Background: an optimization exercise with open tools, aiming at small area, a short achievable clock period and few clock cycles per item. Do not read the settings as production practice. At most, simulation tests tie the RTL to the original design; equivalence was not proved. The series may have gaps, and a smaller design here may also do less where the tests do not look. The RTL of runs 3 and 4 was laid out without a check of its function.

`flow/config.mk`:
```
export PLATFORM = sky130hd
export DESIGN_NAME = miner
export DESIGN_NICKNAME = miner
export VERILOG_FILES = /design/flow/design.v
export SDC_FILE = /design/flow/constraint.sdc
export NUM_CORES = 4
export LEC_CHECK = 0
export CAP_MARGIN = 20
export CORE_MARGIN = 2
export CORE_UTILIZATION = 35
export PLACE_DENSITY = 0.5
export SLEW_MARGIN = 20
```
`flow/constraint.sdc`:
```
create_clock -name core_clock -period 11.0 [get_ports {clk}]
set_input_delay 2.2000 -clock core_clock [delete_from_list [all_inputs] [get_ports {clk}]]
set_output_delay 2.2000 -clock core_clock [all_outputs]
set_load 0.01 [all_outputs]
```
`flow/design.v`:
```
`timescale 1ns / 1ps
module karray(
		input wire [5:0] idx, output reg [31:0] k
	);
	always @(*) begin
		case (idx)
			6'b000000: k = 32'h428a2f98;
			6'b000001: k = 32'h71374491;
			6'b000010: k = 32'hb5c0fbcf;
			6'b000011: k = 32'he9b5dba5;
			6'b000100: k = 32'h3956c25b;
			6'b000101: k = 32'h59f111f1;
			6'b000110: k = 32'h923f82a4;
			6'b000111: k = 32'hab1c5ed5;
			6'b001000: k = 32'hd807aa98;
			6'b001001: k = 32'h12835b01;
			6'b001010: k = 32'h243185be;
			6'b001011: k = 32'h550c7dc3;
			6'b001100: k = 32'h72be5d74;
			6'b001101: k = 32'h80deb1fe;
			6'b001110: k = 32'h9bdc06a7;
			6'b001111: k = 32'hc19bf174;
			6'b010000: k = 32'he49b69c1;
			6'b010001: k = 32'hefbe4786;
			6'b010010: k = 32'h0fc19dc6;
			6'b010011: k = 32'h240ca1cc;
			6'b010100: k = 32'h2de92c6f;
			6'b010101: k = 32'h4a7484aa;
			6'b010110: k = 32'h5cb0a9dc;
			6'b010111: k = 32'h76f988da;
			6'b011000: k = 32'h983e5152;
			6'b011001: k = 32'ha831c66d;
			6'b011010: k = 32'hb00327c8;
			6'b011011: k = 32'hbf597fc7;
			6'b011100: k = 32'hc6e00bf3;
			6'b011101: k = 32'hd5a79147;
			6'b011110: k = 32'h06ca6351;
			6'b011111: k = 32'h14292967;
			6'b100000: k = 32'h27b70a85;
			6'b100001: k = 32'h2e1b2138;
			6'b100010: k = 32'h4d2c6dfc;
			6'b100011: k = 32'h53380d13;
			6'b100100: k = 32'h650a7354;
			6'b100101: k = 32'h766a0abb;
			6'b100110: k = 32'h81c2c92e;
			6'b100111: k = 32'h92722c85;
			6'b101000: k = 32'ha2bfe8a1;
			6'b101001: k = 32'ha81a664b;
			6'b101010: k = 32'hc24b8b70;
			6'b101011: k = 32'hc76c51a3;
			6'b101100: k = 32'hd192e819;
			6'b101101: k = 32'hd6990624;
			6'b101110: k = 32'hf40e3585;
			6'b101111: k = 32'h106aa070;
			6'b110000: k = 32'h19a4c116;
			6'b110001: k = 32'h1e376c08;
			6'b110010: k = 32'h2748774c;
			6'b110011: k = 32'h34b0bcb5;
			6'b110100: k = 32'h391c0cb3;
			6'b110101: k = 32'h4ed8aa4a;
			6'b110110: k = 32'h5b9cca4f;
			6'b110111: k = 32'h682e6ff3;
			6'b111000: k = 32'h748f82ee;
			6'b111001: k = 32'h78a5636f;
			6'b111010: k = 32'h84c87814;
			6'b111011: k = 32'h8cc70208;
			6'b111100: k = 32'h90befffa;
			6'b111101: k = 32'ha4506ceb;
			6'b111110: k = 32'hbef9a3f7;
			6'b111111: k = 32'hc67178f2;
		endcase
	end
endmodule
module dsha_finisher #(parameter START_ROUND=0) (input wire clk, input wire rst, input wire [255:0] X, input wire [95:0] Y, input wire [31:0] in_nonce, output reg [255:0] hash, output reg [31:0] out_nonce, output wire accepted);
	wire [511:0] data1;
	assign data1[95:0] = Y;
	assign data1[127:96] = in_nonce;
	assign data1[135:128] = 8'h80;
	assign data1[495:136] = 0;
	assign data1[511:496] = 16'h8002;
	sha256_chunk #(.START_ROUND(START_ROUND)) chunk1(.clk(clk), .rst(rst), .data(data1), .V_in(X), .hash(hash1), .valid(valid1));
	wire valid1;
	wire [255:0] hash1;
	wire [511:0] data2;
	assign data2[255:0] = hash1;
	assign data2[263:256] = 8'h80;
	assign data2[495:264] = 0;
	assign data2[511:496] = 16'h0001;
	sha256_chunk #(.START_ROUND(START_ROUND)) chunk2(.clk(clk), .rst(rst), .data(data2), .V_in(256'h5be0cd191f83d9ab9b05688c510e527fa54ff53a3c6ef372bb67ae856a09e667), .hash(hash2), .valid(valid2));
	wire [255:0] hash2;
	wire valid2;
	assign accepted = valid2;
	reg [31:0] nonce1, nonce2;
	always @(posedge clk) begin
		if (valid2) begin
			hash <= hash2;
			nonce1 <= in_nonce;
			nonce2 <= nonce1;
			out_nonce <= nonce2;
		end
	end
endmodule
module sha256_chunk #(parameter START_ROUND=0) (
		input wire clk, input wire rst, input wire [511:0] data, input wire [255:0] V_in, output wire [255:0] hash, output wire accepted, output wire valid
	);
	function [31:0] rotate (input [31:0] data, input [4:0] shift);
		reg [63:0] tmp;
		begin
		  tmp = {data, data} >> shift;
		  rotate = tmp[31:0];
		end
	endfunction
	function [31:0] flipbytes (input [31:0] data);
		flipbytes = {data[7:0], data[15:8], data[23:16], data[31:24]};
	endfunction
	reg [5:0] roundnum;
	reg [255:0] V;
	reg [31:0] R[7:0];  
	reg [31:0] w[15:0];
	reg [31:0] nw, nR[7:0], s0, s1, S1, ch, temp1, S0, maj, temp2;
	wire [31:0] k;
	karray karray(.idx(roundnum), .k(k));
	assign hash[31:0] = flipbytes(V[31:0] + nR[0]);
	assign hash[63:32] = flipbytes(V[63:32] + nR[1]);
	assign hash[95:64] = flipbytes(V[95:64] + nR[2]);
	assign hash[127:96] = flipbytes(V[127:96] + nR[3]);
	assign hash[159:128] = flipbytes(V[159:128] + nR[4]);
	assign hash[191:160] = flipbytes(V[191:160] + nR[5]);
	assign hash[223:192] = flipbytes(V[223:192] + nR[6]);
	assign hash[255:224] = flipbytes(V[255:224] + nR[7]);
	assign accepted = (roundnum == 6'b111111);
	assign valid = (roundnum == 6'b111111);
	always @(*) begin
		s0 = rotate(w[1], 7) ^ rotate(w[1], 18) ^ (w[1] >> 3);
		s1 = rotate(w[14], 17) ^ rotate(w[14], 19) ^ (w[14] >> 10);
		nw = w[0] + s0 + w[9] + s1;
		S1 = rotate(R[4], 6) ^ rotate(R[4], 11) ^ rotate(R[4], 25);
		ch = (R[4] & R[5]) ^ ((~R[4]) & R[6]);
		temp1 = R[7] + S1 + ch + k + w[0];
		S0 = rotate(R[0], 2) ^ rotate(R[0], 13) ^ rotate(R[0], 22);
		maj = (R[0] & R[1]) ^ (R[0] & R[2]) ^ (R[1] & R[2]);
		temp2 = S0 + maj;
		nR[7] = R[6];
		nR[6] = R[5];
		nR[5] = R[4];
		nR[4] = R[3] + temp1;
		nR[3] = R[2];
		nR[2] = R[1];
		nR[1] = R[0];
		nR[0] = temp1 + temp2;
	end
	always @(posedge clk) begin
		if (roundnum == 6'b111111) begin
			V <= V_in;
			R[0] <= V_in[31:0];
			R[1] <= V_in[63:32];
			R[2] <= V_in[95:64];
			R[3] <= V_in[127:96];
			R[4] <= V_in[159:128];
			R[5] <= V_in[191:160];
			R[6] <= V_in[223:192];
			R[7] <= V_in[255:224];
			w[0] <= flipbytes(data[31:0]);
			w[1] <= flipbytes(data[63:32]);
			w[2] <= flipbytes(data[95:64]);
			w[3] <= flipbytes(data[127:96]);
			w[4] <= flipbytes(data[159:128]);
			w[5] <= flipbytes(data[191:160]);
			w[6] <= flipbytes(data[223:192]);
			w[7] <= flipbytes(data[255:224]);
			w[8] <= flipbytes(data[287:256]);
			w[9] <= flipbytes(data[319:288]);
			w[10] <= flipbytes(data[351:320]);
			w[11] <= flipbytes(data[383:352]);
			w[12] <= flipbytes(data[415:384]);
			w[13] <= flipbytes(data[447:416]);
			w[14] <= flipbytes(data[479:448]);
			w[15] <= flipbytes(data[511:480]);
		end else begin
			R[0] <= nR[0];
			R[1] <= nR[1];
			R[2] <= nR[2];
			R[3] <= nR[3];
			R[4] <= nR[4];
			R[5] <= nR[5];
			R[6] <= nR[6];
			R[7] <= nR[7];
			w[0] <= w[1];
			w[1] <= w[2];
			w[2] <= w[3];
			w[3] <= w[4];
			w[4] <= w[5];
			w[5] <= w[6];
			w[6] <= w[7];
			w[7] <= w[8];
			w[8] <= w[9];
			w[9] <= w[10];
			w[10] <= w[11];
			w[11] <= w[12];
			w[12] <= w[13];
			w[13] <= w[14];
			w[14] <= w[15];
			w[15] <= nw;
		end
		if (rst) roundnum <= START_ROUND;
		else roundnum <= roundnum + 1'b1;
	end
endmodule
`timescale 1ns / 1ps
`default_nettype none
module miner (
		input wire clk,
		input wire rst,
		input wire [255:0] X,
		input wire [95:0] Y,
		input wire [31:0] nonce_start,
		output reg hash_valid,
		output reg [255:0] hash,
		output reg [31:0] hash_nonce
	);
	localparam NUM_COPIES = 1;
	reg [31:0] in_nonce;
	wire accepted;
	always @(posedge clk) begin
		if (rst) in_nonce <= nonce_start;
		else if (accepted) in_nonce <= in_nonce + 1;
	end
	wire [255:0] _out_hash[NUM_COPIES-1:0];
	wire [31:0] _out_nonce[NUM_COPIES-1:0];
	wire [NUM_COPIES-1:0] _dsha_accepted;
	reg [1:0] _primed[NUM_COPIES-1:0];
	reg [NUM_COPIES-1:0] _out_valid;
	genvar idx;
	generate
		for (idx = 0; idx < NUM_COPIES; idx = idx + 1) begin: block_dsha
			dsha_finisher #(.START_ROUND(idx)) dsha(.clk(clk), .rst(rst), .X(X), .Y(Y), .in_nonce(in_nonce), .hash(_out_hash[idx]), .out_nonce(_out_nonce[idx]), .accepted(_dsha_accepted[idx]));
			always @(posedge clk) begin
				if (rst) begin
					_primed[idx] <= 2'd0;
					_out_valid[idx] <= 1'b0;
				end else begin
					if (_dsha_accepted[idx] && !_primed[idx][1]) _primed[idx] <= _primed[idx] + 1'b1;
					_out_valid[idx] <= _dsha_accepted[idx] && _primed[idx][1];
				end
			end
		end
	endgenerate
	assign accepted = (_dsha_accepted != 0);
	integer i;
	always @(*) begin
		hash_valid = (_out_valid != 0);
		hash = _out_hash[0];
		hash_nonce = _out_nonce[0];
		for (i = 1; i < NUM_COPIES; i = i + 1) begin
			if (_out_valid[i]) begin
				hash = _out_hash[i];
				hash_nonce = _out_nonce[i];
			end
		end
	end
endmodule
```
`flow/run.sh`:
```
#!/bin/bash
# synth_recipe.tcl (not shown) runs the flow's synth.tcl, then flattens the netlist and writes it again
# the make line also repeats each setting of config.mk as NAME=value (left out here)
make -C /OpenROAD-flow-scripts/flow DESIGN_CONFIG=/design/flow/config.mk WORK_HOME=/design/flow/orfs CLKGATE_MAP_FILE= SYNTH_SCRIPT=/design/flow/synth_recipe.tcl finish
```
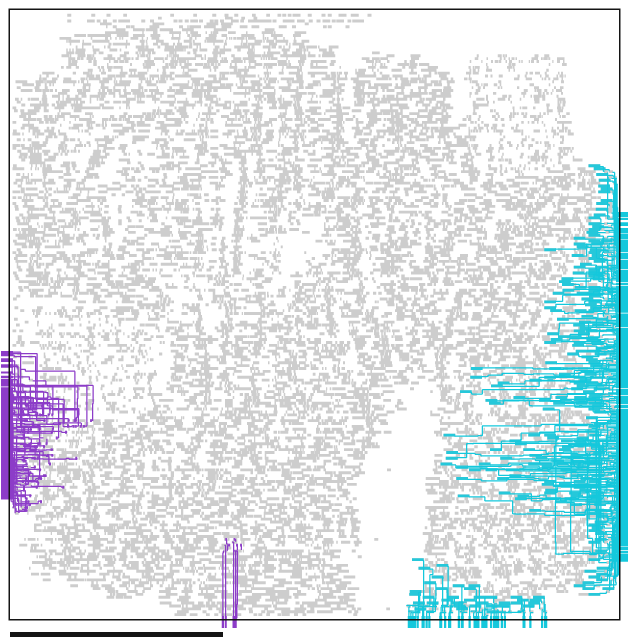
*Wires at chosen ports, followed through buffers, run 1*
The bar under the picture is 200 µm long.
[cyan] hash | bits: 256 | direction: output | end cells: 256 | buffers: 256 | wire: 12900 µm
[purple] Y | bits: 96 | direction: input | end cells: 96 | buffers: 96 | wire: 4250 µm
IO Pins: 675
I/O Buffers: 674

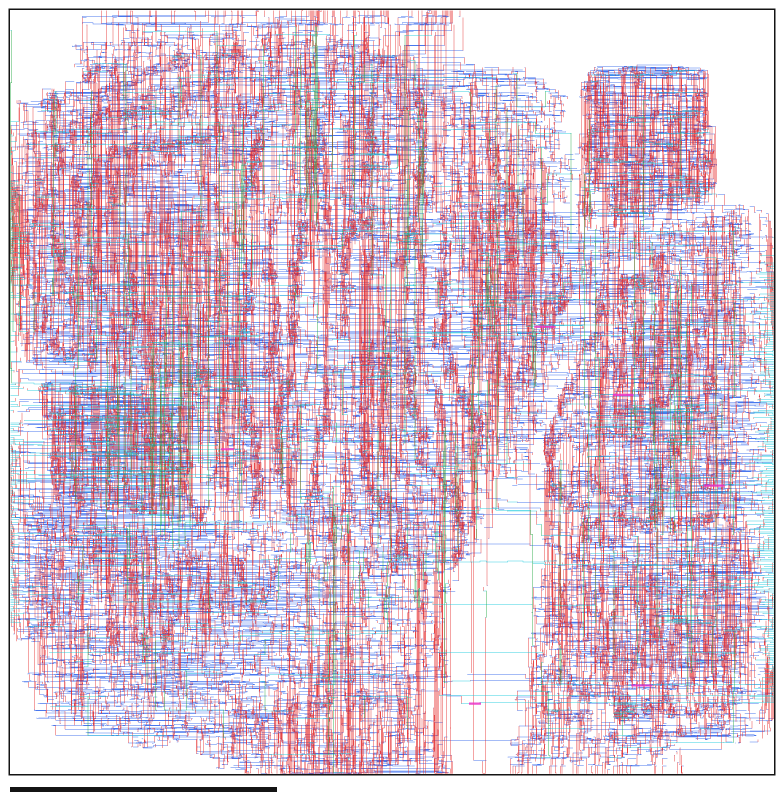
*Signal wires by layer, run 1*
The bar under the picture is 200 µm long.
[magenta] M5 | wire length: 70.8 µm
[green] M4 | wire length: 16200 µm
[blue] M1 | wire length: 189 mm
[red] M2 | wire length: 203 mm
[cyan] M3 | wire length: 24.8 mm
final WL: 434 mm
DR vias: 84500
WL/cell: 26.2 µm
total track usage: 25.8%

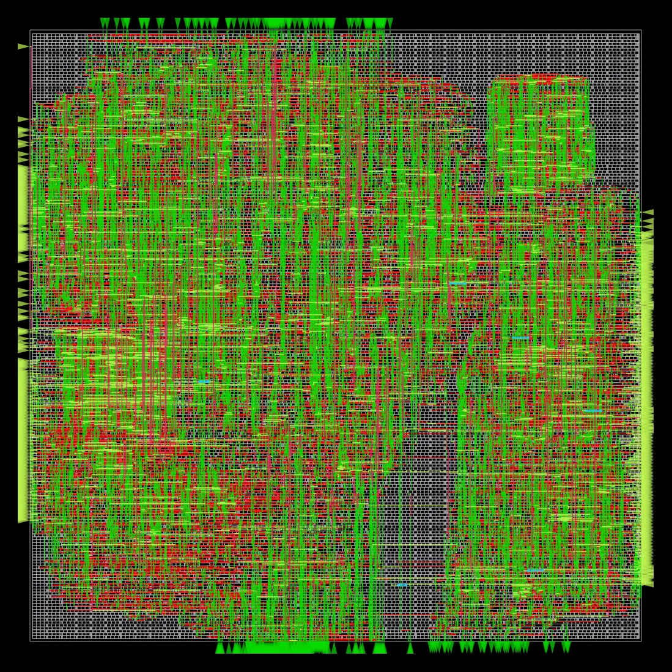
*Routing view, run 1*
met2 WL: 203 mm
DR top layer: met5
met1 WL: 189 mm
metal3 WL: 24.8 mm

==> flow_metrics.py, run 1 <==
metrics = {
    "yosys": {
        "synth_edf_count": 640,
        "ys_types": 108,
        "syn-mean-instance-area_um2": 9.85,
        "synth_area_um2": 113000,
        "synth_seq_cells": 2255,
        "seq_area_frac_synth_pct": 45.7,
    },
    "run_status": {
        "status": "no timing/DRC/antenna violations",
    },
    "place": {
        "post_dp_cell_area_um2": 124000,
        "placedCellCount": 16000,
        "place_ws_ns": 1.36,
    },
    "clocking": {
        "clk_path_buf_depth": 4,
        "insertion_delay_ns": 0.91,
        "cts_buffers": 268,
        "cts_tree": "built",
        "cts.sinks": 2255,
        "ctsHtreeMaxLevel": 5,
        "cts_hold_buf": 0,
        "root_buffer": "clkbuf_16",
        "cts_setup_buffers": 0,
    },
    "routing": {
        "drc": 0,
        "first_pass_iters": 6,
        "drtIter0Drc": 7327,
    },
    "die": {
        "tapcell.inserted": 4305,
        "core_um2": 321000,
        "die_h_um": 572,
    },
    "hold_path": {
        "hold_depth": 1,
        "hold_start": "block_dsha[0].dsha.chunk1.w[13][16]$_SDFF_PP0_",
        "whs_endpoint": "block_dsha[0].dsha.chunk1.w[12][16]$_SDFF_PP0_",
    },
    "cells_and_area": {
        "multi_input_area_share_pct": 43.4,
        "seq-cell-share_pct": 38.8,
        "design.seq.count": 2255,
        "buffer_area_share_pct": 5.74,
        "drive_gt1_share_pct": 5.55,
        "largest_class": "multi-input combinational cells",
        "final-seq-area_um2": 51500,
        "num-multi-input-gates": 8187,
        "utilization_pct": 41.4,
        "num-fill-cells": 31400,
        "inverters": 495,
        "diodes": 21,
        "layout.cells.non_filler": 16500,
    },
    "timing": {
        "final.period_utilization_pct": 87.9,
        "final.setup.tns_ns": 0,
        "setup_ws_ns": 1.33,
        "worst_pin_slew_ns": 1.18,
        "fin_crit_ns": 9.67,
        "finClkSkew_ns": 0.0602,
        "slew_headroom_pct": 20.5,
    },
    "critical_path": {
        "startpoint": "block_dsha[0].dsha.chunk1.R[4][1]$_DFF_P_",
        "crit_path_max_incr_delay_ns": 0.62,
        "rrSetupSlack_ns": 1.33,
        "cp-start-kind": "register",
        "r2r-start": "block_dsha[0].dsha.chunk1.R[4][1]$_DFF_P_",
        "worstPathArrival_ns": 10.45,
        "critPathCaptureType": "register",
    },
    "job": {
        "maxCapViolCount": 0,
    },
    "global_route": {
        "grt_pass1_wl_mm": 611,
        "top_usage_layer": "met2",
        "grt-ovfl-total": 0,
        "grt_antenna_before_repair": 76,
    },
}
Testbench counts for the RTL of run 1, summed over its fixed seeds: cycles 21,504, items 320.
==> run 1: registers in the layout, indices dropped and copies added (netlist names), 256 cells and up <==
signal	cells
block_dsha.dsha.chunk1.w	512
block_dsha.dsha.chunk2.w	512
block_dsha.dsha.chunk1.R	256
block_dsha.dsha.chunk1.V	256
block_dsha.dsha.chunk2.R	256
block_dsha.dsha.hash	256
==> run 1: Yosys cell counts, types with 34 or more instances <==
cell      number  area, µm²
o211ai_1      57        428
xnor2_1      812       7110
and3_1        53        332
mux2_2        68        766
a21oi_1      497       2490
fa_1         382       7650
nand2_1     1831       6870
a211oi_1      89        668
a21o_1       227       1700
nand3_1      143        716
o21bai_1      67        503
nor2b_1       76        475
nand2b_1     201       1260
dfxtp_1     1615      32300
and2_1       703       4400
or3_1         44        275
nor3_1       147        736
o21a_1        91        683
o21ai_0      663       3320
ha_1         543       6790
inv_1        487       1830
o31ai_1       62        465
a31oi_1       70        438
clkbuf_1     484       1820
xor2_1       364       3190
buf_1         37        139
o311ai_0      34        298
nor2_1       480       1800
edfxtp_1     640      19200
==> run 1: worst register-to-register path, delay by kind of cell, from the launching register on <==
| kind | cells | cell delay [ns] |
|---|---|---|
| AOI/OAI and AO/OA | 19 | 4.00 |
| buffers and inverters | 6 | 0.55 |
| DFF | 1 | 0.62 |
| xor gates and xnor gates | 3 | 0.62 |
| adders and majority gates | 8 | 3.10 |
| and+or+nand+nor | 5 | 0.66 |
==> run 1: worst max path at each step <==
stage / end / slack (ns) / depth (start not counted)
2_1_floorplan: block_dsha[0].dsha.hash[0]$_DFFE_PP_ / 0.28 / 5
3_3_place_gp: block_dsha[0].dsha.chunk2.w[0][31]$_DFF_P_ / 1.34 / 41
3_5_place_dp: block_dsha[0].dsha.chunk2.w[0][31]$_DFF_P_ / 1.36 / 41
4_1_cts: block_dsha[0].dsha.chunk2.w[0][31]$_DFF_P_ / 1.29 / 41
5_1_grt: block_dsha[0].dsha.chunk2.w[0][31]$_DFF_P_ / 0.59 / 41
6_report: block_dsha[0].dsha.chunk2.w[0][31]$_DFF_P_ / 1.33 / 41
==> run 1: cells by family after synthesis <==
| logic type | share of synthesized area (%) |
|---|---|
| AND/OR/NAND/NOR | 15.9 |
| flip-flops | 45.7 |
| AO/OA/AOI/OAI | 12.0 |
| buffers and inverters | 3.38 |
| multiplexers | 0.902 |
| XOR/XNOR | 9.22 |
| adder cells (fa/ha/maj) | 12.9 |
--- run 2 (changed files replaced; the others as in run 1) ---
==> flow/design.v <==
`timescale 1ns / 1ps
`default_nettype none
module sha_engine #(parameter CONST_IV = 0) (
		input wire clk,
		input wire [5:0] rnd,
		input wire r0, input wire r62, input wire r63, input wire ge48,
		input wire [255:0] iv_in,
		input wire [31:0] tail_m,
		input wire ld_en,
		input wire [255:0] ld_data,
		output wire [255:0] state
	);
	localparam [255:0] IV2 = 256'h5be0cd191f83d9ab9b05688c510e527fa54ff53a3c6ef372bb67ae856a09e667;
	function [31:0] rotr(input [31:0] x, input integer s);
		rotr = (x >> s) | (x << (32 - s));
	endfunction
	function [31:0] kconst(input [5:0] i);
		case (i)
			6'd0: kconst = 32'h428a2f98; 6'd1: kconst = 32'h71374491; 6'd2: kconst = 32'hb5c0fbcf; 6'd3: kconst = 32'he9b5dba5;
			6'd4: kconst = 32'h3956c25b; 6'd5: kconst = 32'h59f111f1; 6'd6: kconst = 32'h923f82a4; 6'd7: kconst = 32'hab1c5ed5;
			6'd8: kconst = 32'hd807aa98; 6'd9: kconst = 32'h12835b01; 6'd10: kconst = 32'h243185be; 6'd11: kconst = 32'h550c7dc3;
			6'd12: kconst = 32'h72be5d74; 6'd13: kconst = 32'h80deb1fe; 6'd14: kconst = 32'h9bdc06a7; 6'd15: kconst = 32'hc19bf174;
			6'd16: kconst = 32'he49b69c1; 6'd17: kconst = 32'hefbe4786; 6'd18: kconst = 32'h0fc19dc6; 6'd19: kconst = 32'h240ca1cc;
			6'd20: kconst = 32'h2de92c6f; 6'd21: kconst = 32'h4a7484aa; 6'd22: kconst = 32'h5cb0a9dc; 6'd23: kconst = 32'h76f988da;
			6'd24: kconst = 32'h983e5152; 6'd25: kconst = 32'ha831c66d; 6'd26: kconst = 32'hb00327c8; 6'd27: kconst = 32'hbf597fc7;
			6'd28: kconst = 32'hc6e00bf3; 6'd29: kconst = 32'hd5a79147; 6'd30: kconst = 32'h06ca6351; 6'd31: kconst = 32'h14292967;
			6'd32: kconst = 32'h27b70a85; 6'd33: kconst = 32'h2e1b2138; 6'd34: kconst = 32'h4d2c6dfc; 6'd35: kconst = 32'h53380d13;
			6'd36: kconst = 32'h650a7354; 6'd37: kconst = 32'h766a0abb; 6'd38: kconst = 32'h81c2c92e; 6'd39: kconst = 32'h92722c85;
			6'd40: kconst = 32'ha2bfe8a1; 6'd41: kconst = 32'ha81a664b; 6'd42: kconst = 32'hc24b8b70; 6'd43: kconst = 32'hc76c51a3;
			6'd44: kconst = 32'hd192e819; 6'd45: kconst = 32'hd6990624; 6'd46: kconst = 32'hf40e3585; 6'd47: kconst = 32'h106aa070;
			6'd48: kconst = 32'h19a4c116; 6'd49: kconst = 32'h1e376c08; 6'd50: kconst = 32'h2748774c; 6'd51: kconst = 32'h34b0bcb5;
			6'd52: kconst = 32'h391c0cb3; 6'd53: kconst = 32'h4ed8aa4a; 6'd54: kconst = 32'h5b9cca4f; 6'd55: kconst = 32'h682e6ff3;
			6'd56: kconst = 32'h748f82ee; 6'd57: kconst = 32'h78a5636f; 6'd58: kconst = 32'h84c87814; 6'd59: kconst = 32'h8cc70208;
			6'd60: kconst = 32'h90befffa; 6'd61: kconst = 32'ha4506ceb; 6'd62: kconst = 32'hbef9a3f7;
			default: kconst = (CONST_IV != 0) ? 32'hc67178f2 + IV2[31:0] : 32'hc67178f2;
		endcase
	endfunction
	wire [255:0] iv = (CONST_IV != 0) ? IV2 : iv_in;
	wire [31:0] iva = iv[31:0], ivb = iv[63:32], ivc = iv[95:64], ivd = iv[127:96];
	wire [31:0] ive = iv[159:128], ivf = iv[191:160], ivg = iv[223:192], ivh = iv[255:224];
	reg [31:0] a, b, c, d, e, f, g, h, hk;
	reg [31:0] w[0:15];
	wire [31:0] ai = r0 ? iva : a;
	wire [31:0] bi = r0 ? ivb : b;
	wire [31:0] ci = r0 ? ivc : c;
	wire [31:0] di = r0 ? ivd : d;
	wire [31:0] ei = r0 ? ive : e;
	wire [31:0] fi = r0 ? ivf : f;
	wire [31:0] gi = r0 ? ivg : g;
	wire [31:0] S1 = rotr(ei, 6) ^ rotr(ei, 11) ^ rotr(ei, 25);
	wire [31:0] ch = (ei & fi) ^ (~ei & gi);
	wire [31:0] S0 = rotr(ai, 2) ^ rotr(ai, 13) ^ rotr(ai, 22);
	wire [31:0] maj = (ai & bi) ^ (ai & ci) ^ (bi & ci);
	wire [31:0] t1s = hk ^ S1 ^ ch;
	wire [31:0] t1c = {((hk & S1) | (hk & ch) | (S1 & ch)), 1'b0} ;
	wire [31:0] es = t1s ^ t1c ^ di;
	wire [31:0] ec = {((t1s & t1c) | (t1s & di) | (t1c & di)), 1'b0};
	wire [31:0] e_new = es + ec;
	wire [31:0] as1 = t1s ^ t1c ^ S0;
	wire [31:0] ac1 = {((t1s & t1c) | (t1s & S0) | (t1c & S0)), 1'b0};
	wire [31:0] as2 = as1 ^ ac1 ^ maj;
	wire [31:0] ac2 = {((as1 & ac1) | (as1 & maj) | (ac1 & maj)), 1'b0};
	wire [31:0] a_new = as2 + ac2;
	wire [31:0] hsrc = r63 ? ivh : gi;
	wire [31:0] kn = kconst(rnd + 6'd1);
	wire [31:0] wsrc = ld_en ? ld_data[31:0] : w[1];
	wire [31:0] hx = (CONST_IV == 0 && r62) ? iva : 32'd0;
	wire [31:0] hs1 = hsrc ^ kn ^ wsrc;
	wire [31:0] hc1 = {((hsrc & kn) | (hsrc & wsrc) | (kn & wsrc)), 1'b0};
	wire [31:0] hs2 = hs1 ^ hc1 ^ hx;
	wire [31:0] hc2 = {((hs1 & hc1) | (hs1 & hx) | (hc1 & hx)), 1'b0};
	wire [31:0] hk_new = hs2 + hc2;
	wire [31:0] dx = r62 ? ive : r63 ? ivd : 32'd0;
	wire [31:0] dy = r62 ? ~iva : 32'd0;
	wire dcin = r62;
	wire [31:0] ds = ci ^ dx ^ dy;
	wire [31:0] dc = {((ci & dx) | (ci & dy) | (dx & dy)), dcin};
	wire [31:0] d_new = ds + dc;
	wire [31:0] s0 = rotr(w[1], 7) ^ rotr(w[1], 18) ^ (w[1] >> 3);
	wire [31:0] s1 = rotr(w[14], 17) ^ rotr(w[14], 19) ^ (w[14] >> 10);
	wire [31:0] ws1 = s0 ^ s1 ^ w[9];
	wire [31:0] wc1 = {((s0 & s1) | (s0 & w[9]) | (s1 & w[9])), 1'b0};
	wire [31:0] ws2 = ws1 ^ wc1 ^ w[0];
	wire [31:0] wc2 = {((ws1 & wc1) | (ws1 & w[0]) | (wc1 & w[0])), 1'b0};
	wire [31:0] nw = ws2 + wc2;
	wire [31:0] tail = ge48 ? tail_m : nw;
	integer i;
	always @(posedge clk) begin
		a <= a_new;
		b <= ai + (r63 ? ivb : 32'd0);
		c <= bi + (r63 ? ivc : 32'd0);
		d <= d_new;
		e <= e_new;
		f <= ei + (r63 ? ivf : 32'd0);
		g <= fi + (r63 ? ivg : 32'd0);
		h <= g + (r63 ? ivh : 32'd0);
		hk <= hk_new;
		for (i = 0; i < 15; i = i + 1) w[i] <= w[i + 1];
		w[15] <= tail;
		if (ld_en) begin
			w[0] <= ld_data[31:0];
			w[1] <= ld_data[63:32];
			w[2] <= ld_data[95:64];
			w[3] <= ld_data[127:96];
			w[4] <= ld_data[159:128];
			w[5] <= ld_data[191:160];
			w[6] <= ld_data[223:192];
			w[7] <= ld_data[255:224];
		end
	end
	assign state = {h, g, f, e, d, c, b, a};
endmodule
`timescale 1ns / 1ps
`default_nettype none
module miner (
		input wire clk,
		input wire rst,
		input wire [255:0] X,
		input wire [95:0] Y,
		input wire [31:0] nonce_start,
		output reg hash_valid,
		output reg [255:0] hash,
		output reg [31:0] hash_nonce
	);
	function [31:0] flip(input [31:0] v);
		flip = {v[7:0], v[15:8], v[23:16], v[31:24]};
	endfunction
	reg [255:0] Xr;
	always @(posedge clk) Xr <= X;
	reg [5:0] phase;
	reg [1:0] primed;       
	reg [31:0] N;           
	reg valid_r;
	reg e1_r0, e1_r62, e1_r63, e1_ge48;
	reg e2_r0, e2_r62, e2_r63, e2_ge48;
	wire [5:0] phase_n = rst ? 6'd48 : phase + 6'd1;
	always @(posedge clk) begin
		phase <= phase_n;
		e1_r0 <= (phase_n == 6'd0);
		e1_r62 <= (phase_n == 6'd62);
		e1_r63 <= (phase_n == 6'd63);
		e1_ge48 <= (phase_n >= 6'd48);
		e2_r0 <= (phase_n == 6'd1);
		e2_r62 <= (phase_n == 6'd63);
		e2_r63 <= (phase_n == 6'd0);
		e2_ge48 <= (phase_n >= 6'd49) || (phase_n == 6'd0);
		if (rst) begin
			primed <= 2'd0;
			valid_r <= 1'b0;
			N <= nonce_start;
		end else begin
			if (phase == 6'd0 && primed != 2'd3) primed <= primed + 2'd1;
			valid_r <= (phase == 6'd0) && primed[1];
			if (valid_r) N <= N + 32'd1;
		end
	end
	wire [31:0] n1 = N + {30'd0, primed[1], primed[0] & ~primed[1]};
	reg [31:0] m1;
	always @(*) begin
		case (phase[3:0])
			4'd0: m1 = flip(Y[31:0]);
			4'd1: m1 = flip(Y[63:32]);
			4'd2: m1 = flip(Y[95:64]);
			4'd3: m1 = flip(n1);
			4'd4: m1 = 32'h80000000;
			4'd15: m1 = 32'h00000280;
			default: m1 = 32'd0;
		endcase
	end
	wire [5:0] rnd2 = phase - 6'd1;
	wire [31:0] m2 = (rnd2[3:0] == 4'd8) ? 32'h80000000 : (rnd2[3:0] == 4'd15) ? 32'h00000100 : 32'd0;
	wire [255:0] st1, st2;
	sha_engine #(.CONST_IV(0)) eng1(.clk(clk), .rnd(phase),
		.r0(e1_r0), .r62(e1_r62), .r63(e1_r63), .ge48(e1_ge48),
		.iv_in(Xr), .tail_m(m1), .ld_en(1'b0), .ld_data(256'd0), .state(st1));
	sha_engine #(.CONST_IV(1)) eng2(.clk(clk), .rnd(rnd2),
		.r0(e2_r0), .r62(e2_r62), .r63(e2_r63), .ge48(e2_ge48),
		.iv_in(256'd0), .tail_m(m2), .ld_en(e2_r63), .ld_data(st1), .state(st2));
	integer j;
	always @(*) begin
		hash_valid = valid_r;
		hash_nonce = N;
		for (j = 0; j < 8; j = j + 1) hash[32*j +: 32] = flip(st2[32*j +: 32]);
	end
endmodule
==> flow_metrics.py, run 2 <==
metrics = {
    "clocking": {
        "root_buffer": "clkbuf_16",
        "cts_hold_buf": 0,
        "clk_path_buf_depth": 4,
        "ctsHtreeMaxLevel": 4,
        "cts.sinks": 1903,
        "insertion_delay_ns": 0.92,
    },
    "routing": {
        "first_pass_iters": 6,
        "drc": 0,
        "drtIter0Drc": 6310,
    },
    "yosys": {
        "synth_edf_count": 32,
        "seq_area_frac_synth_pct": 37.7,
        "synth_seq_cells": 1903,
        "yosysTopAreaCellShare_pct": 36.8,
        "synth_top_cells_by_area": "dfxtp_1 37%, fa_1 10%, ha_1 7.8%, xnor2_1 7.6%, mux2_2 4.8%",
        "synth_common_cells": "1871 x dfxtp_1, 885 x xnor2_1, 681 x inv_1, 634 x ha_1, 606 x nand2_1",
        "yosysTopAreaCell": "dfxtp_1",
        "synth_area_um2": 102000,
    },
    "hold_path": {
        "hold_depth": 0,
        "hold_start": "eng1.w[8][10]$_DFF_P_",
    },
    "global_route": {
        "grt_antenna_before_repair": 42,
        "grt_pass1_wl_mm": 576,
        "grt-ovfl-total": 0,
    },
    "cells_and_area": {
        "final-seq-area_um2": 38400,
        "layout.cells.non_filler": 15000,
        "num-fill-cells": 28300,
        "top_regs": "eng1.w: 512 flops, eng2.w: 512 flops, Xr: 256 flops",
    },
    "run_status": {
        "status": "no timing/DRC/antenna violations",
    },
    "job": {
        "maxCapViolCount": 0,
    },
    "critical_path": {
        "cp-start-kind": "register",
        "r2r-start": "phase[1]$_DFF_P_",
        "crit_path_max_incr_delay_ns": 0.66,
        "worstPathArrival_ns": 9.67,
        "rrSetupSlack_ns": 2.10,
    },
    "timing": {
        "fin_crit_ns": 8.90,
        "finClkSkew_ns": 0.0737,
        "final.setup.tns_ns": 0,
        "slew_headroom_pct": 20.6,
        "final.period_utilization_pct": 80.9,
    },
    "die": {
        "die_h_um": 543,
        "io_pins": 675,
    },
    "place": {
        "placedCellCount": 14500,
    },
}
Testbench counts for the RTL of run 2, summed over its fixed seeds: cycles 21,128, items 320.
run 2: worst max path at each step:
stage	slack [ns]	endpoint	cells past startpoint	from
6_report	2.10	eng2.hk[30]$_DFF_P_	29	phase[1]$_DFF_P_
5_1_grt	1.42	eng2.hk[30]$_DFF_P_	27	phase[1]$_DFF_P_
4_1_cts	2.20	eng2.hk[30]$_DFF_P_	27	phase[1]$_DFF_P_
3_5_place_dp	2.32	eng2.hk[30]$_DFF_P_	27	phase[1]$_DFF_P_
3_3_place_gp	2.36	eng2.hk[30]$_DFF_P_	30	phase[1]$_DFF_P_
2_1_floorplan	2.46	eng1.a[31]$_DFF_P_	25	e2_r63$_DFF_P_
run 2: cell families after synthesis:
family / Yosys count / share of synthesized area (%)
AND/OR/NAND/NOR: 2277 / 10.8
AO/OA/AOI/OAI: 2054 / 13.0
flip-flops: 1903 / 37.7
adder cells (fa/ha/maj): 1182 / 18.2
XOR/XNOR: 1124 / 9.67
buffers and inverters: 1088 / 4.07
multiplexers: 592 / 6.47
run 2: per-stage QoR:
stage               worst slack (ns)  cell area [µm²]  hold slack (ns)  util, %
finish                          2.10           121000            0.313     41.6
global route                    1.42           121000            0.313     41.6
CTS                             2.20           121000            0.306     41.6
detailed placement              2.32           113000            0.312     38.9
global placement                2.36           113000            0.310     38.9
floorplan                       2.46           102000            0.310        -
run 2: final cells by class:
| cell class | instances | area share (%) |
|---|---|---|
| sequential | 1903 | 31.8 |
| antenna | 25 | 0.0518 |
| tap | 3900 | 4.04 |
| multi-input combinational | 7229 | 49.2 |
| timing repair buffer | 802 | 6.40 |
| clock buffer | 283 | 5.05 |
| clock inverter | 121 | 1.28 |
| inverter | 687 | 2.14 |
run 2: routing by layer:
layer / global-route usage [%] / vias to the layer above / share of wire, %
met5: 0 / - / 0.027
met2: 43.3 / 2706 / 45
met4: 10.7 / 16 / 4.4
li1: - / 36300 / -
met3: 3.44 / 560 / 5.4
met1: 36.9 / 38500 / 45
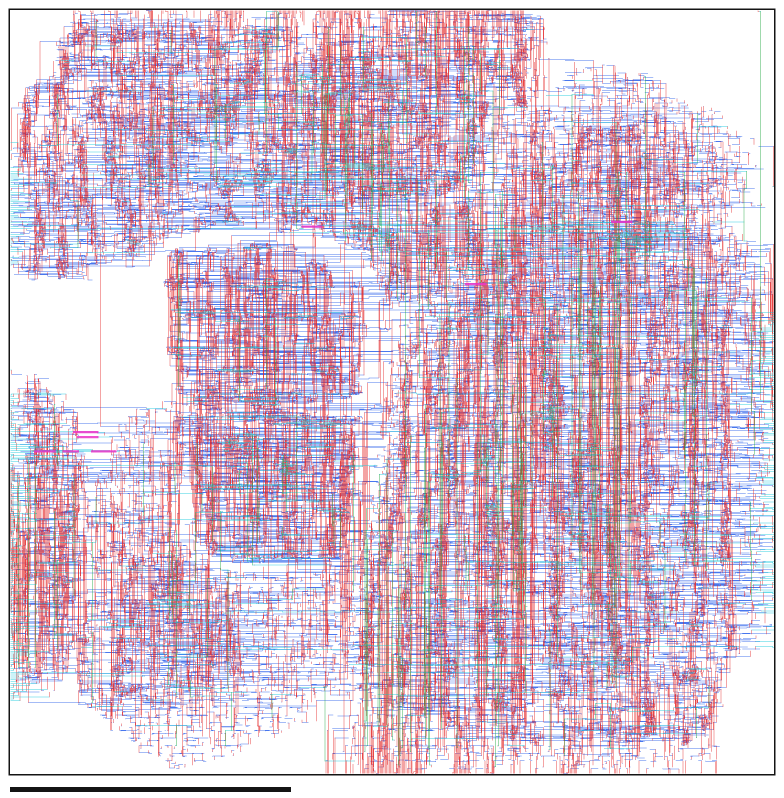
*Signal wires by layer, run 2*
The bar under the picture is 200 µm long.
[red] M2 | wire length: 186 mm
[green] M4 | wire length: 18100 µm
[cyan] M3 | wire length: 22.3 mm
[magenta] M5 | wire length: 111 µm
[blue] M1 | wire length: 184 mm
final WL: 411 mm
total track usage: 27.1%
WL/cell: 27.5 µm
DR vias: 78100

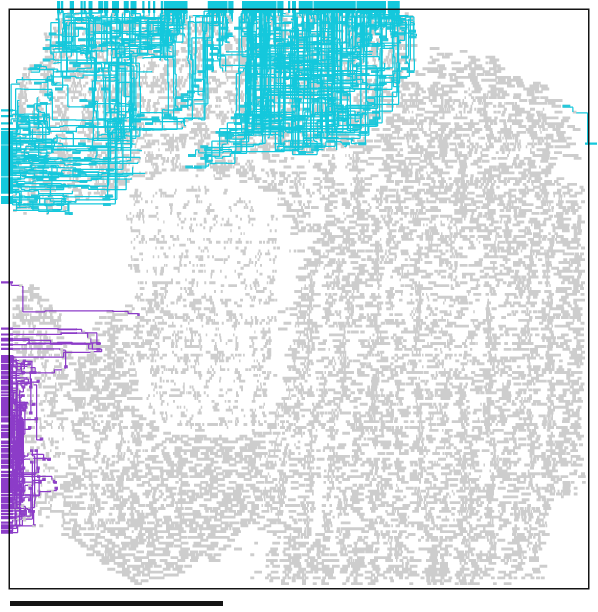
*Wires at chosen ports, followed through buffers, run 2*
The bar under the picture is 200 µm long.
[purple] Y | bits: 96 | direction: input | end cells: 62 | buffers: 96 | wire: 4180 µm
[cyan] hash | bits: 256 | direction: output | end cells: 256 | buffers: 261 | wire: 34.4 mm

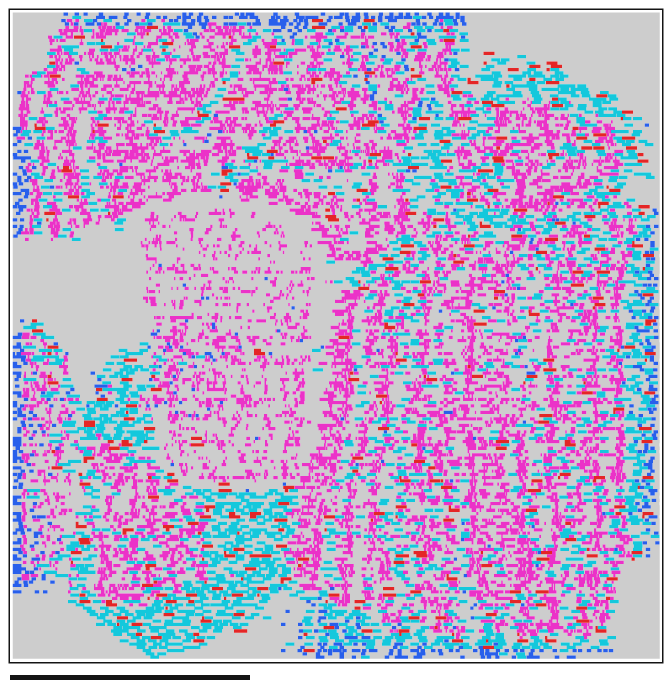
*Cell classes on the final placement, run 2*
The bar under the picture is 200 µm long. Fill, decap, tap and diode cells in grey.
[blue] remaining buffers and delay cells | cells: 802
[magenta] remaining logic cells | cells: 7916
[cyan] sequential cells | cells: 1903
[red] clock drivers and dummy loads | cells: 404
Core ar.: 290000 µm²
Final Util: 41.6%
Final Cell Area: 121000 µm²
sequential cell area share: 31.8%

==> run 3: a larger rewrite; changed files in full <==
==> flow/design.v <==
`timescale 1ns / 1ps
`default_nettype none
module sha_eng1 (
		input wire clk,
		input wire [31:0] kn,            
		input wire r62, input wire r63, input wire ge48,
		input wire [255:0] iv,
		input wire [31:0] tail_m,
		output wire [255:0] h1           
	);
	function [31:0] rotr(input [31:0] x, input integer s);
		rotr = (x >> s) | (x << (32 - s));
	endfunction
	wire [31:0] iva = iv[31:0], ivb = iv[63:32], ivc = iv[95:64], ivd = iv[127:96];
	wire [31:0] ive = iv[159:128], ivf = iv[191:160], ivg = iv[223:192], ivh = iv[255:224];
	reg [31:0] a, b, c, d, e, f, g, hk;
	reg [31:0] w[0:15];
	wire [31:0] S1 = rotr(e, 6) ^ rotr(e, 11) ^ rotr(e, 25);
	wire [31:0] ch = (e & f) ^ (~e & g);
	wire [31:0] S0 = rotr(a, 2) ^ rotr(a, 13) ^ rotr(a, 22);
	wire [31:0] maj = (a & b) ^ (a & c) ^ (b & c);
	wire [31:0] t1s = hk ^ S1 ^ ch;
	wire [31:0] t1c = {((hk & S1) | (hk & ch) | (S1 & ch)), 1'b0};
	wire [31:0] es = t1s ^ t1c ^ d;
	wire [31:0] ec = {((t1s & t1c) | (t1s & d) | (t1c & d)), 1'b0};
	wire [31:0] e_new = es + ec;
	wire [31:0] as1 = t1s ^ t1c ^ S0;
	wire [31:0] ac1 = {((t1s & t1c) | (t1s & S0) | (t1c & S0)), 1'b0};
	wire [31:0] as2 = as1 ^ ac1 ^ maj;
	wire [31:0] ac2 = {((as1 & ac1) | (as1 & maj) | (ac1 & maj)), 1'b0};
	wire [31:0] a_new = as2 + ac2;
	wire [31:0] hsrc = r63 ? ivh : g;
	wire [31:0] hx = r62 ? iva : 32'd0;
	wire [31:0] hs1 = hsrc ^ kn ^ w[1];
	wire [31:0] hc1 = {((hsrc & kn) | (hsrc & w[1]) | (kn & w[1])), 1'b0};
	wire [31:0] hs2 = hs1 ^ hc1 ^ hx;
	wire [31:0] hc2 = {((hs1 & hc1) | (hs1 & hx) | (hc1 & hx)), 1'b0};
	wire [31:0] hk_new = hs2 + hc2;
	wire [31:0] dx = r62 ? ive : 32'd0;
	wire [31:0] dy = r62 ? ~iva : 32'd0;
	wire [31:0] ds = c ^ dx ^ dy;
	wire [31:0] dc = {((c & dx) | (c & dy) | (dx & dy)), r62};
	wire [31:0] dsum = ds + dc;
	wire [31:0] s0 = rotr(w[1], 7) ^ rotr(w[1], 18) ^ (w[1] >> 3);
	wire [31:0] s1 = rotr(w[14], 17) ^ rotr(w[14], 19) ^ (w[14] >> 10);
	wire [31:0] ws1 = s0 ^ s1 ^ w[9];
	wire [31:0] wc1 = {((s0 & s1) | (s0 & w[9]) | (s1 & w[9])), 1'b0};
	wire [31:0] ws2 = ws1 ^ wc1 ^ w[0];
	wire [31:0] wc2 = {((ws1 & wc1) | (ws1 & w[0]) | (wc1 & w[0])), 1'b0};
	wire [31:0] nw = ws2 + wc2;
	integer i;
	always @(posedge clk) begin
		a <= r63 ? iva : a_new;
		b <= r63 ? ivb : a;
		c <= r63 ? ivc : b;
		d <= r63 ? ivd : dsum;
		e <= r63 ? ive : e_new;
		f <= r63 ? ivf : e;
		g <= r63 ? ivg : f;
		hk <= hk_new;
		for (i = 0; i < 15; i = i + 1) w[i] <= w[i + 1];
		w[15] <= ge48 ? tail_m : nw;
	end
	assign h1 = {g, f, e, e_new, c, b, a, a_new};
endmodule
module sha_eng2 (
		input wire clk,
		input wire [31:0] kn,            
		input wire r0, input wire r62, input wire r63, input wire ge48,
		input wire [31:0] tail_m,
		input wire ld_en,
		input wire [255:0] ld_data,      
		input wire [31:0] conv_x,        
		output wire [255:0] digest
	);
	function [31:0] rotr(input [31:0] x, input integer s);
		rotr = (x >> s) | (x << (32 - s));
	endfunction
	localparam [31:0] IVA = 32'h6a09e667, IVB = 32'hbb67ae85, IVC = 32'h3c6ef372, IVD = 32'ha54ff53a;
	localparam [31:0] IVE = 32'h510e527f, IVF = 32'h9b05688c, IVG = 32'h1f83d9ab, IVH = 32'h5be0cd19;
	localparam [31:0] IVE_MINUS_A = 32'he7046c18;
	localparam [31:0] E0_MINUS_A0 = 32'h9cbf5a55;
	reg [31:0] a, b, c, d, e, f, g, h, hk;
	reg [31:0] w[0:15];
	wire [31:0] S1 = rotr(e, 6) ^ rotr(e, 11) ^ rotr(e, 25);
	wire [31:0] ch = (e & f) ^ (~e & g);
	wire [31:0] S0 = rotr(a, 2) ^ rotr(a, 13) ^ rotr(a, 22);
	wire [31:0] maj = (a & b) ^ (a & c) ^ (b & c);
	wire [31:0] t1s = hk ^ S1 ^ ch;
	wire [31:0] t1c = {((hk & S1) | (hk & ch) | (S1 & ch)), 1'b0};
	wire [31:0] es = t1s ^ t1c ^ d;
	wire [31:0] ec = {((t1s & t1c) | (t1s & d) | (t1c & d)), 1'b0};
	wire [31:0] e_new = es + ec;
	wire [31:0] as1 = t1s ^ t1c ^ S0;
	wire [31:0] ac1 = {((t1s & t1c) | (t1s & S0) | (t1c & S0)), 1'b0};
	wire [31:0] as2 = as1 ^ ac1 ^ maj;
	wire [31:0] ac2 = {((as1 & ac1) | (as1 & maj) | (ac1 & maj)), 1'b0};
	wire [31:0] a_new = as2 + ac2;
	wire [31:0] hsrc = r63 ? 32'd0 : r0 ? IVG : g;
	wire [31:0] hs1 = hsrc ^ kn ^ w[1];
	wire [31:0] hc1 = {((hsrc & kn) | (hsrc & w[1]) | (kn & w[1])), 1'b0};
	wire [31:0] hk_new = hs1 + hc1;
	wire [31:0] dop = r0 ? hk : c;
	wire [31:0] dx = r62 ? IVE_MINUS_A : r63 ? IVD : r0 ? E0_MINUS_A0 : 32'd0;
	wire [31:0] dsum = dop + dx;
	wire [31:0] s0 = rotr(w[1], 7) ^ rotr(w[1], 18) ^ (w[1] >> 3);
	wire [31:0] s1 = rotr(w[14], 17) ^ rotr(w[14], 19) ^ (w[14] >> 10);
	wire [31:0] ws1 = s0 ^ s1 ^ w[9];
	wire [31:0] wc1 = {((s0 & s1) | (s0 & w[9]) | (s1 & w[9])), 1'b0};
	wire [31:0] ws2 = ws1 ^ wc1 ^ w[0];
	wire [31:0] wc2 = {((ws1 & wc1) | (ws1 & w[0]) | (wc1 & w[0])), 1'b0};
	wire [31:0] nw = ws2 + wc2;
	wire [31:0] conv = w[2] + conv_x;
	integer i;
	always @(posedge clk) begin
		a <= r0 ? hk : a_new;
		e <= r0 ? dsum : e_new;
		b <= r0 ? IVA : a + (r63 ? IVB : 32'd0);
		c <= r0 ? IVB : b + (r63 ? IVC : 32'd0);
		d <= r0 ? IVC : dsum;
		f <= r0 ? IVE : e + (r63 ? IVF : 32'd0);
		g <= r0 ? IVF : f + (r63 ? IVG : 32'd0);
		h <= g + IVH;
		hk <= hk_new;
		w[0] <= w[1];
		w[1] <= ld_en ? ld_data[31:0] : conv;
		for (i = 2; i < 9; i = i + 1) w[i] <= ld_en ? ld_data[32*(i-1) +: 32] : w[i + 1];
		for (i = 9; i < 15; i = i + 1) w[i] <= w[i + 1];
		w[15] <= ge48 ? tail_m : nw;
	end
	assign digest = {h, g, f, e, d, c, b, a};
endmodule
`timescale 1ns / 1ps
`default_nettype none
module miner (
		input wire clk,
		input wire rst,
		input wire [255:0] X,
		input wire [95:0] Y,
		input wire [31:0] nonce_start,
		output reg hash_valid,
		output reg [255:0] hash,
		output reg [31:0] hash_nonce
	);
	function [31:0] flip(input [31:0] v);
		flip = {v[7:0], v[15:8], v[23:16], v[31:24]};
	endfunction
	localparam [2047:0] KTAB = {
		32'hc67178f2,
		32'hbef9a3f7,
		32'ha4506ceb,
		32'h90befffa,
		32'h8cc70208,
		32'h84c87814,
		32'h78a5636f,
		32'h748f82ee,
		32'h682e6ff3,
		32'h5b9cca4f,
		32'h4ed8aa4a,
		32'h391c0cb3,
		32'h34b0bcb5,
		32'h2748774c,
		32'h1e376c08,
		32'h19a4c116,
		32'h106aa070,
		32'hf40e3585,
		32'hd6990624,
		32'hd192e819,
		32'hc76c51a3,
		32'hc24b8b70,
		32'ha81a664b,
		32'ha2bfe8a1,
		32'h92722c85,
		32'h81c2c92e,
		32'h766a0abb,
		32'h650a7354,
		32'h53380d13,
		32'h4d2c6dfc,
		32'h2e1b2138,
		32'h27b70a85,
		32'h14292967,
		32'h06ca6351,
		32'hd5a79147,
		32'hc6e00bf3,
		32'hbf597fc7,
		32'hb00327c8,
		32'ha831c66d,
		32'h983e5152,
		32'h76f988da,
		32'h5cb0a9dc,
		32'h4a7484aa,
		32'h2de92c6f,
		32'h240ca1cc,
		32'h0fc19dc6,
		32'hefbe4786,
		32'he49b69c1,
		32'hc19bf174,
		32'h9bdc06a7,
		32'h80deb1fe,
		32'h72be5d74,
		32'h550c7dc3,
		32'h243185be,
		32'h12835b01,
		32'hd807aa98,
		32'hab1c5ed5,
		32'h923f82a4,
		32'h59f111f1,
		32'h3956c25b,
		32'he9b5dba5,
		32'hb5c0fbcf,
		32'h71374491,
		32'h428a2f98};
	reg [255:0] Xr;
	always @(posedge clk) Xr <= X;
	reg [5:0] phase;
	reg [31:0] k1, k2;
	reg [1:0] primed;       
	reg [31:0] N;           
	reg valid_r;
	reg e1_r62, e1_r63, e1_ge48;
	reg e2_r0, e2_r62, e2_r63, e2_ge48;
	wire [5:0] phase_n = rst ? 6'd48 : phase + 6'd1;
	wire [5:0] kidx1 = phase + 6'd2;
	always @(posedge clk) begin
		phase <= phase_n;
		k1 <= rst ? KTAB[32*49 +: 32] : KTAB[32*kidx1 +: 32];
		k2 <= e1_r63 ? 32'hfc08884d : e1_r62 ? 32'h307b5f59 : k1;
		e1_r62 <= (phase_n == 6'd62);
		e1_r63 <= (phase_n == 6'd63);
		e1_ge48 <= (phase_n >= 6'd48);
		e2_r0 <= (phase_n == 6'd1);
		e2_r62 <= (phase_n == 6'd63);
		e2_r63 <= (phase_n == 6'd0);
		e2_ge48 <= (phase_n >= 6'd49) || (phase_n == 6'd0);
		if (rst) begin
			primed <= 2'd0;
			valid_r <= 1'b0;
			N <= nonce_start;
		end else begin
			if (phase == 6'd0 && primed != 2'd3) primed <= primed + 2'd1;
			valid_r <= (phase == 6'd0) && primed[1];
			if (valid_r) N <= N + 32'd1;
		end
	end
	wire [31:0] n1 = N + {30'd0, primed[1], primed[0] & ~primed[1]};
	reg [31:0] m1;
	always @(*) begin
		case (phase[3:0])
			4'd0: m1 = flip(Y[31:0]);
			4'd1: m1 = flip(Y[63:32]);
			4'd2: m1 = flip(Y[95:64]);
			4'd3: m1 = flip(n1);
			4'd4: m1 = 32'h80000000;
			4'd15: m1 = 32'h00000280;
			default: m1 = 32'd0;
		endcase
	end
	wire [3:0] r2lo = phase[3:0] - 4'd1;
	wire [31:0] m2 = (r2lo == 4'd8) ? 32'h80000000 : (r2lo == 4'd15) ? 32'h00000100 : 32'd0;
	reg [31:0] conv_x;
	always @(*) begin
		case (phase)
			6'd0: conv_x = Xr[63:32];
			6'd1: conv_x = Xr[95:64];
			6'd2: conv_x = Xr[127:96];
			6'd4: conv_x = Xr[191:160];
			6'd5: conv_x = Xr[223:192];
			6'd6: conv_x = Xr[255:224];
			default: conv_x = 32'd0;
		endcase
	end
	wire [255:0] h1, st2;
	sha_eng1 eng1(.clk(clk), .kn(k1), .r62(e1_r62), .r63(e1_r63), .ge48(e1_ge48),
		.iv(Xr), .tail_m(m1), .h1(h1));
	sha_eng2 eng2(.clk(clk), .kn(k2), .r0(e2_r0), .r62(e2_r62), .r63(e2_r63), .ge48(e2_ge48),
		.tail_m(m2), .ld_en(e2_r62), .ld_data(h1), .conv_x(conv_x), .digest(st2));
	integer j;
	always @(*) begin
		hash_valid = valid_r;
		hash_nonce = N;
		for (j = 0; j < 8; j = j + 1) hash[32*j +: 32] = flip(st2[32*j +: 32]);
	end
endmodule
==> flow/config.mk <==
export PLATFORM = sky130hd
export DESIGN_NAME = miner
export DESIGN_NICKNAME = miner
export VERILOG_FILES = /design/flow/design.v
export SDC_FILE = /design/flow/constraint.sdc
export NUM_CORES = 4
export LEC_CHECK = 0
export CAP_MARGIN = 20
export CORE_MARGIN = 2
export CORE_UTILIZATION = 35
export PLACE_DENSITY = 0.5
export SETUP_SLACK_MARGIN = 5
export SLEW_MARGIN = 20
==> flow_metrics.py, run 3 <==
metrics = {
    "yosys": {
        "synth_common_cells": "1903 x dfxtp_1, 708 x inv_1, 675 x xnor2_1, 557 x nand2_1, 501 x fa_1",
        "synth_top_cells_by_area": "dfxtp_1 41%, fa_1 11%, xnor2_1 6.4%, ha_1 5.8%, mux2_2 5.6%",
        "yosysTopAreaCellShare_pct": 41.1,
        "synth_cells": 8977,
        "syn-mean-instance-area_um2": 10.3,
        "synth_seq_cells": 1935,
        "seq_area_frac_synth_pct": 42.1,
        "yosysMostFrequentCell": "dfxtp_1",
        "ys_types": 105,
        "synth_area_um2": 92700,
        "synth_edf_count": 32,
        "yosysTopAreaCell": "dfxtp_1",
    },
    "cells_and_area": {
        "drive_gt1_share_pct": 10.7,
        "top_regs": "eng1.w: 512 flops, eng2.w: 512 flops, Xr: 256 flops",
        "final-seq-area_um2": 39100,
        "num-fill-cells": 25500,
        "postLayoutCellArea_um2": 111000,
        "utilization_pct": 42.2,
        "layout.cells.non_filler": 13300,
        "multiInputGateArea_um2": 49800,
    },
    "global_route": {
        "grt_antenna_before_repair": 26,
        "track_usage_pct": 26.7,
        "grt_pass1_wl_mm": 518,
        "grt-ovfl-total": 0,
    },
    "place": {
        "placedCellCount": 12900,
        "place_ws_ns": 3.98,
        "io_buffers": 674,
        "post_dp_cell_area_um2": 103000,
    },
    "die": {
        "die_h_um": 519,
        "core_um2": 263000,
        "io_pins": 675,
    },
    "timing": {
        "slew_headroom_pct": 28.0,
        "fin_crit_ns": 5.97,
        "worst_pin_slew_ns": 1.07,
        "final.period_utilization_pct": 54.3,
        "setup_ws_ns": 5.03,
        "whs_ns": 0.276,
        "final.setup.tns_ns": 0,
    },
    "clocking": {
        "root_buffer": "clkbuf_16",
        "clk_path_buf_depth": 4,
        "cts.sinks": 1935,
        "ctsHtreeMaxLevel": 4,
        "cts_tree": "built",
        "clk_pin_slew_worst_paths_ns": 0.06,
        "cts_buffers": 216,
    },
    "routing": {
        "viasPerCell": 5.22,
        "wirelength_mm": 369,
        "drc": 0,
        "first_pass_iters": 6,
        "drtIter0Drc": 6909,
    },
    "critical_path": {
        "rrSetupSlack_ns": 5.03,
        "path_class": "register to register",
        "cp-start-kind": "register",
        "crit_path_max_incr_delay_ns": 0.72,
        "critPathCaptureType": "register",
        "worstPathArrival_ns": 6.70,
    },
    "job": {
        "maxCapViolCount": 0,
    },
    "run_status": {
        "status": "no timing/DRC/antenna violations",
    },
}
run 3: timing repair:
item	CTS	global route
gates resized for setup	31	21
setup endpoints to repair	20	23
buffers inserted	1	4
cloned	2	0
hold endpoints to repair	0	0
hold buffers	0	0
pin swaps	2	1
run 3: critical path, delay by kind of cell, from the launching register on:
kind	cells	cell delay [ns]
adder cells (fa/ha/maj)	2	0.86
flip-flops	1	0.46
buffers and inverters	4	1.26
AO/OA/AOI/OAI	9	2.75
AND/OR/NAND/NOR	2	0.37
run 3: cell families after synthesis:
| group | synth area share (%) |
|---|---|
| compound gates | 11.9 |
| xor+xnor | 9.33 |
| fa+ha+maj | 17.3 |
| buf+inv | 4.46 |
| mux | 5.89 |
| simple gates | 8.97 |
| flops | 42.1 |
run 3: final timing paths:
kind / from / to / cells after the start
hold / removal: eng2.w[12][7]$_DFF_P_ / eng2.w[11][7]$_DFF_P_ / 0
setup / recovery: e1_r62$_DFF_P_ / eng1.d[31]$_DFF_P_ / 17
hold reg to reg: eng2.w[12][7]$_DFF_P_ / eng2.w[11][7]$_DFF_P_ / 0
setup reg to reg: e1_r62$_DFF_P_ / eng1.d[31]$_DFF_P_ / 17
run 3: layer usage:
layer | vias up | share of wire (%) | wire (µm) | track usage (%)
met4 | 6 | 3.7 | 13600 | 8.59
met2 | 2959 | 44 | 162000 | 41.5
met3 | 536 | 7.4 | 27400 | 4.76
met1 | 34200 | 45 | 167000 | 37.4
met5 | - | 0.0092 | 34 | 0
li1 | 31600 | - | - | -
run 3: area by class of cell:
type / instances / area share, %
clock inverter: 90 / 0.953
inverter: 712 / 2.42
multi-input combinational: 5944 / 44.9
tap: 3515 / 3.96
sequential: 1935 / 35.2
timing repair buffer: 782 / 6.93
clock buffer: 299 / 5.60
antenna: 23 / 0.0519
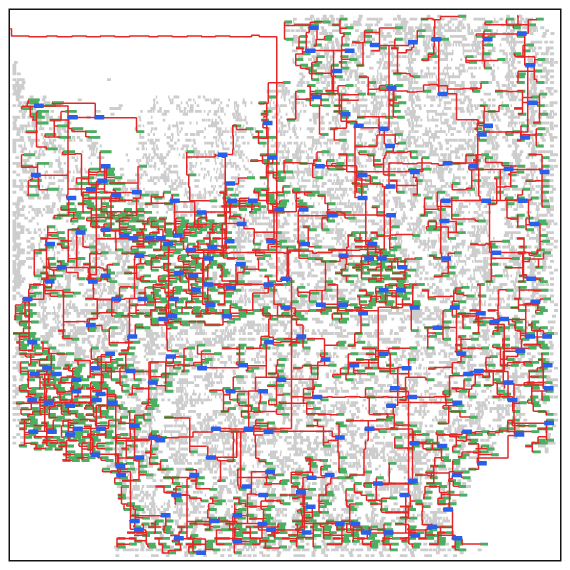
*Clock network drawn from the DEF, run 3*
[green] flip-flops | count: 1935
[blue] clock-net drivers | count: 216
[red] clock wires | length: 26.1 mm
routed clock nets: 217
flops lie: spread over the die
worst clock skew: 0.128 ns
Worst-Skew Late Latency: 0.94 ns

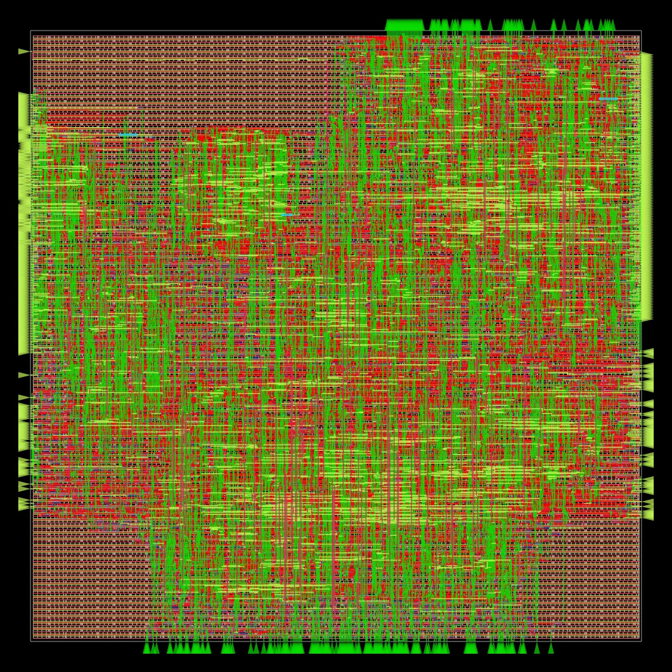
*Routing view, run 3*
WL/cell: 27.8 µm
DR vias: 69400

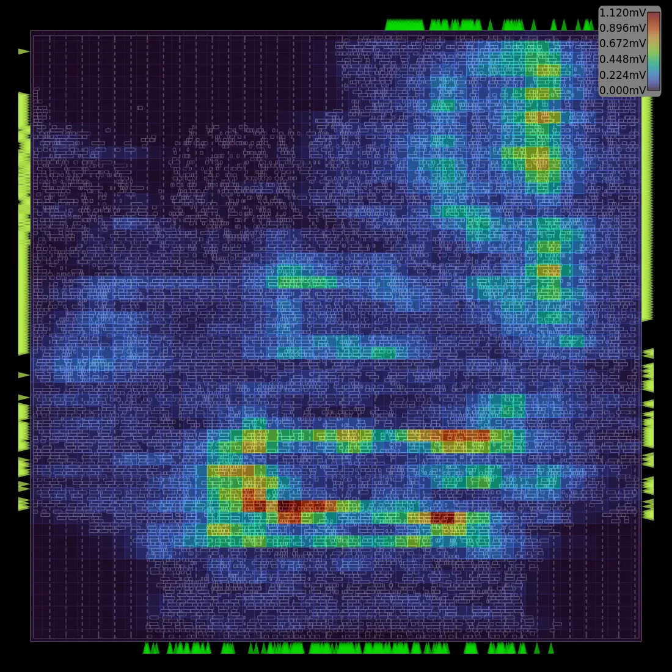
*Supply voltage drop heat map, run 3*

## Run 4: what changed since run 3
--- a/flow/design.v
+++ b/flow/design.v
@@ -3,7 +3,7 @@
 module sha_eng1 (
 		input wire clk,
 		input wire [31:0] kn,            
-		input wire r62, input wire r63, input wire ge48,
+		input wire r63, input wire ge48,
 		input wire [255:0] iv,
 		input wire [31:0] tail_m,
 		output wire [255:0] h1           
@@ -30,17 +30,9 @@
 	wire [31:0] ac2 = {((as1 & ac1) | (as1 & maj) | (ac1 & maj)), 1'b0};
 	wire [31:0] a_new = as2 + ac2;
 	wire [31:0] hsrc = r63 ? ivh : g;
-	wire [31:0] hx = r62 ? iva : 32'd0;
 	wire [31:0] hs1 = hsrc ^ kn ^ w[1];
 	wire [31:0] hc1 = {((hsrc & kn) | (hsrc & w[1]) | (kn & w[1])), 1'b0};
-	wire [31:0] hs2 = hs1 ^ hc1 ^ hx;
-	wire [31:0] hc2 = {((hs1 & hc1) | (hs1 & hx) | (hc1 & hx)), 1'b0};
-	wire [31:0] hk_new = hs2 + hc2;
-	wire [31:0] dx = r62 ? ive : 32'd0;
-	wire [31:0] dy = r62 ? ~iva : 32'd0;
-	wire [31:0] ds = c ^ dx ^ dy;
-	wire [31:0] dc = {((c & dx) | (c & dy) | (dx & dy)), r62};
-	wire [31:0] dsum = ds + dc;
+	wire [31:0] hk_new = hs1 + hc1;
 	wire [31:0] s0 = rotr(w[1], 7) ^ rotr(w[1], 18) ^ (w[1] >> 3);
 	wire [31:0] s1 = rotr(w[14], 17) ^ rotr(w[14], 19) ^ (w[14] >> 10);
 	wire [31:0] ws1 = s0 ^ s1 ^ w[9];
@@ -53,7 +45,7 @@
 		a <= r63 ? iva : a_new;
 		b <= r63 ? ivb : a;
 		c <= r63 ? ivc : b;
-		d <= r63 ? ivd : dsum;
+		d <= r63 ? ivd : c;
 		e <= r63 ? ive : e_new;
 		f <= r63 ? ivf : e;
 		g <= r63 ? ivg : f;
@@ -123,9 +115,9 @@
 		h <= g + IVH;
 		hk <= hk_new;
 		w[0] <= w[1];
-		w[1] <= ld_en ? ld_data[31:0] : conv;
-		for (i = 2; i < 9; i = i + 1) w[i] <= ld_en ? ld_data[32*(i-1) +: 32] : w[i + 1];
-		for (i = 9; i < 15; i = i + 1) w[i] <= w[i + 1];
+		w[1] <= conv;
+		for (i = 2; i < 10; i = i + 1) w[i] <= ld_en ? ld_data[32*(i-2) +: 32] : w[i + 1];
+		for (i = 10; i < 15; i = i + 1) w[i] <= w[i + 1];
 		w[15] <= ge48 ? tail_m : nw;
 	end
 	assign digest = {h, g, f, e, d, c, b, a};
@@ -213,32 +205,32 @@
 	reg [255:0] Xr;
 	always @(posedge clk) Xr <= X;
 	reg [5:0] phase;
-	reg [31:0] k1, k2;
+	reg [31:0] k1, kd, k2;
 	reg [1:0] primed;       
 	reg [31:0] N;           
 	reg valid_r;
-	reg e1_r62, e1_r63, e1_ge48;
+	reg e1_r63, e1_ge48;
 	reg e2_r0, e2_r62, e2_r63, e2_ge48;
 	wire [5:0] phase_n = rst ? 6'd48 : phase + 6'd1;
 	wire [5:0] kidx1 = phase + 6'd2;
 	always @(posedge clk) begin
 		phase <= phase_n;
 		k1 <= rst ? KTAB[32*49 +: 32] : KTAB[32*kidx1 +: 32];
-		k2 <= e1_r63 ? 32'hfc08884d : e1_r62 ? 32'h307b5f59 : k1;
-		e1_r62 <= (phase_n == 6'd62);
+		kd <= k1;
+		k2 <= (phase == 6'd0) ? 32'hfc08884d : (phase == 6'd63) ? 32'h307b5f59 : kd;
 		e1_r63 <= (phase_n == 6'd63);
 		e1_ge48 <= (phase_n >= 6'd48);
-		e2_r0 <= (phase_n == 6'd1);
-		e2_r62 <= (phase_n == 6'd63);
-		e2_r63 <= (phase_n == 6'd0);
-		e2_ge48 <= (phase_n >= 6'd49) || (phase_n == 6'd0);
+		e2_r0 <= (phase_n == 6'd2);
+		e2_r62 <= (phase_n == 6'd0);
+		e2_r63 <= (phase_n == 6'd1);
+		e2_ge48 <= (phase_n >= 6'd50) || (phase_n < 6'd2);
 		if (rst) begin
 			primed <= 2'd0;
 			valid_r <= 1'b0;
 			N <= nonce_start;
 		end else begin
 			if (phase == 6'd0 && primed != 2'd3) primed <= primed + 2'd1;
-			valid_r <= (phase == 6'd0) && primed[1];
+			valid_r <= (phase == 6'd1) && (primed == 2'd3);
 			if (valid_r) N <= N + 32'd1;
 		end
 	end
@@ -255,25 +247,14 @@
 			default: m1 = 32'd0;
 		endcase
 	end
-	wire [3:0] r2lo = phase[3:0] - 4'd1;
+	wire [3:0] r2lo = phase[3:0] - 4'd2;
 	wire [31:0] m2 = (r2lo == 4'd8) ? 32'h80000000 : (r2lo == 4'd15) ? 32'h00000100 : 32'd0;
-	reg [31:0] conv_x;
-	always @(*) begin
-		case (phase)
-			6'd0: conv_x = Xr[63:32];
-			6'd1: conv_x = Xr[95:64];
-			6'd2: conv_x = Xr[127:96];
-			6'd4: conv_x = Xr[191:160];
-			6'd5: conv_x = Xr[223:192];
-			6'd6: conv_x = Xr[255:224];
-			default: conv_x = 32'd0;
-		endcase
-	end
+	wire [31:0] conv_x = (phase < 6'd8) ? Xr[32*phase[2:0] +: 32] : 32'd0;
 	wire [255:0] h1, st2;
-	sha_eng1 eng1(.clk(clk), .kn(k1), .r62(e1_r62), .r63(e1_r63), .ge48(e1_ge48),
+	sha_eng1 eng1(.clk(clk), .kn(k1), .r63(e1_r63), .ge48(e1_ge48),
 		.iv(Xr), .tail_m(m1), .h1(h1));
 	sha_eng2 eng2(.clk(clk), .kn(k2), .r0(e2_r0), .r62(e2_r62), .r63(e2_r63), .ge48(e2_ge48),
-		.tail_m(m2), .ld_en(e2_r62), .ld_data(h1), .conv_x(conv_x), .digest(st2));
+		.tail_m(m2), .ld_en(e1_r63), .ld_data(h1), .conv_x(conv_x), .digest(st2));
 	integer j;
 	always @(*) begin
 		hash_valid = valid_r;
==> flow_metrics.py, run 4 <==
metrics = {
    "yosys": {
        "synth_top_family_by_area": "adder cells",
        "synth_compound_area_share_pct": 10.5,
        "synth_cells": 8563,
        "muxShareOfSynthArea_pct": 8.77,
        "synth_edf_count": 32,
        "synth_common_cells": "1935 x dfxtp_1, 719 x inv_1, 682 x xnor2_1, 555 x mux2_2, 500 x nand2_1",
        "synth_xor_area_share_pct": 9.32,
        "synth_area_um2": 91200,
        "yosysTopAreaCellShare_pct": 42.5,
        "yosysMostFrequentCell": "dfxtp_1",
    },
    "routing": {
        "post_drt_wl_per_cell_um": 27.8,
        "drtIter0Drc": 5628,
        "top_layer": "met5",
        "wl_met3_mm": 20.5,
        "vias": 65800,
        "wirelength_mm": 355,
        "viasPerCell": 5.15,
    },
    "clocking": {
        "cts_tree": "built",
        "root_buffer": "clkbuf_16",
        "clk_pin_slew_worst_paths_ns": 0.07,
        "ctsHtreeMaxLevel": 4,
        "clk_path_buf_depth": 3,
    },
    "timing": {
        "final.period_utilization_pct": 54.5,
        "setup_ws_ns": 5.01,
        "worst_pin_slew_ns": 1.23,
        "fin_crit_ns": 5.99,
        "slew_headroom_pct": 18.1,
    },
    "place": {
        "post_dp_cell_area_um2": 102000,
    },
    "critical_path": {
        "r2r_cells": 17,
        "r2r-end": "eng1.a[30]$_DFF_P_",
        "path_class": "register to register",
        "crit_path_end": "eng1.a[30]$_DFF_P_",
        "critPathCaptureType": "register",
        "worstPathArrival_ns": 6.75,
        "rrSetupSlack_ns": 5.01,
    },
    "die": {
        "io_pins": 675,
        "die_h_um": 514,
    },
    "global_route": {
        "use_met3_pct": 3.92,
        "top_usage_layer": "met2",
        "grt_antenna_before_repair": 21,
        "grt-ovfl-total": 0,
        "grt_util_met1_pct": 36.6,
        "grt_pass1_wl_mm": 496,
        "grt_use_met2_pct": 42.1,
    },
    "cells_and_area": {
        "num-fill-cells": 24800,
        "utilization_pct": 42.3,
        "postLayoutCellArea_um2": 110000,
    },
    "run_status": {
        "status": "no timing/DRC/antenna violations",
    },
}
==> run 4: cell types whose count changed in the layout (fill, tap and decap cells not counted), sizes merged, moves of 32 or more <==
cell   before   now
mux4        1    65
dfxtp    1903  1935
a22oi      96     6
mux2      464   555
nor2      488   382
nand2     558   500
fa        501   439
o21ai     465   374
and2       98    33
==> run 4: cell type report <==
cell class                 instances  area [µm²]  share of cell area (%)
clock buffer                     279        6020                    5.50
sequential                      1967       39700                    36.3
tap                             3402        4260                    3.89
inverter                         721        2710                    2.47
clock inverter                   116        1810                    1.66
antenna                           14        35.0                  0.0320
timing repair buffer             761        7440                    6.79
multi-input combinational       5505       47600                    43.4
==> run 4: cell families after synthesis <==
family	Yosys count
XOR/XNOR	970
adder cells (fa/ha/maj)	900
AO/OA/AOI/OAI	1499
AND/OR/NAND/NOR	1488
flip-flops	1967
multiplexers	648
buffers and inverters	1091
==> run 4: worst max-delay path, cell delays in order, from the launching register on <==
cell and delay (ns):
dfxtp_1 0.63, xnor2_1 0.16, xnor2_1 0.63, fa_1 0.57, inv_1 0.14, fa_1 0.42
inv_1 0.08, fa_1 0.42, ha_1 0.39, a21o_1 0.18, a21oi_1 0.17, o21ai_0 0.18
a21oi_2 0.46, o211ai_1 0.23, a2111oi_2 0.61, o21ai_0 0.31, mux2i_1 0.22, nand2_1 0.07
==> run 4: metrics by stage <==
stage	std cells	hold WS [ns]
2_1_floorplan	8563	0.310
3_3_place_gp	12400	0.310
3_5_place_dp	12400	0.312
4_1_cts	12700	0.285
5_1_grt	12800	0.295
6_report	12800	0.282
==> run 4: worst min path at each step <==
stage	start	cells after the start	endpoint
floorplan	eng1.w[11][0]$_DFF_P_	0	eng1.w[10][0]$_DFF_P_
global placement	eng1.w[11][17]$_DFF_P_	0	eng1.w[10][17]$_DFF_P_
detailed placement	eng1.w[11][22]$_DFF_P_	0	eng1.w[10][22]$_DFF_P_
CTS	eng1.w[2][18]$_DFF_P_	0	eng1.w[1][18]$_DFF_P_
global route	eng1.w[2][18]$_DFF_P_	0	eng1.w[1][18]$_DFF_P_
finish	eng1.w[2][18]$_DFF_P_	0	eng1.w[1][18]$_DFF_P_
==> run 4: what timing repair did <==
item,CTS,global route
setup endpoints to repair,14,28
hold endpoints to repair,0,0
gates resized for setup,7,14
pin swaps,0,1
setup buffers,0,2
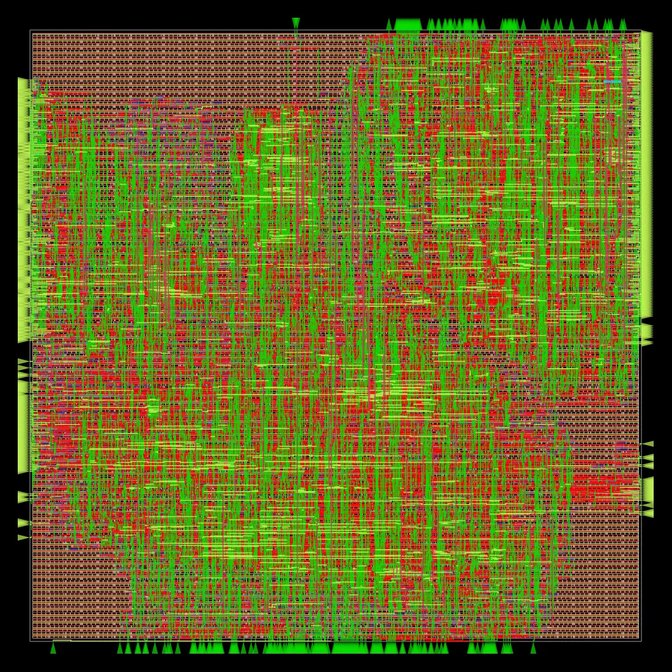
*Routing view, run 4*
met1 WL: 163 mm
total track usage: 26.3%

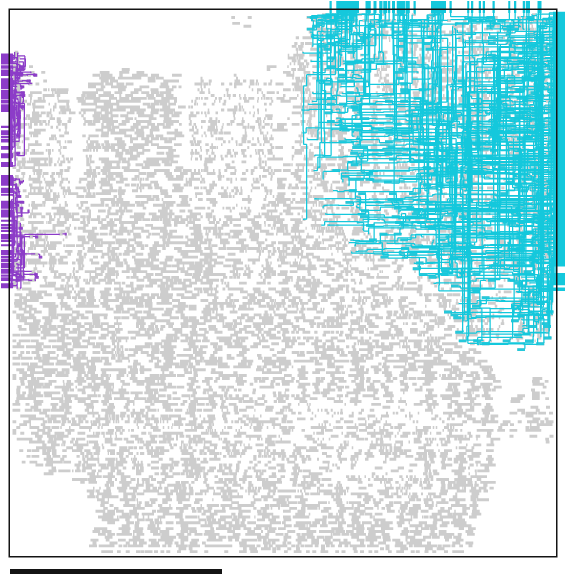
*Wires at chosen ports, followed through buffers, run 4*
The bar under the picture is 200 µm long.
[cyan] hash | bits: 256 | direction: output | end cells: 256 | buffers: 276 | wire: 44.7 mm
[purple] Y | bits: 96 | direction: input | end cells: 39 | buffers: 96 | wire: 2430 µm

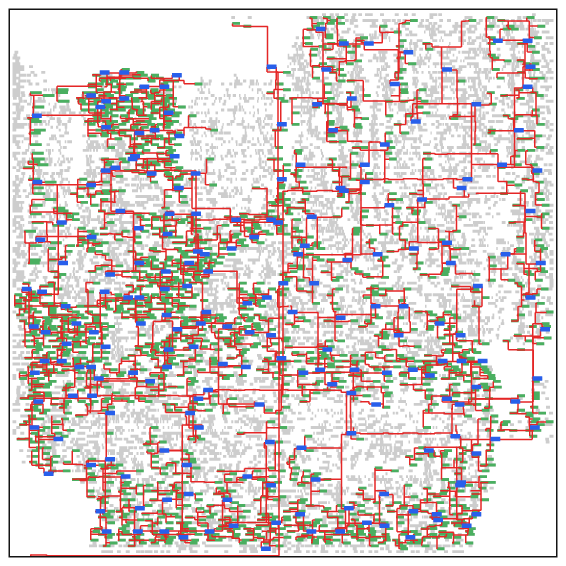
*Clock network drawn from the DEF, run 4*
Worst-Skew Late Latency: 0.90 ns
worst clock skew: 0.0804 ns

## Run 5: what changed since run 4
--- a/flow/design.v
+++ b/flow/design.v
@@ -202,8 +202,7 @@
 		32'hb5c0fbcf,
 		32'h71374491,
 		32'h428a2f98};
-	reg [255:0] Xr;
-	always @(posedge clk) Xr <= X;
+	wire [255:0] Xr = X;
 	reg [5:0] phase;
 	reg [31:0] k1, kd, k2;
 	reg [1:0] primed;       
==> flow_metrics.py, run 5 <==
metrics = {
    "clocking": {
        "root_buffer": "clkbuf_16",
        "ctsHtreeMaxLevel": 4,
        "clk_pin_slew_worst_paths_ns": 0.06,
        "clk_path_buf_depth": 3,
        "post_cts_resized": 2,
        "cts.sinks": 1711,
        "cts_tree": "built",
        "cts_setup_buffers": 3,
        "cts_buffers": 192,
        "cts_hold_buf": 0,
    },
    "yosys": {
        "synth_top_family_by_area": "adder cells",
        "syn-mean-instance-area_um2": 10.3,
        "synth_nets": 9528,
        "ys_warn_count": 5,
        "ys_types": 92,
        "synth-simple-area-share_pct": 8.38,
        "synth_edf_count": 32,
        "yosysTopAreaCellShare_pct": 39.2,
        "synth_flop_cell": "dfxtp_1",
        "synth_area_um2": 85800,
        "synth_cells": 8304,
        "synth_common_cells": "1679 x dfxtp_1, 709 x inv_1, 679 x xnor2_1, 556 x nand2_1, 533 x mux2_2",
        "yosysMostFrequentCell": "dfxtp_1",
        "muxShareOfSynthArea_pct": 8.92,
        "synth_top_cells_by_area": "dfxtp_1 39%, fa_1 10%, mux2_2 7.0%, xnor2_1 6.9%, ha_1 5.8%",
        "synth_xor_area_share_pct": 9.79,
        "synthArstFlopShare_pct": 0,
        "synth_compound_area_share_pct": 11.1,
        "synth_seq_cells": 1711,
        "seq_area_frac_synth_pct": 40.3,
        "yosysTopAreaCell": "dfxtp_1",
        "yosys.area_share.adder_pct": 16.8,
    },
    "global_route": {
        "grt_pass1_vias": 64400,
        "grt_antenna_before_repair": 40,
        "grt-ovfl-total": 0,
        "grt_pass1_wl_mm": 481,
    },
    "timing": {
        "finClkSkew_ns": 0.0483,
        "final.period_utilization_pct": 54.1,
        "rsz0062_at_grt": "true",
        "worst_pin_slew_ns": 1.12,
        "finalMaxSlewViolations": 0,
        "final.setup.tns_ns": 0,
        "whs_ns": 0.304,
        "finalHoldViolations": 0,
        "max_clock_freq_mhz": 168,
        "slew_headroom_pct": 25.2,
        "fin_crit_ns": 5.96,
        "finalSetupViolations": 0,
    },
    "critical_path": {
        "slowest_stage": "dfxtp_1",
        "cp_num_buf_inv": 3,
        "crit_top_cell": "fa_1",
        "worstPathArrival_ns": 6.67,
        "r2r-end": "eng1.a[30]$_DFF_P_",
        "cp-start-kind": "register",
        "crit_path_max_incr_delay_ns": 0.81,
        "worstPathCellList": "xnor2_1 -> fa_1 -> inv_1 -> fa_1 -> inv_1 -> fa_1 -> ha_1 -> a21oi_1 -> o21ai_1 -> o21ba_2 -> a311oi_4 -> buf_12 -> a21oi_2 -> a221o_1 -> a211o_1 -> nor4bb_1 -> or3_1",
        "critPathMaxFanout": 6,
        "cpLargestDelayFamily": "adder cells",
        "r2r_cells": 17,
        "critPathCaptureType": "register",
        "cp_data_required_time_ns": 11.71,
        "path_class": "register to register",
        "rrSetupSlack_ns": 5.04,
        "r2r-start": "eng1.e[28]$_DFF_P_",
    },
    "cells_and_area": {
        "num-fill-cells": 23500,
        "drive_gt1_share_pct": 12.4,
        "syn_to_final_growth_pct": 20.2,
        "final_common_cell": "dfxtp_1",
        "top_regs": "eng1.w: 512 flops, eng2.w: 512 flops",
        "final_cell_mix": "1668 x dfxtp_1, 708 x inv_1, 675 x xnor2_1",
        "layout.cells.non_filler": 12300,
    },
    "die": {
        "core_um2": 243000,
        "dieArea_um2": 249000,
        "start_util_pct": 35.3,
        "die_h_um": 499,
        "fp.dieW_um": 499,
        "num_rows": 181,
        "io_pins": 675,
    },
    "hold_path": {
        "hold_depth": 0,
        "whs_endpoint": "eng1.w[6][5]$_DFF_P_",
        "hold_start": "eng1.w[7][5]$_DFF_P_",
        "hold_path.class": "register to register",
    },
    "place": {
        "placedCellCount": 11900,
        "place_hpwl_mm": 273,
        "io_buffers": 674,
        "gp_congestion": 0.964,
    },
    "routing": {
        "first_pass_iters": 7,
        "drc": 0,
        "viasPerCell": 5.24,
        "drtIter0Drc": 5844,
        "antenna_left": 0,
    },
    "run_status": {
        "status": "no timing/DRC/antenna violations",
    },
    "job": {
        "maxCapViolCount": 0,
    },
}
Testbench counts for the RTL of run 5, summed over its fixed seeds: cycles 21,136, items 320.
[run 5: cell types whose count changed after synthesis, moves of 14 or more]
cell | before | now
clkbuf_1 | 343 | 325
mux2_2 | 555 | 533
nand4_1 | 50 | 33
dfxtp_1 | 1935 | 1679
nand2_1 | 500 | 556
o21ai_0 | 368 | 270
o211ai_1 | 34 | 48
a21oi_1 | 410 | 382
o21ai_1 | 5 | 94
[run 5: logic make-up after synthesis]
family | after synthesis
AND/OR/NAND/NOR | 1556
XOR/XNOR | 959
adder cells (fa/ha/maj) | 901
flip-flops | 1711
multiplexers | 618
buffers and inverters | 1077
AO/OA/AOI/OAI | 1482
[run 5: metal layers]
| layer | GRT usage, % | vias to the layer above | part of all wire, % |
|---|---|---|---|
| li1 | - | 29400 | - |
| met1 | 38.1 | 32300 | 46 |
| met4 | 7.57 | 8 | 2.8 |
| met2 | 42.3 | 2473 | 45 |
| met3 | 4.00 | 406 | 6.8 |
| met5 | 0 | - | 0.016 |
[run 5: worst max-delay path by stage]
stage,depth (start not counted),end,slack (ns),from
2_1_floorplan,15,eng1.hk[31]$_DFF_P_,5.63,X[225]
3_3_place_gp,15,eng2.w[1][30]$_DFF_P_,3.78,X[228]
3_5_place_dp,15,eng2.w[1][30]$_DFF_P_,4.24,X[228]
4_1_cts,19,eng1.a[30]$_DFF_P_,5.04,eng1.e[27]$_DFF_P_
5_1_grt,19,eng1.a[30]$_DFF_P_,4.90,eng1.e[9]$_DFF_P_
6_report,17,eng1.a[30]$_DFF_P_,5.04,eng1.e[28]$_DFF_P_
[run 5: through the flow]
step                      util, %  setup WS [ns]  cell area, µm²
after floorplan                 -           5.63           85800
after global placement       39.5           3.78           96300
after detailed placement     39.5           4.24           96300
after CTS                    42.3           5.04          103000
after global routing         42.4           4.90          103000
final                        42.4           5.04          103000
[run 5: area by class of cell]
type	count	area (µm²)	area share, %
antenna	14	35.0	0.0340
clock buffer	259	5470	5.30
clock inverter	93	1280	1.24
inverter	715	2690	2.60
multi-input combinational	5516	47400	45.9
sequential	1711	34600	33.5
tap	3202	4010	3.88
timing repair buffer	797	7730	7.49
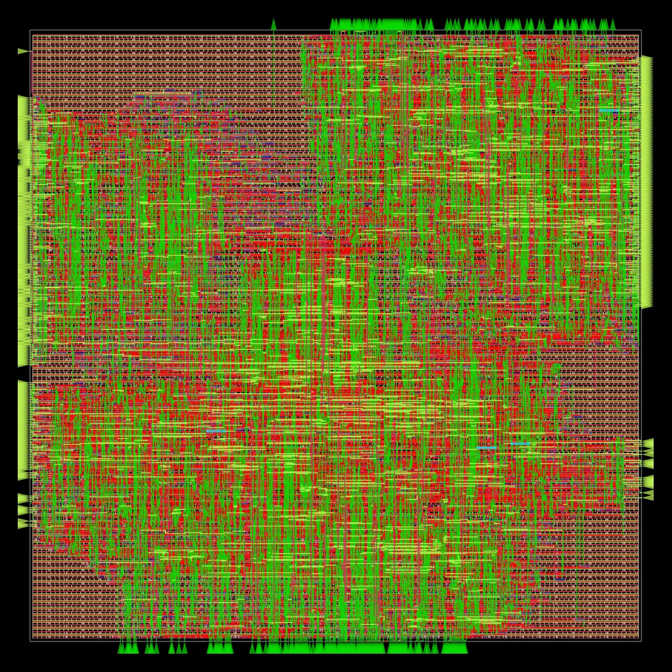
*Routing view, run 5*
WL/cell: 27.8 µm
met1 WL: 157 mm
final WL: 342 mm
total track usage: 26.9%
DR vias: 64500

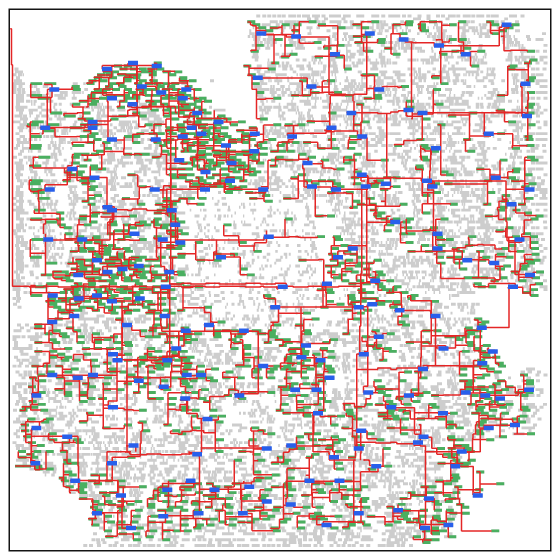
*Clock network drawn from the DEF, run 5*
[red] clock wires | length: 23.8 mm
[green] flip-flops | count: 1711
[blue] clock-net drivers | count: 192
flops lie: spread over the die
Worst-Skew Late Latency: 0.87 ns

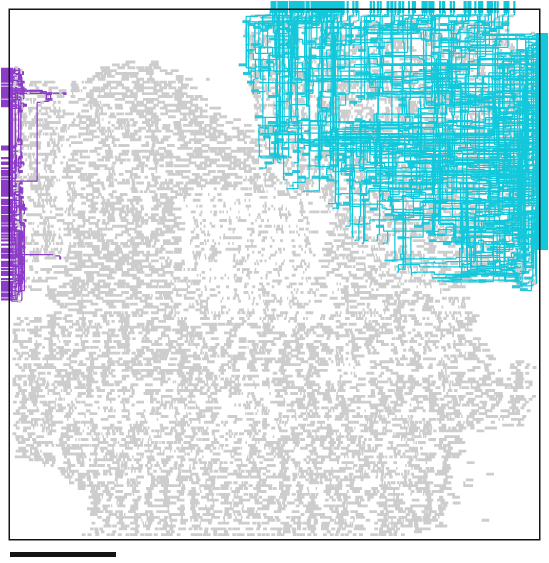
*Wires at chosen ports, followed through buffers, run 5*
The bar under the picture is 100 µm long.
[purple] Y | bits: 96 | direction: input | end cells: 39 | buffers: 96 | wire: 2670 µm
[cyan] hash | bits: 256 | direction: output | end cells: 256 | buffers: 278 | wire: 44.0 mm

## Run 6: files that changed since run 5, shown whole
==> flow/design.v <==
`timescale 1ns / 1ps
`default_nettype none
module sha_eng1 (
		input wire clk,
		input wire [5:0] kidx,           
		input wire r62, input wire r63, input wire ge48,
		input wire [255:0] iv,
		input wire [31:0] tail_m,
		output wire [255:0] h1           
	);
	function [31:0] rotr(input [31:0] x, input integer s);
		rotr = (x >> s) | (x << (32 - s));
	endfunction
	localparam [2047:0] KTAB = {
		32'hc67178f2,
		32'hbef9a3f7,
		32'ha4506ceb,
		32'h90befffa,
		32'h8cc70208,
		32'h84c87814,
		32'h78a5636f,
		32'h748f82ee,
		32'h682e6ff3,
		32'h5b9cca4f,
		32'h4ed8aa4a,
		32'h391c0cb3,
		32'h34b0bcb5,
		32'h2748774c,
		32'h1e376c08,
		32'h19a4c116,
		32'h106aa070,
		32'hf40e3585,
		32'hd6990624,
		32'hd192e819,
		32'hc76c51a3,
		32'hc24b8b70,
		32'ha81a664b,
		32'ha2bfe8a1,
		32'h92722c85,
		32'h81c2c92e,
		32'h766a0abb,
		32'h650a7354,
		32'h53380d13,
		32'h4d2c6dfc,
		32'h2e1b2138,
		32'h27b70a85,
		32'h14292967,
		32'h06ca6351,
		32'hd5a79147,
		32'hc6e00bf3,
		32'hbf597fc7,
		32'hb00327c8,
		32'ha831c66d,
		32'h983e5152,
		32'h76f988da,
		32'h5cb0a9dc,
		32'h4a7484aa,
		32'h2de92c6f,
		32'h240ca1cc,
		32'h0fc19dc6,
		32'hefbe4786,
		32'he49b69c1,
		32'hc19bf174,
		32'h9bdc06a7,
		32'h80deb1fe,
		32'h72be5d74,
		32'h550c7dc3,
		32'h243185be,
		32'h12835b01,
		32'hd807aa98,
		32'hab1c5ed5,
		32'h923f82a4,
		32'h59f111f1,
		32'h3956c25b,
		32'he9b5dba5,
		32'hb5c0fbcf,
		32'h71374491,
		32'h428a2f98};
	wire [31:0] iva = iv[31:0], ivb = iv[63:32], ivc = iv[95:64], ivd = iv[127:96];
	wire [31:0] ive = iv[159:128], ivf = iv[191:160], ivg = iv[223:192], ivh = iv[255:224];
	reg [31:0] a, b, c, d, e, f, g, hk;
	reg [31:0] w[0:15];
	wire [31:0] S1 = rotr(e, 6) ^ rotr(e, 11) ^ rotr(e, 25);
	wire [31:0] ch = (e & f) ^ (~e & g);
	wire [31:0] S0 = rotr(a, 2) ^ rotr(a, 13) ^ rotr(a, 22);
	wire [31:0] maj = (a & b) ^ (a & c) ^ (b & c);
	wire [31:0] t1s = hk ^ S1 ^ ch;
	wire [31:0] t1c = {((hk & S1) | (hk & ch) | (S1 & ch)), 1'b0};
	wire [31:0] es = t1s ^ t1c ^ d;
	wire [31:0] ec = {((t1s & t1c) | (t1s & d) | (t1c & d)), 1'b0};
	wire [31:0] e_new = es + ec;
	wire [31:0] as1 = t1s ^ t1c ^ S0;
	wire [31:0] ac1 = {((t1s & t1c) | (t1s & S0) | (t1c & S0)), 1'b0};
	wire [31:0] as2 = as1 ^ ac1 ^ maj;
	wire [31:0] ac2 = {((as1 & ac1) | (as1 & maj) | (ac1 & maj)), 1'b0};
	wire [31:0] a_new = as2 + ac2;
	wire [31:0] hsrc = r63 ? ivh : g;
	wire [31:0] kn = KTAB[32*kidx +: 32];
	wire [31:0] hx = r62 ? iva : 32'd0;
	wire [31:0] hs1 = hsrc ^ kn ^ w[1];
	wire [31:0] hc1 = {((hsrc & kn) | (hsrc & w[1]) | (kn & w[1])), 1'b0};
	wire [31:0] hs2 = hs1 ^ hc1 ^ hx;
	wire [31:0] hc2 = {((hs1 & hc1) | (hs1 & hx) | (hc1 & hx)), 1'b0};
	wire [31:0] hk_new = hs2 + hc2;
	wire [31:0] dx = r62 ? ive : r63 ? ivd : 32'd0;
	wire [31:0] dy = r62 ? ~iva : 32'd0;
	wire [31:0] ds = c ^ dx ^ dy;
	wire [31:0] dc = {((c & dx) | (c & dy) | (dx & dy)), r62};
	wire [31:0] dsum = ds + dc;
	wire [31:0] s0 = rotr(w[1], 7) ^ rotr(w[1], 18) ^ (w[1] >> 3);
	wire [31:0] s1 = rotr(w[14], 17) ^ rotr(w[14], 19) ^ (w[14] >> 10);
	wire [31:0] ws1 = s0 ^ s1 ^ w[9];
	wire [31:0] wc1 = {((s0 & s1) | (s0 & w[9]) | (s1 & w[9])), 1'b0};
	wire [31:0] ws2 = ws1 ^ wc1 ^ w[0];
	wire [31:0] wc2 = {((ws1 & wc1) | (ws1 & w[0]) | (wc1 & w[0])), 1'b0};
	wire [31:0] nw = ws2 + wc2;
	integer i;
	always @(posedge clk) begin
		a <= r63 ? iva : a_new;
		b <= r63 ? ivb : a;
		c <= r63 ? ivc : b;
		d <= r63 ? ivd : dsum;
		e <= r63 ? ive : e_new;
		f <= r63 ? ivf : e;
		g <= r63 ? ivg : f;
		hk <= hk_new;
		for (i = 0; i < 15; i = i + 1) w[i] <= w[i + 1];
		w[15] <= ge48 ? tail_m : nw;
	end
	assign h1 = {g + ivh, f + ivg, e + ivf, e_new, dsum, b + ivc, a + ivb, a_new};
endmodule
module sha_eng2 (
		input wire clk,
		input wire [5:0] kidx,           
		input wire r0, input wire r62, input wire r63, input wire ge48,
		input wire [31:0] tail_m,
		input wire ld_en,
		input wire [255:0] ld_data,
		output wire [255:0] digest
	);
	function [31:0] rotr(input [31:0] x, input integer s);
		rotr = (x >> s) | (x << (32 - s));
	endfunction
	localparam [2047:0] KTAB = {
		32'h307b5f59,
		32'hbef9a3f7,
		32'ha4506ceb,
		32'h90befffa,
		32'h8cc70208,
		32'h84c87814,
		32'h78a5636f,
		32'h748f82ee,
		32'h682e6ff3,
		32'h5b9cca4f,
		32'h4ed8aa4a,
		32'h391c0cb3,
		32'h34b0bcb5,
		32'h2748774c,
		32'h1e376c08,
		32'h19a4c116,
		32'h106aa070,
		32'hf40e3585,
		32'hd6990624,
		32'hd192e819,
		32'hc76c51a3,
		32'hc24b8b70,
		32'ha81a664b,
		32'ha2bfe8a1,
		32'h92722c85,
		32'h81c2c92e,
		32'h766a0abb,
		32'h650a7354,
		32'h53380d13,
		32'h4d2c6dfc,
		32'h2e1b2138,
		32'h27b70a85,
		32'h14292967,
		32'h06ca6351,
		32'hd5a79147,
		32'hc6e00bf3,
		32'hbf597fc7,
		32'hb00327c8,
		32'ha831c66d,
		32'h983e5152,
		32'h76f988da,
		32'h5cb0a9dc,
		32'h4a7484aa,
		32'h2de92c6f,
		32'h240ca1cc,
		32'h0fc19dc6,
		32'hefbe4786,
		32'he49b69c1,
		32'hc19bf174,
		32'h9bdc06a7,
		32'h80deb1fe,
		32'h72be5d74,
		32'h550c7dc3,
		32'h243185be,
		32'h12835b01,
		32'hd807aa98,
		32'hab1c5ed5,
		32'h923f82a4,
		32'h59f111f1,
		32'h3956c25b,
		32'he9b5dba5,
		32'hb5c0fbcf,
		32'h71374491,
		32'hfc08884d};
	localparam [31:0] IVA = 32'h6a09e667, IVB = 32'hbb67ae85, IVC = 32'h3c6ef372, IVD = 32'ha54ff53a;
	localparam [31:0] IVE = 32'h510e527f, IVF = 32'h9b05688c, IVG = 32'h1f83d9ab, IVH = 32'h5be0cd19;
	localparam [31:0] IVE_MINUS_A = 32'he7046c18;
	localparam [31:0] E0_MINUS_A0 = 32'h9cbf5a55;
	reg [31:0] a, b, c, d, e, f, g, h, hk;
	reg [31:0] w[0:15];
	wire [31:0] S1 = rotr(e, 6) ^ rotr(e, 11) ^ rotr(e, 25);
	wire [31:0] ch = (e & f) ^ (~e & g);
	wire [31:0] S0 = rotr(a, 2) ^ rotr(a, 13) ^ rotr(a, 22);
	wire [31:0] maj = (a & b) ^ (a & c) ^ (b & c);
	wire [31:0] t1s = hk ^ S1 ^ ch;
	wire [31:0] t1c = {((hk & S1) | (hk & ch) | (S1 & ch)), 1'b0};
	wire [31:0] es = t1s ^ t1c ^ d;
	wire [31:0] ec = {((t1s & t1c) | (t1s & d) | (t1c & d)), 1'b0};
	wire [31:0] e_new = es + ec;
	wire [31:0] as1 = t1s ^ t1c ^ S0;
	wire [31:0] ac1 = {((t1s & t1c) | (t1s & S0) | (t1c & S0)), 1'b0};
	wire [31:0] as2 = as1 ^ ac1 ^ maj;
	wire [31:0] ac2 = {((as1 & ac1) | (as1 & maj) | (ac1 & maj)), 1'b0};
	wire [31:0] a_new = as2 + ac2;
	wire [31:0] hsrc = r63 ? 32'd0 : r0 ? IVG : g;
	wire [31:0] kn = KTAB[32*kidx +: 32];
	wire [31:0] hs1 = hsrc ^ kn ^ w[1];
	wire [31:0] hc1 = {((hsrc & kn) | (hsrc & w[1]) | (kn & w[1])), 1'b0};
	wire [31:0] hk_new = hs1 + hc1;
	wire [31:0] dop = r0 ? hk : c;
	wire [31:0] dx = r62 ? IVE_MINUS_A : r63 ? IVD : r0 ? E0_MINUS_A0 : 32'd0;
	wire [31:0] dsum = dop + dx;
	wire [31:0] s0 = rotr(w[1], 7) ^ rotr(w[1], 18) ^ (w[1] >> 3);
	wire [31:0] s1 = rotr(w[14], 17) ^ rotr(w[14], 19) ^ (w[14] >> 10);
	wire [31:0] ws1 = s0 ^ s1 ^ w[9];
	wire [31:0] wc1 = {((s0 & s1) | (s0 & w[9]) | (s1 & w[9])), 1'b0};
	wire [31:0] ws2 = ws1 ^ wc1 ^ w[0];
	wire [31:0] wc2 = {((ws1 & wc1) | (ws1 & w[0]) | (wc1 & w[0])), 1'b0};
	wire [31:0] nw = ws2 + wc2;
	integer i;
	always @(posedge clk) begin
		a <= r0 ? hk : a_new;
		e <= r0 ? dsum : e_new;
		b <= r0 ? IVA : a + (r63 ? IVB : 32'd0);
		c <= r0 ? IVB : b + (r63 ? IVC : 32'd0);
		d <= r0 ? IVC : dsum;
		f <= r0 ? IVE : e + (r63 ? IVF : 32'd0);
		g <= r0 ? IVF : f + (r63 ? IVG : 32'd0);
		h <= g + IVH;
		hk <= hk_new;
		w[0] <= w[1];
		for (i = 1; i < 9; i = i + 1) w[i] <= ld_en ? ld_data[32*(i-1) +: 32] : w[i + 1];
		for (i = 9; i < 15; i = i + 1) w[i] <= w[i + 1];
		w[15] <= ge48 ? tail_m : nw;
	end
	assign digest = {h, g, f, e, d, c, b, a};
endmodule
`timescale 1ns / 1ps
`default_nettype none
module miner (
		input wire clk,
		input wire rst,
		input wire [255:0] X,
		input wire [95:0] Y,
		input wire [31:0] nonce_start,
		output reg hash_valid,
		output reg [255:0] hash,
		output reg [31:0] hash_nonce
	);
	function [31:0] flip(input [31:0] v);
		flip = {v[7:0], v[15:8], v[23:16], v[31:24]};
	endfunction
	reg [255:0] Xr;
	always @(posedge clk) Xr <= X;
	reg [5:0] phase, kidx1;
	reg [1:0] primed;       
	reg [31:0] N;           
	reg valid_r;
	reg e1_r62, e1_r63, e1_ge48;
	reg e2_r0, e2_r62, e2_r63, e2_ge48;
	wire [5:0] phase_n = rst ? 6'd48 : phase + 6'd1;
	always @(posedge clk) begin
		phase <= phase_n;
		kidx1 <= phase_n + 6'd1;
		e1_r62 <= (phase_n == 6'd62);
		e1_r63 <= (phase_n == 6'd63);
		e1_ge48 <= (phase_n >= 6'd48);
		e2_r0 <= (phase_n == 6'd1);
		e2_r62 <= (phase_n == 6'd63);
		e2_r63 <= (phase_n == 6'd0);
		e2_ge48 <= (phase_n >= 6'd49) || (phase_n == 6'd0);
		if (rst) begin
			primed <= 2'd0;
			valid_r <= 1'b0;
			N <= nonce_start;
		end else begin
			if (phase == 6'd0 && primed != 2'd3) primed <= primed + 2'd1;
			valid_r <= (phase == 6'd0) && primed[1];
			if (valid_r) N <= N + 32'd1;
		end
	end
	wire [31:0] n1 = N + {30'd0, primed[1], primed[0] & ~primed[1]};
	reg [31:0] m1;
	always @(*) begin
		case (phase[3:0])
			4'd0: m1 = flip(Y[31:0]);
			4'd1: m1 = flip(Y[63:32]);
			4'd2: m1 = flip(Y[95:64]);
			4'd3: m1 = flip(n1);
			4'd4: m1 = 32'h80000000;
			4'd15: m1 = 32'h00000280;
			default: m1 = 32'd0;
		endcase
	end
	wire [3:0] r2lo = phase[3:0] - 4'd1;
	wire [31:0] m2 = (r2lo == 4'd8) ? 32'h80000000 : (r2lo == 4'd15) ? 32'h00000100 : 32'd0;
	wire [255:0] h1, st2;
	sha_eng1 eng1(.clk(clk), .kidx(kidx1), .r62(e1_r62), .r63(e1_r63), .ge48(e1_ge48),
		.iv(Xr), .tail_m(m1), .h1(h1));
	sha_eng2 eng2(.clk(clk), .kidx(phase), .r0(e2_r0), .r62(e2_r62), .r63(e2_r63), .ge48(e2_ge48),
		.tail_m(m2), .ld_en(e2_r62), .ld_data(h1), .digest(st2));
	integer j;
	always @(*) begin
		hash_valid = valid_r;
		hash_nonce = N;
		for (j = 0; j < 8; j = j + 1) hash[32*j +: 32] = flip(st2[32*j +: 32]);
	end
endmodule
==> flow/config.mk <==
export PLATFORM = sky130hd
export DESIGN_NAME = miner
export DESIGN_NICKNAME = miner
export VERILOG_FILES = /design/flow/design.v
export SDC_FILE = /design/flow/constraint.sdc
export NUM_CORES = 4
export LEC_CHECK = 0
export CAP_MARGIN = 20
export CORE_MARGIN = 2
export CORE_UTILIZATION = 35
export PLACE_DENSITY = 0.5
export SLEW_MARGIN = 20
==> flow_metrics.py, run 6 <==
metrics = {
    "run_status": {
        "status": "no timing/DRC/antenna violations",
    },
    "cells_and_area": {
        "top_regs": "eng1.w: 512 flops, eng2.w: 512 flops, Xr: 256 flops",
        "final_cell_mix": "1832 x dfxtp_1, 781 x xnor2_1, 751 x nand2_1",
    },
    "timing": {
        "worst_pin_slew_ns": 1.15,
        "slew_headroom_pct": 22.8,
        "final.setup.tns_ns": 0,
        "finalHoldViolations": 0,
        "rsz0062_at_grt": "false",
        "max_clock_freq_mhz": 137,
        "finalMaxSlewViolations": 0,
        "finalSetupViolations": 0,
        "fin_crit_ns": 7.30,
        "final.period_utilization_pct": 66.4,
    },
    "yosys": {
        "seq_area_frac_synth_pct": 38.2,
        "synth_cells": 10100,
        "synth_common_cells": "1845 x dfxtp_1, 781 x xnor2_1, 752 x inv_1, 751 x nand2_1, 630 x a21oi_1",
        "yosysTopAreaCell": "dfxtp_1",
        "synth_edf_count": 32,
        "synth_seq_cells": 1877,
        "synth_nets": 11500,
        "synth_flop_cell": "dfxtp_1",
        "synthArstFlopShare_pct": 0,
        "synth_top_cells_by_area": "dfxtp_1 37%, fa_1 10%, ha_1 7.4%, xnor2_1 6.9%, mux2_2 5.2%",
        "syn-mean-instance-area_um2": 9.86,
        "synth_area_um2": 99200,
    },
    "critical_path": {
        "worstPathArrival_ns": 8.08,
        "r2r-end": "eng1.hk[29]$_DFF_P_",
        "r2r-start": "kidx1[0]$_DFF_P_",
        "critPathMaxFanout": 20,
        "cp_data_required_time_ns": 11.78,
        "critPathCaptureType": "register",
        "rrSetupSlack_ns": 3.70,
        "cp-start-kind": "register",
        "r2r_cells": 24,
        "worstPathCellList": "buf_4 -> inv_1 -> ha_1 -> inv_1 -> nor2_1 -> o311a_1 -> nor3_1 -> a31oi_1 -> fa_1 -> inv_1 -> fa_1 -> inv_1 -> ha_1 -> fa_1 -> a211o_1 -> a2111oi_0 -> o32ai_1 -> a221oi_2 -> o21bai_1 -> a21oi_1 -> o21ai_0 -> a21oi_1 -> o21bai_1 -> xor2_1",
        "cpLargestDelayFamily": "compound AO/OA/AOI/OAI gates",
    },
    "clocking": {
        "cts_tree": "built",
        "cts_setup_buffers": 0,
        "insertion_delay_ns": 0.93,
        "cts.sinks": 1877,
        "clk_pin_slew_worst_paths_ns": 0.06,
        "cts_hold_buf": 0,
        "cts_buffers": 211,
    },
    "die": {
        "fp.dieW_um": 536,
        "io_pins": 675,
    },
    "job": {
        "maxCapViolCount": 0,
    },
    "routing": {
        "drtIter0Drc": 7390,
        "viasPerCell": 5.28,
        "drc": 0,
    },
    "global_route": {
        "grt-ovfl-total": 0,
        "track_usage_pct": 27.5,
        "grt_antenna_before_repair": 47,
    },
    "hold_path": {
        "whs_endpoint": "eng1.w[12][7]$_DFF_P_",
        "hold_depth": 0,
    },
    "place": {
        "gp_congestion": 0.975,
        "io_buffers": 674,
    },
}
Testbench counts for the RTL of run 6, summed over its fixed seeds: cycles 21,128, items 320.
==> run 6: cell count changes after synthesis, sizes merged, moves of 58 or more <==
cell / change
xnor2: +102
dfxtp: +166
fa: +66
nor2: +147
mux2: -79
o21ai: +193
a21oi: +246
nand2: +195
a21o: +58
ha: +184
==> run 6: per-layer routing <==
layer	GRT usage, %	wire (µm)	up-vias
met5	0	50	-
met4	11.7	18200	8
met3	3.99	26000	551
met2	43.3	182000	2946
met1	37.6	181000	38100
li1	-	-	35500
==> run 6: kinds of logic (layout without fill, tap and decap cells) <==
logic type,Yosys count,count (layout),synth area share (%)
AO/OA/AOI/OAI,2152,2152,13.7
XOR/XNOR,1097,1097,9.69
adder cells (fa/ha/maj),1150,1150,18.2
buffers and inverters,1156,1918,4.39
flip-flops,1877,1877,38.2
multiplexers,500,500,5.82
other,0,24,0
AND/OR/NAND/NOR,2129,2129,10.0
==> run 6: worst max path at each step <==
stage / from / end / slack (ns) / depth (start not counted)
4_1_cts: kidx1[0]$_DFF_P_ / eng1.hk[29]$_DFF_P_ / 3.76 / 23
3_3_place_gp: kidx1[0]$_DFF_P_ / eng1.hk[29]$_DFF_P_ / 3.71 / 24
6_report: kidx1[0]$_DFF_P_ / eng1.hk[29]$_DFF_P_ / 3.70 / 24
3_5_place_dp: kidx1[0]$_DFF_P_ / eng1.hk[29]$_DFF_P_ / 3.73 / 24
5_1_grt: kidx1[1]$_DFF_P_ / eng1.hk[29]$_DFF_P_ / 3.36 / 23
2_1_floorplan: kidx1[1]$_DFF_P_ / eng1.hk[29]$_DFF_P_ / 5.17 / 24
==> run 6: layout make-up <==
cell class,count,area (µm²)
Multi-Input combinational cell,7028,57000
Inverter,760,2860
Timing Repair Buffer,770,7500
Tap cell,3743,4680
Clock buffer,271,5800
Fill cell,27700,165000
Antenna cell,24,60.1
Clock inverter,117,1530
Sequential cell,1877,37900
==> run 6: metrics by stage <==
step | cells | setup slack (ns) | utilization, %
floorplan | 10100 | 5.17 | -
global placement | 14200 | 3.71 | 39.0
detailed placement | 14200 | 3.73 | 39.0
CTS | 14600 | 3.76 | 41.6
global route | 14600 | 3.36 | 41.6
finish | 14600 | 3.70 | 41.6
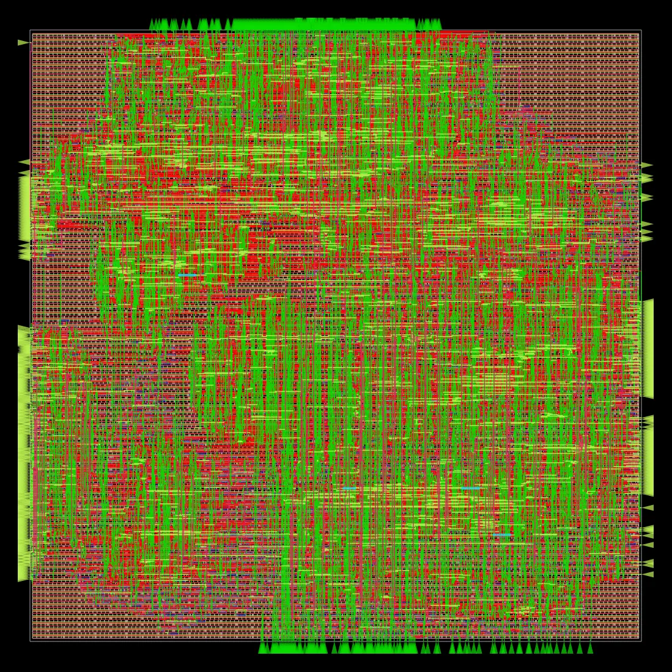
*Routing view, run 6*
final WL: 407 mm
WL/cell: 27.9 µm

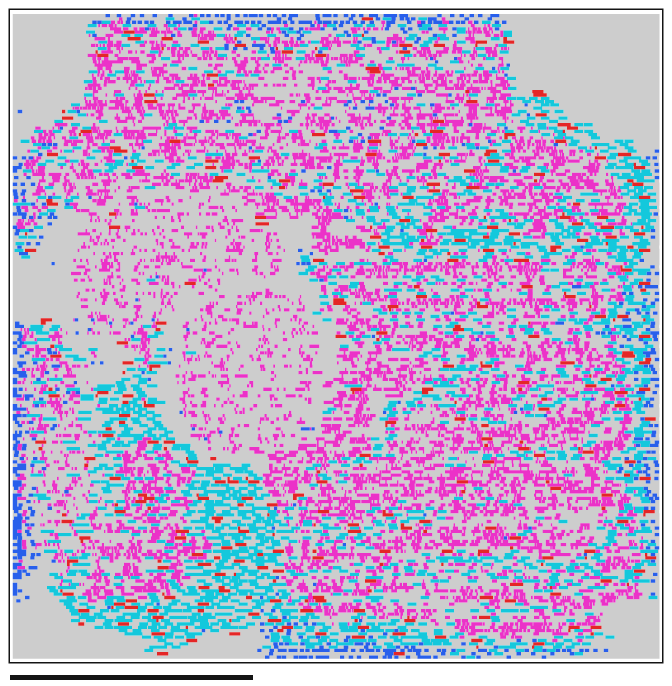
*Cell classes on the final placement, run 6*
The bar under the picture is 200 µm long. Fill, decap, tap and diode cells in grey.
[red] clock drivers and dummy loads | cells: 388
[magenta] remaining logic cells | cells: 7788
[blue] remaining buffers and delay cells | cells: 770
[cyan] sequential cells | cells: 1877
Final Cell Area: 117000 µm²
Core ar.: 282000 µm²
row count: 195
Final Util: 41.6%

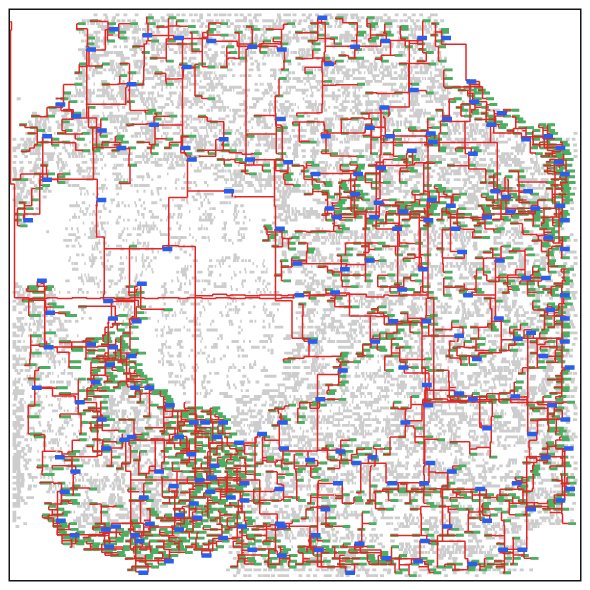
*Clock network drawn from the DEF, run 6*
worst clock skew: 0.0868 ns

--- run 7: outline of the changes from run 6 ---
flow/design.v: 332 -> 559 lines; modules unchanged: 0
  sha_eng1: edited, 129 -> 57 lines
  sha_eng2: edited, 130 -> 77 lines
  add_sk: new, 165 lines
  add_bk: new, 119 lines
  miner: edited, 69 -> 137 lines
==> module sha_eng1 as of run 7 <==
module sha_eng1 (
		input wire clk,
		input wire [31:0] kn,            
		input wire r63, input wire ge48,
		input wire [255:0] iv,
		input wire [31:0] tail_m,
		output wire [255:0] h1           
	);
	function [31:0] rotr(input [31:0] x, input integer s);
		rotr = (x >> s) | (x << (32 - s));
	endfunction
	wire [31:0] iva = iv[31:0], ivb = iv[63:32], ivc = iv[95:64], ivd = iv[127:96];
	wire [31:0] ive = iv[159:128], ivf = iv[191:160], ivg = iv[223:192], ivh = iv[255:224];
	reg [31:0] a, b, c, d, e, f, g, hk;
	reg [31:0] w[0:15];
	wire [31:0] S1 = rotr(e, 6) ^ rotr(e, 11) ^ rotr(e, 25);
	wire [31:0] ch = (e & f) ^ (~e & g);
	wire [31:0] S0 = rotr(a, 2) ^ rotr(a, 13) ^ rotr(a, 22);
	wire [31:0] maj = (a & b) ^ (a & c) ^ (b & c);
	wire [31:0] t1s = hk ^ S1 ^ ch;
	wire [31:0] t1c = {((hk & S1) | (hk & ch) | (S1 & ch)), 1'b0};
	wire [31:0] es = t1s ^ t1c ^ d;
	wire [31:0] ec = {((t1s & t1c) | (t1s & d) | (t1c & d)), 1'b0};
	wire [31:0] e_new = es + ec;
	wire [31:0] as1 = t1s ^ t1c ^ S0;
	wire [31:0] ac1 = {((t1s & t1c) | (t1s & S0) | (t1c & S0)), 1'b0};
	wire [31:0] as2 = as1 ^ ac1 ^ maj;
	wire [31:0] ac2 = {((as1 & ac1) | (as1 & maj) | (ac1 & maj)), 1'b0};
	wire [31:0] a_new = as2 + ac2;
	wire [31:0] hsrc = r63 ? ivh : g;
	wire [31:0] hs1 = hsrc ^ kn ^ w[1];
	wire [31:0] hc1 = {((hsrc & kn) | (hsrc & w[1]) | (kn & w[1])), 1'b0};
	wire [31:0] hk_new;
	add_sk hk_add(.x(hs1), .y(hc1), .s(hk_new));
	wire [31:0] s0 = rotr(w[1], 7) ^ rotr(w[1], 18) ^ (w[1] >> 3);
	wire [31:0] s1 = rotr(w[14], 17) ^ rotr(w[14], 19) ^ (w[14] >> 10);
	wire [31:0] ws1 = s0 ^ s1 ^ w[9];
	wire [31:0] wc1 = {((s0 & s1) | (s0 & w[9]) | (s1 & w[9])), 1'b0};
	wire [31:0] ws2 = ws1 ^ wc1 ^ w[0];
	wire [31:0] wc2 = {((ws1 & wc1) | (ws1 & w[0]) | (wc1 & w[0])), 1'b0};
	wire [31:0] nw;
	add_sk nw_add(.x(ws2), .y(wc2), .s(nw));
	integer i;
	always @(posedge clk) begin
		a <= r63 ? iva : a_new;
		b <= r63 ? ivb : a;
		c <= r63 ? ivc : b;
		d <= r63 ? ivd : c;
		e <= r63 ? ive : e_new;
		f <= r63 ? ivf : e;
		g <= r63 ? ivg : f;
		hk <= hk_new;
		for (i = 0; i < 15; i = i + 1) w[i] <= w[i + 1];
		w[15] <= ge48 ? tail_m : nw;
	end
	assign h1 = {g, f, e, e_new, c, b, a, a_new};
endmodule
==> flow/flow/run.sh (new file) <==
#!/bin/bash
# The standard layout (standard.sh: standard synthesis, floorplan, power
# grid, placement, CTS, routing), with two changes to how the layout is made:
#  - every input and output port still gets a buffer, but a plain
#    sky130_fd_sc_hd__buf_1 instead of the delay buffer the resizer picks;
#  - the clock tree is built from clkbuf_8 buffers without dummy loads.
# make's full output goes to flow_make.log in the work folder; ORFS writes each
# step's own log under orfs/logs.
set -euo pipefail
bash standard.sh \
  "BUFFER_PORTS_ARGS=-buffer_cell sky130_fd_sc_hd__buf_1" \
  "CTS_ARGS=-sink_clustering_enable -repair_clock_nets -buf_list sky130_fd_sc_hd__clkbuf_8 -dont_use_dummy_load" \
  finish > flow_make.log 2>&1
==> flow/standard.sh (new file) <==
#!/bin/bash
# synth_recipe.tcl (not shown) runs the flow's synth.tcl, then flattens the netlist and writes it again
# the make line also repeats each setting of config.mk as NAME=value (left out here)
make -C /OpenROAD-flow-scripts/flow DESIGN_CONFIG=/design/flow/config.mk WORK_HOME=/design/flow/orfs CLKGATE_MAP_FILE= SYNTH_SCRIPT=/design/flow/synth_recipe.tcl "${@:-finish}"
--- a/flow/config.mk
+++ b/flow/config.mk
@@ -6,7 +6,9 @@
 export NUM_CORES = 4
 export LEC_CHECK = 0
+export ABC_AREA = 1
 export CAP_MARGIN = 20
 export CORE_MARGIN = 2
 export CORE_UTILIZATION = 35
 export PLACE_DENSITY = 0.5
+export SETUP_SLACK_MARGIN = 5
 export SLEW_MARGIN = 20
removed: flow/run.sh
==> flow_metrics.py, run 7 <==
metrics = {
    "run_status": {
        "status": "no timing/DRC/antenna violations",
    },
    "timing": {
        "whs_ns": 0.268,
        "fin_crit_ns": 5.72,
        "finalMaxSlewViolations": 0,
        "slew_headroom_pct": 20.4,
        "rsz0062_at_grt": "false",
        "max_clock_freq_mhz": 175,
        "finalHoldViolations": 0,
    },
    "clocking": {
        "clk_path_buf_depth": 4,
        "ctsHtreeMaxLevel": 5,
        "root_buffer": "clkbuf_8",
        "cts_hold_buf": 0,
        "clk_pin_slew_worst_paths_ns": 0.06,
        "post_cts_resized": 0,
    },
    "hold_path": {
        "whs_endpoint": "eng2.w[11][29]$_DFF_P_",
        "hold_start": "eng2.w[12][29]$_DFF_P_",
        "hold_depth": 0,
    },
    "yosys": {
        "muxShareOfSynthArea_pct": 0.0114,
        "synth_nets": 12100,
        "seq_area_frac_synth_pct": 39.3,
        "ys_types": 64,
        "yosysTopAreaCellShare_pct": 38.2,
        "yosysMostFrequentCell": "nand2_1",
        "synth_area_um2": 88100,
        "ys_warn_count": 6,
        "synth-simple-area-share_pct": 18.0,
        "yosys.area_share.adder_pct": 16.8,
        "synth_edf_count": 32,
        "synth_seq_cells": 1711,
        "synth_top_family_by_area": "simple AND/OR/NAND/NOR gates",
        "synth_flop_cell": "dfxtp_1",
        "synth_cells": 10800,
        "synth_top_cells_by_area": "dfxtp_1 38%, fa_1 11%, nand2_1 10%, inv_1 6.5%, ha_1 5.7%",
    },
    "die": {
        "fp.dieW_um": 506,
        "io_pins": 675,
        "dieArea_um2": 256000,
    },
    "place": {
        "gp_congestion": 1.04,
        "io_buffers": 674,
        "placedCellCount": 14500,
    },
    "routing": {
        "antenna_left": 0,
        "drtIter0Drc": 8603,
        "first_pass_iters": 6,
        "wirelength_mm": 430,
        "vias": 77000,
        "post_drt_wl_per_cell_um": 29.0,
        "drc": 0,
        "viasPerCell": 5.19,
    },
    "critical_path": {
        "cp_num_buf_inv": 3,
        "crit_top_cell": "nand2_1",
        "cpLargestDelayFamily": "adder cells",
        "critPathMaxFanout": 6,
        "cp_data_required_time_ns": 11.98,
        "worstPathArrival_ns": 6.71,
        "r2r_cells": 20,
        "cp-start-kind": "register",
        "r2r-end": "eng1.a[28]$_DFF_P_",
        "rrSetupSlack_ns": 5.28,
        "worstPathCellList": "xnor2_1 -> xor2_1 -> inv_1 -> fa_1 -> inv_1 -> fa_1 -> inv_1 -> fa_1 -> ha_1 -> a21oi_1 -> nor2_1 -> nor2_1 -> nand2_1 -> nand2_1 -> nand2_1 -> nand2_1 -> nand2_1 -> nand2_1 -> nand3_1 -> nand2_1",
        "crit_path_max_incr_delay_ns": 0.84,
    },
    "cells_and_area": {
        "layout.cells.non_filler": 14800,
        "top_regs": "eng1.w: 512 flops, eng2.w: 512 flops",
        "syn_to_final_growth_pct": 11.5,
        "final_common_cell": "nand2_1",
        "final_cell_mix": "2437 x nand2_1, 1674 x dfxtp_1, 1533 x inv_1",
    },
    "global_route": {
        "grt-ovfl-total": 0,
    },
}
Testbench counts for the RTL of run 7, summed over its fixed seeds: cycles 21,136, items 320.
-- run 7: cell count changes in the layout (fill, tap and decap cells not counted), moves of 182 or more --
cell,before,now
nand3_1,133,540
o21ai_0,552,844
mux2_2,456,0
inv_1,750,1533
clkbuf_16,211,0
clkdlybuf4s50_1,673,0
a21o_1,209,27
clkbuf_8,29,331
buf_1,0,673
xnor2_1,781,296
nand2_1,751,2437
-- run 7: worst max-delay path by stage --
stage                            start                    end  slack, ns
floorplan                       X[128]  eng2.w[1][31]$_DFF_P_       6.09
global placement                X[131]  eng2.w[1][31]$_DFF_P_       4.75
detailed placement              X[131]  eng2.w[1][31]$_DFF_P_       4.76
CTS                   phase[0]$_DFF_P_  eng2.w[1][31]$_DFF_P_       5.09
global route          phase[0]$_DFF_P_  eng2.w[1][31]$_DFF_P_       5.06
finish              eng1.e[16]$_DFF_P_     eng1.a[28]$_DFF_P_       5.28
-- run 7: cell type report --
cell class / count / area [µm²]
clock buffer: 331 / 4560
tap: 3348 / 4190
inverter: 1557 / 5860
fill: 26100 / 153000
multi-input combinational: 7098 / 45700
timing repair buffer: 755 / 3210
sequential: 1711 / 34600
antenna: 22 / 55.1
-- run 7: per-layer routing --
| metal | part of all wire [%] | track usage [%] | up-vias |
|---|---|---|---|
| li1 | - | - | 35200 |
| met1 | 45 | 46.4 | 37600 |
| met2 | 42 | 48.0 | 3603 |
| met3 | 9.7 | 8.77 | 569 |
| met4 | 3.7 | 11.2 | 10 |
| met5 | 0.015 | 0 | - |
-- run 7: stage by stage --
stage	instance area [µm²]	util [%]	worst slack (ns)
2_1_floorplan	88100	-	6.09
3_3_place_gp	93600	37.3	4.75
3_5_place_dp	93600	37.3	4.76
4_1_cts	98100	39.1	5.09
5_1_grt	98100	39.1	5.06
6_report	98200	39.2	5.28
-- run 7: logic make-up after synthesis --
family | Yosys count
AO/OA/AOI/OAI | 1744
XOR/XNOR | 625
adder cells (fa/ha/maj) | 896
buffers and inverters | 2000
flip-flops | 1711
multiplexers | 1
AND/OR/NAND/NOR | 3832
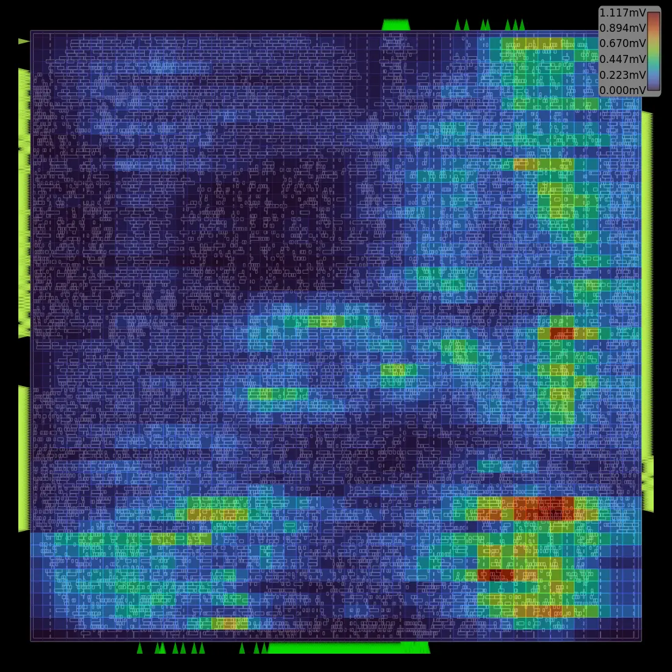
*Supply voltage drop heat map, run 7*

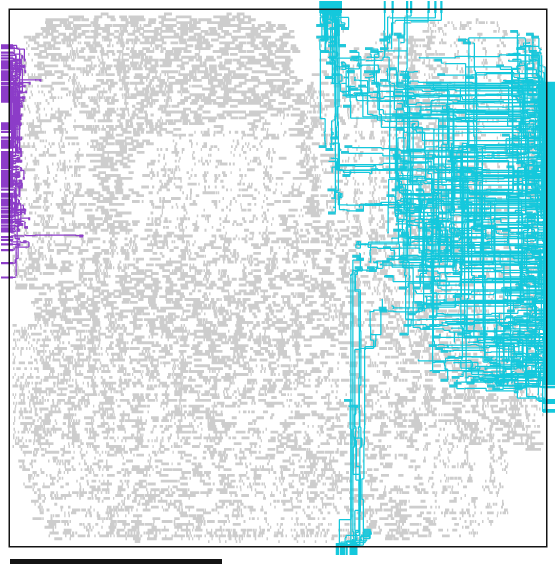
*Wires at chosen ports, followed through buffers, run 7*
The bar under the picture is 200 µm long.
[cyan] hash | bits: 256 | direction: output | end cells: 256 | buffers: 271 | wire: 39.0 mm
[purple] Y | bits: 96 | direction: input | end cells: 81 | buffers: 96 | wire: 2310 µm

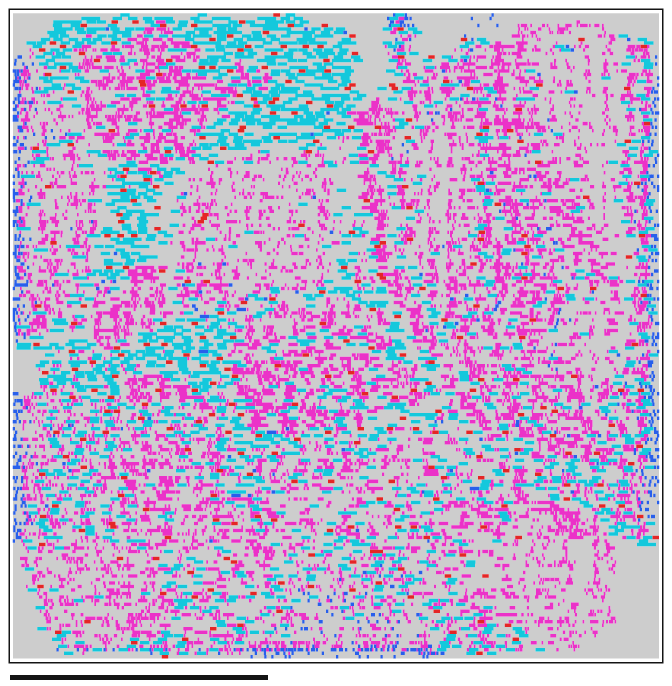
*Cell classes on the final placement, run 7*
The bar under the picture is 200 µm long. Fill, decap, tap and diode cells in grey.
[magenta] remaining logic cells | cells: 8655
[red] clock-net drivers | cells: 331
[blue] remaining buffers and delay cells | cells: 755
[cyan] sequential cells | cells: 1711
sequential cell area share: 35.2%
Core ar.: 251000 µm²
Final Cell Area: 98200 µm²
row count: 184
Final Util: 39.2%

[separate check: timing with driven ports]
How much do the figures lean on ideal ports? The routed layouts below were timed once more, with nothing changed but the port constraints. Step 1 (the two cells are an assumption about what drives the block):
set clk [get_ports {clk}]
set_driving_cell -lib_cell sky130_fd_sc_hd__clkbuf_16 $clk
set_driving_cell -lib_cell sky130_fd_sc_hd__buf_2 [delete_from_list [all_inputs] $clk]
Step 2 adds t to the input delays and takes it off the output delays; t is the mean of the earliest and latest rising clock arrival at the registers after step 1. Input paths then give back, and output paths get back, about the clock's delay inside the block. Three values: no drivers, after step 1, after step 2; two values: the first two.
| run | t, ns | setup WS [ns] | worst setup path after step 2 | slew at the worst register clock pin (ns) |
|---|---|---|---|---|
| run 1 | 0.996 | 1.330 / 1.330 / 1.330 | register to register | 0.07 / 0.07 |
| run 2 | 0.992 | 2.100 / 2.100 / 2.100 | register to register | 0.07 / 0.07 |
| run 3 | 0.972 | 5.032 / 5.032 / 5.032 | register to register | 0.08 / 0.08 |
| run 4 | 0.958 | 5.006 / 5.006 / 5.006 | register to register | 0.08 / 0.08 |
| run 5 | 0.953 | 5.044 / 5.044 / 4.282 | input to register | 0.07 / 0.07 |
| run 6 | 0.990 | 3.698 / 3.698 / 3.698 | register to register | 0.08 / 0.08 |
| run 7 | 1.149 | 5.276 / 5.276 / 4.779 | input to register | 0.08 / 0.08 |
After both steps every run listed still meets setup and hold. The setup slack of run 5, which loses most, moves by 0.000 ns with the drivers and by -0.762 ns with both steps.
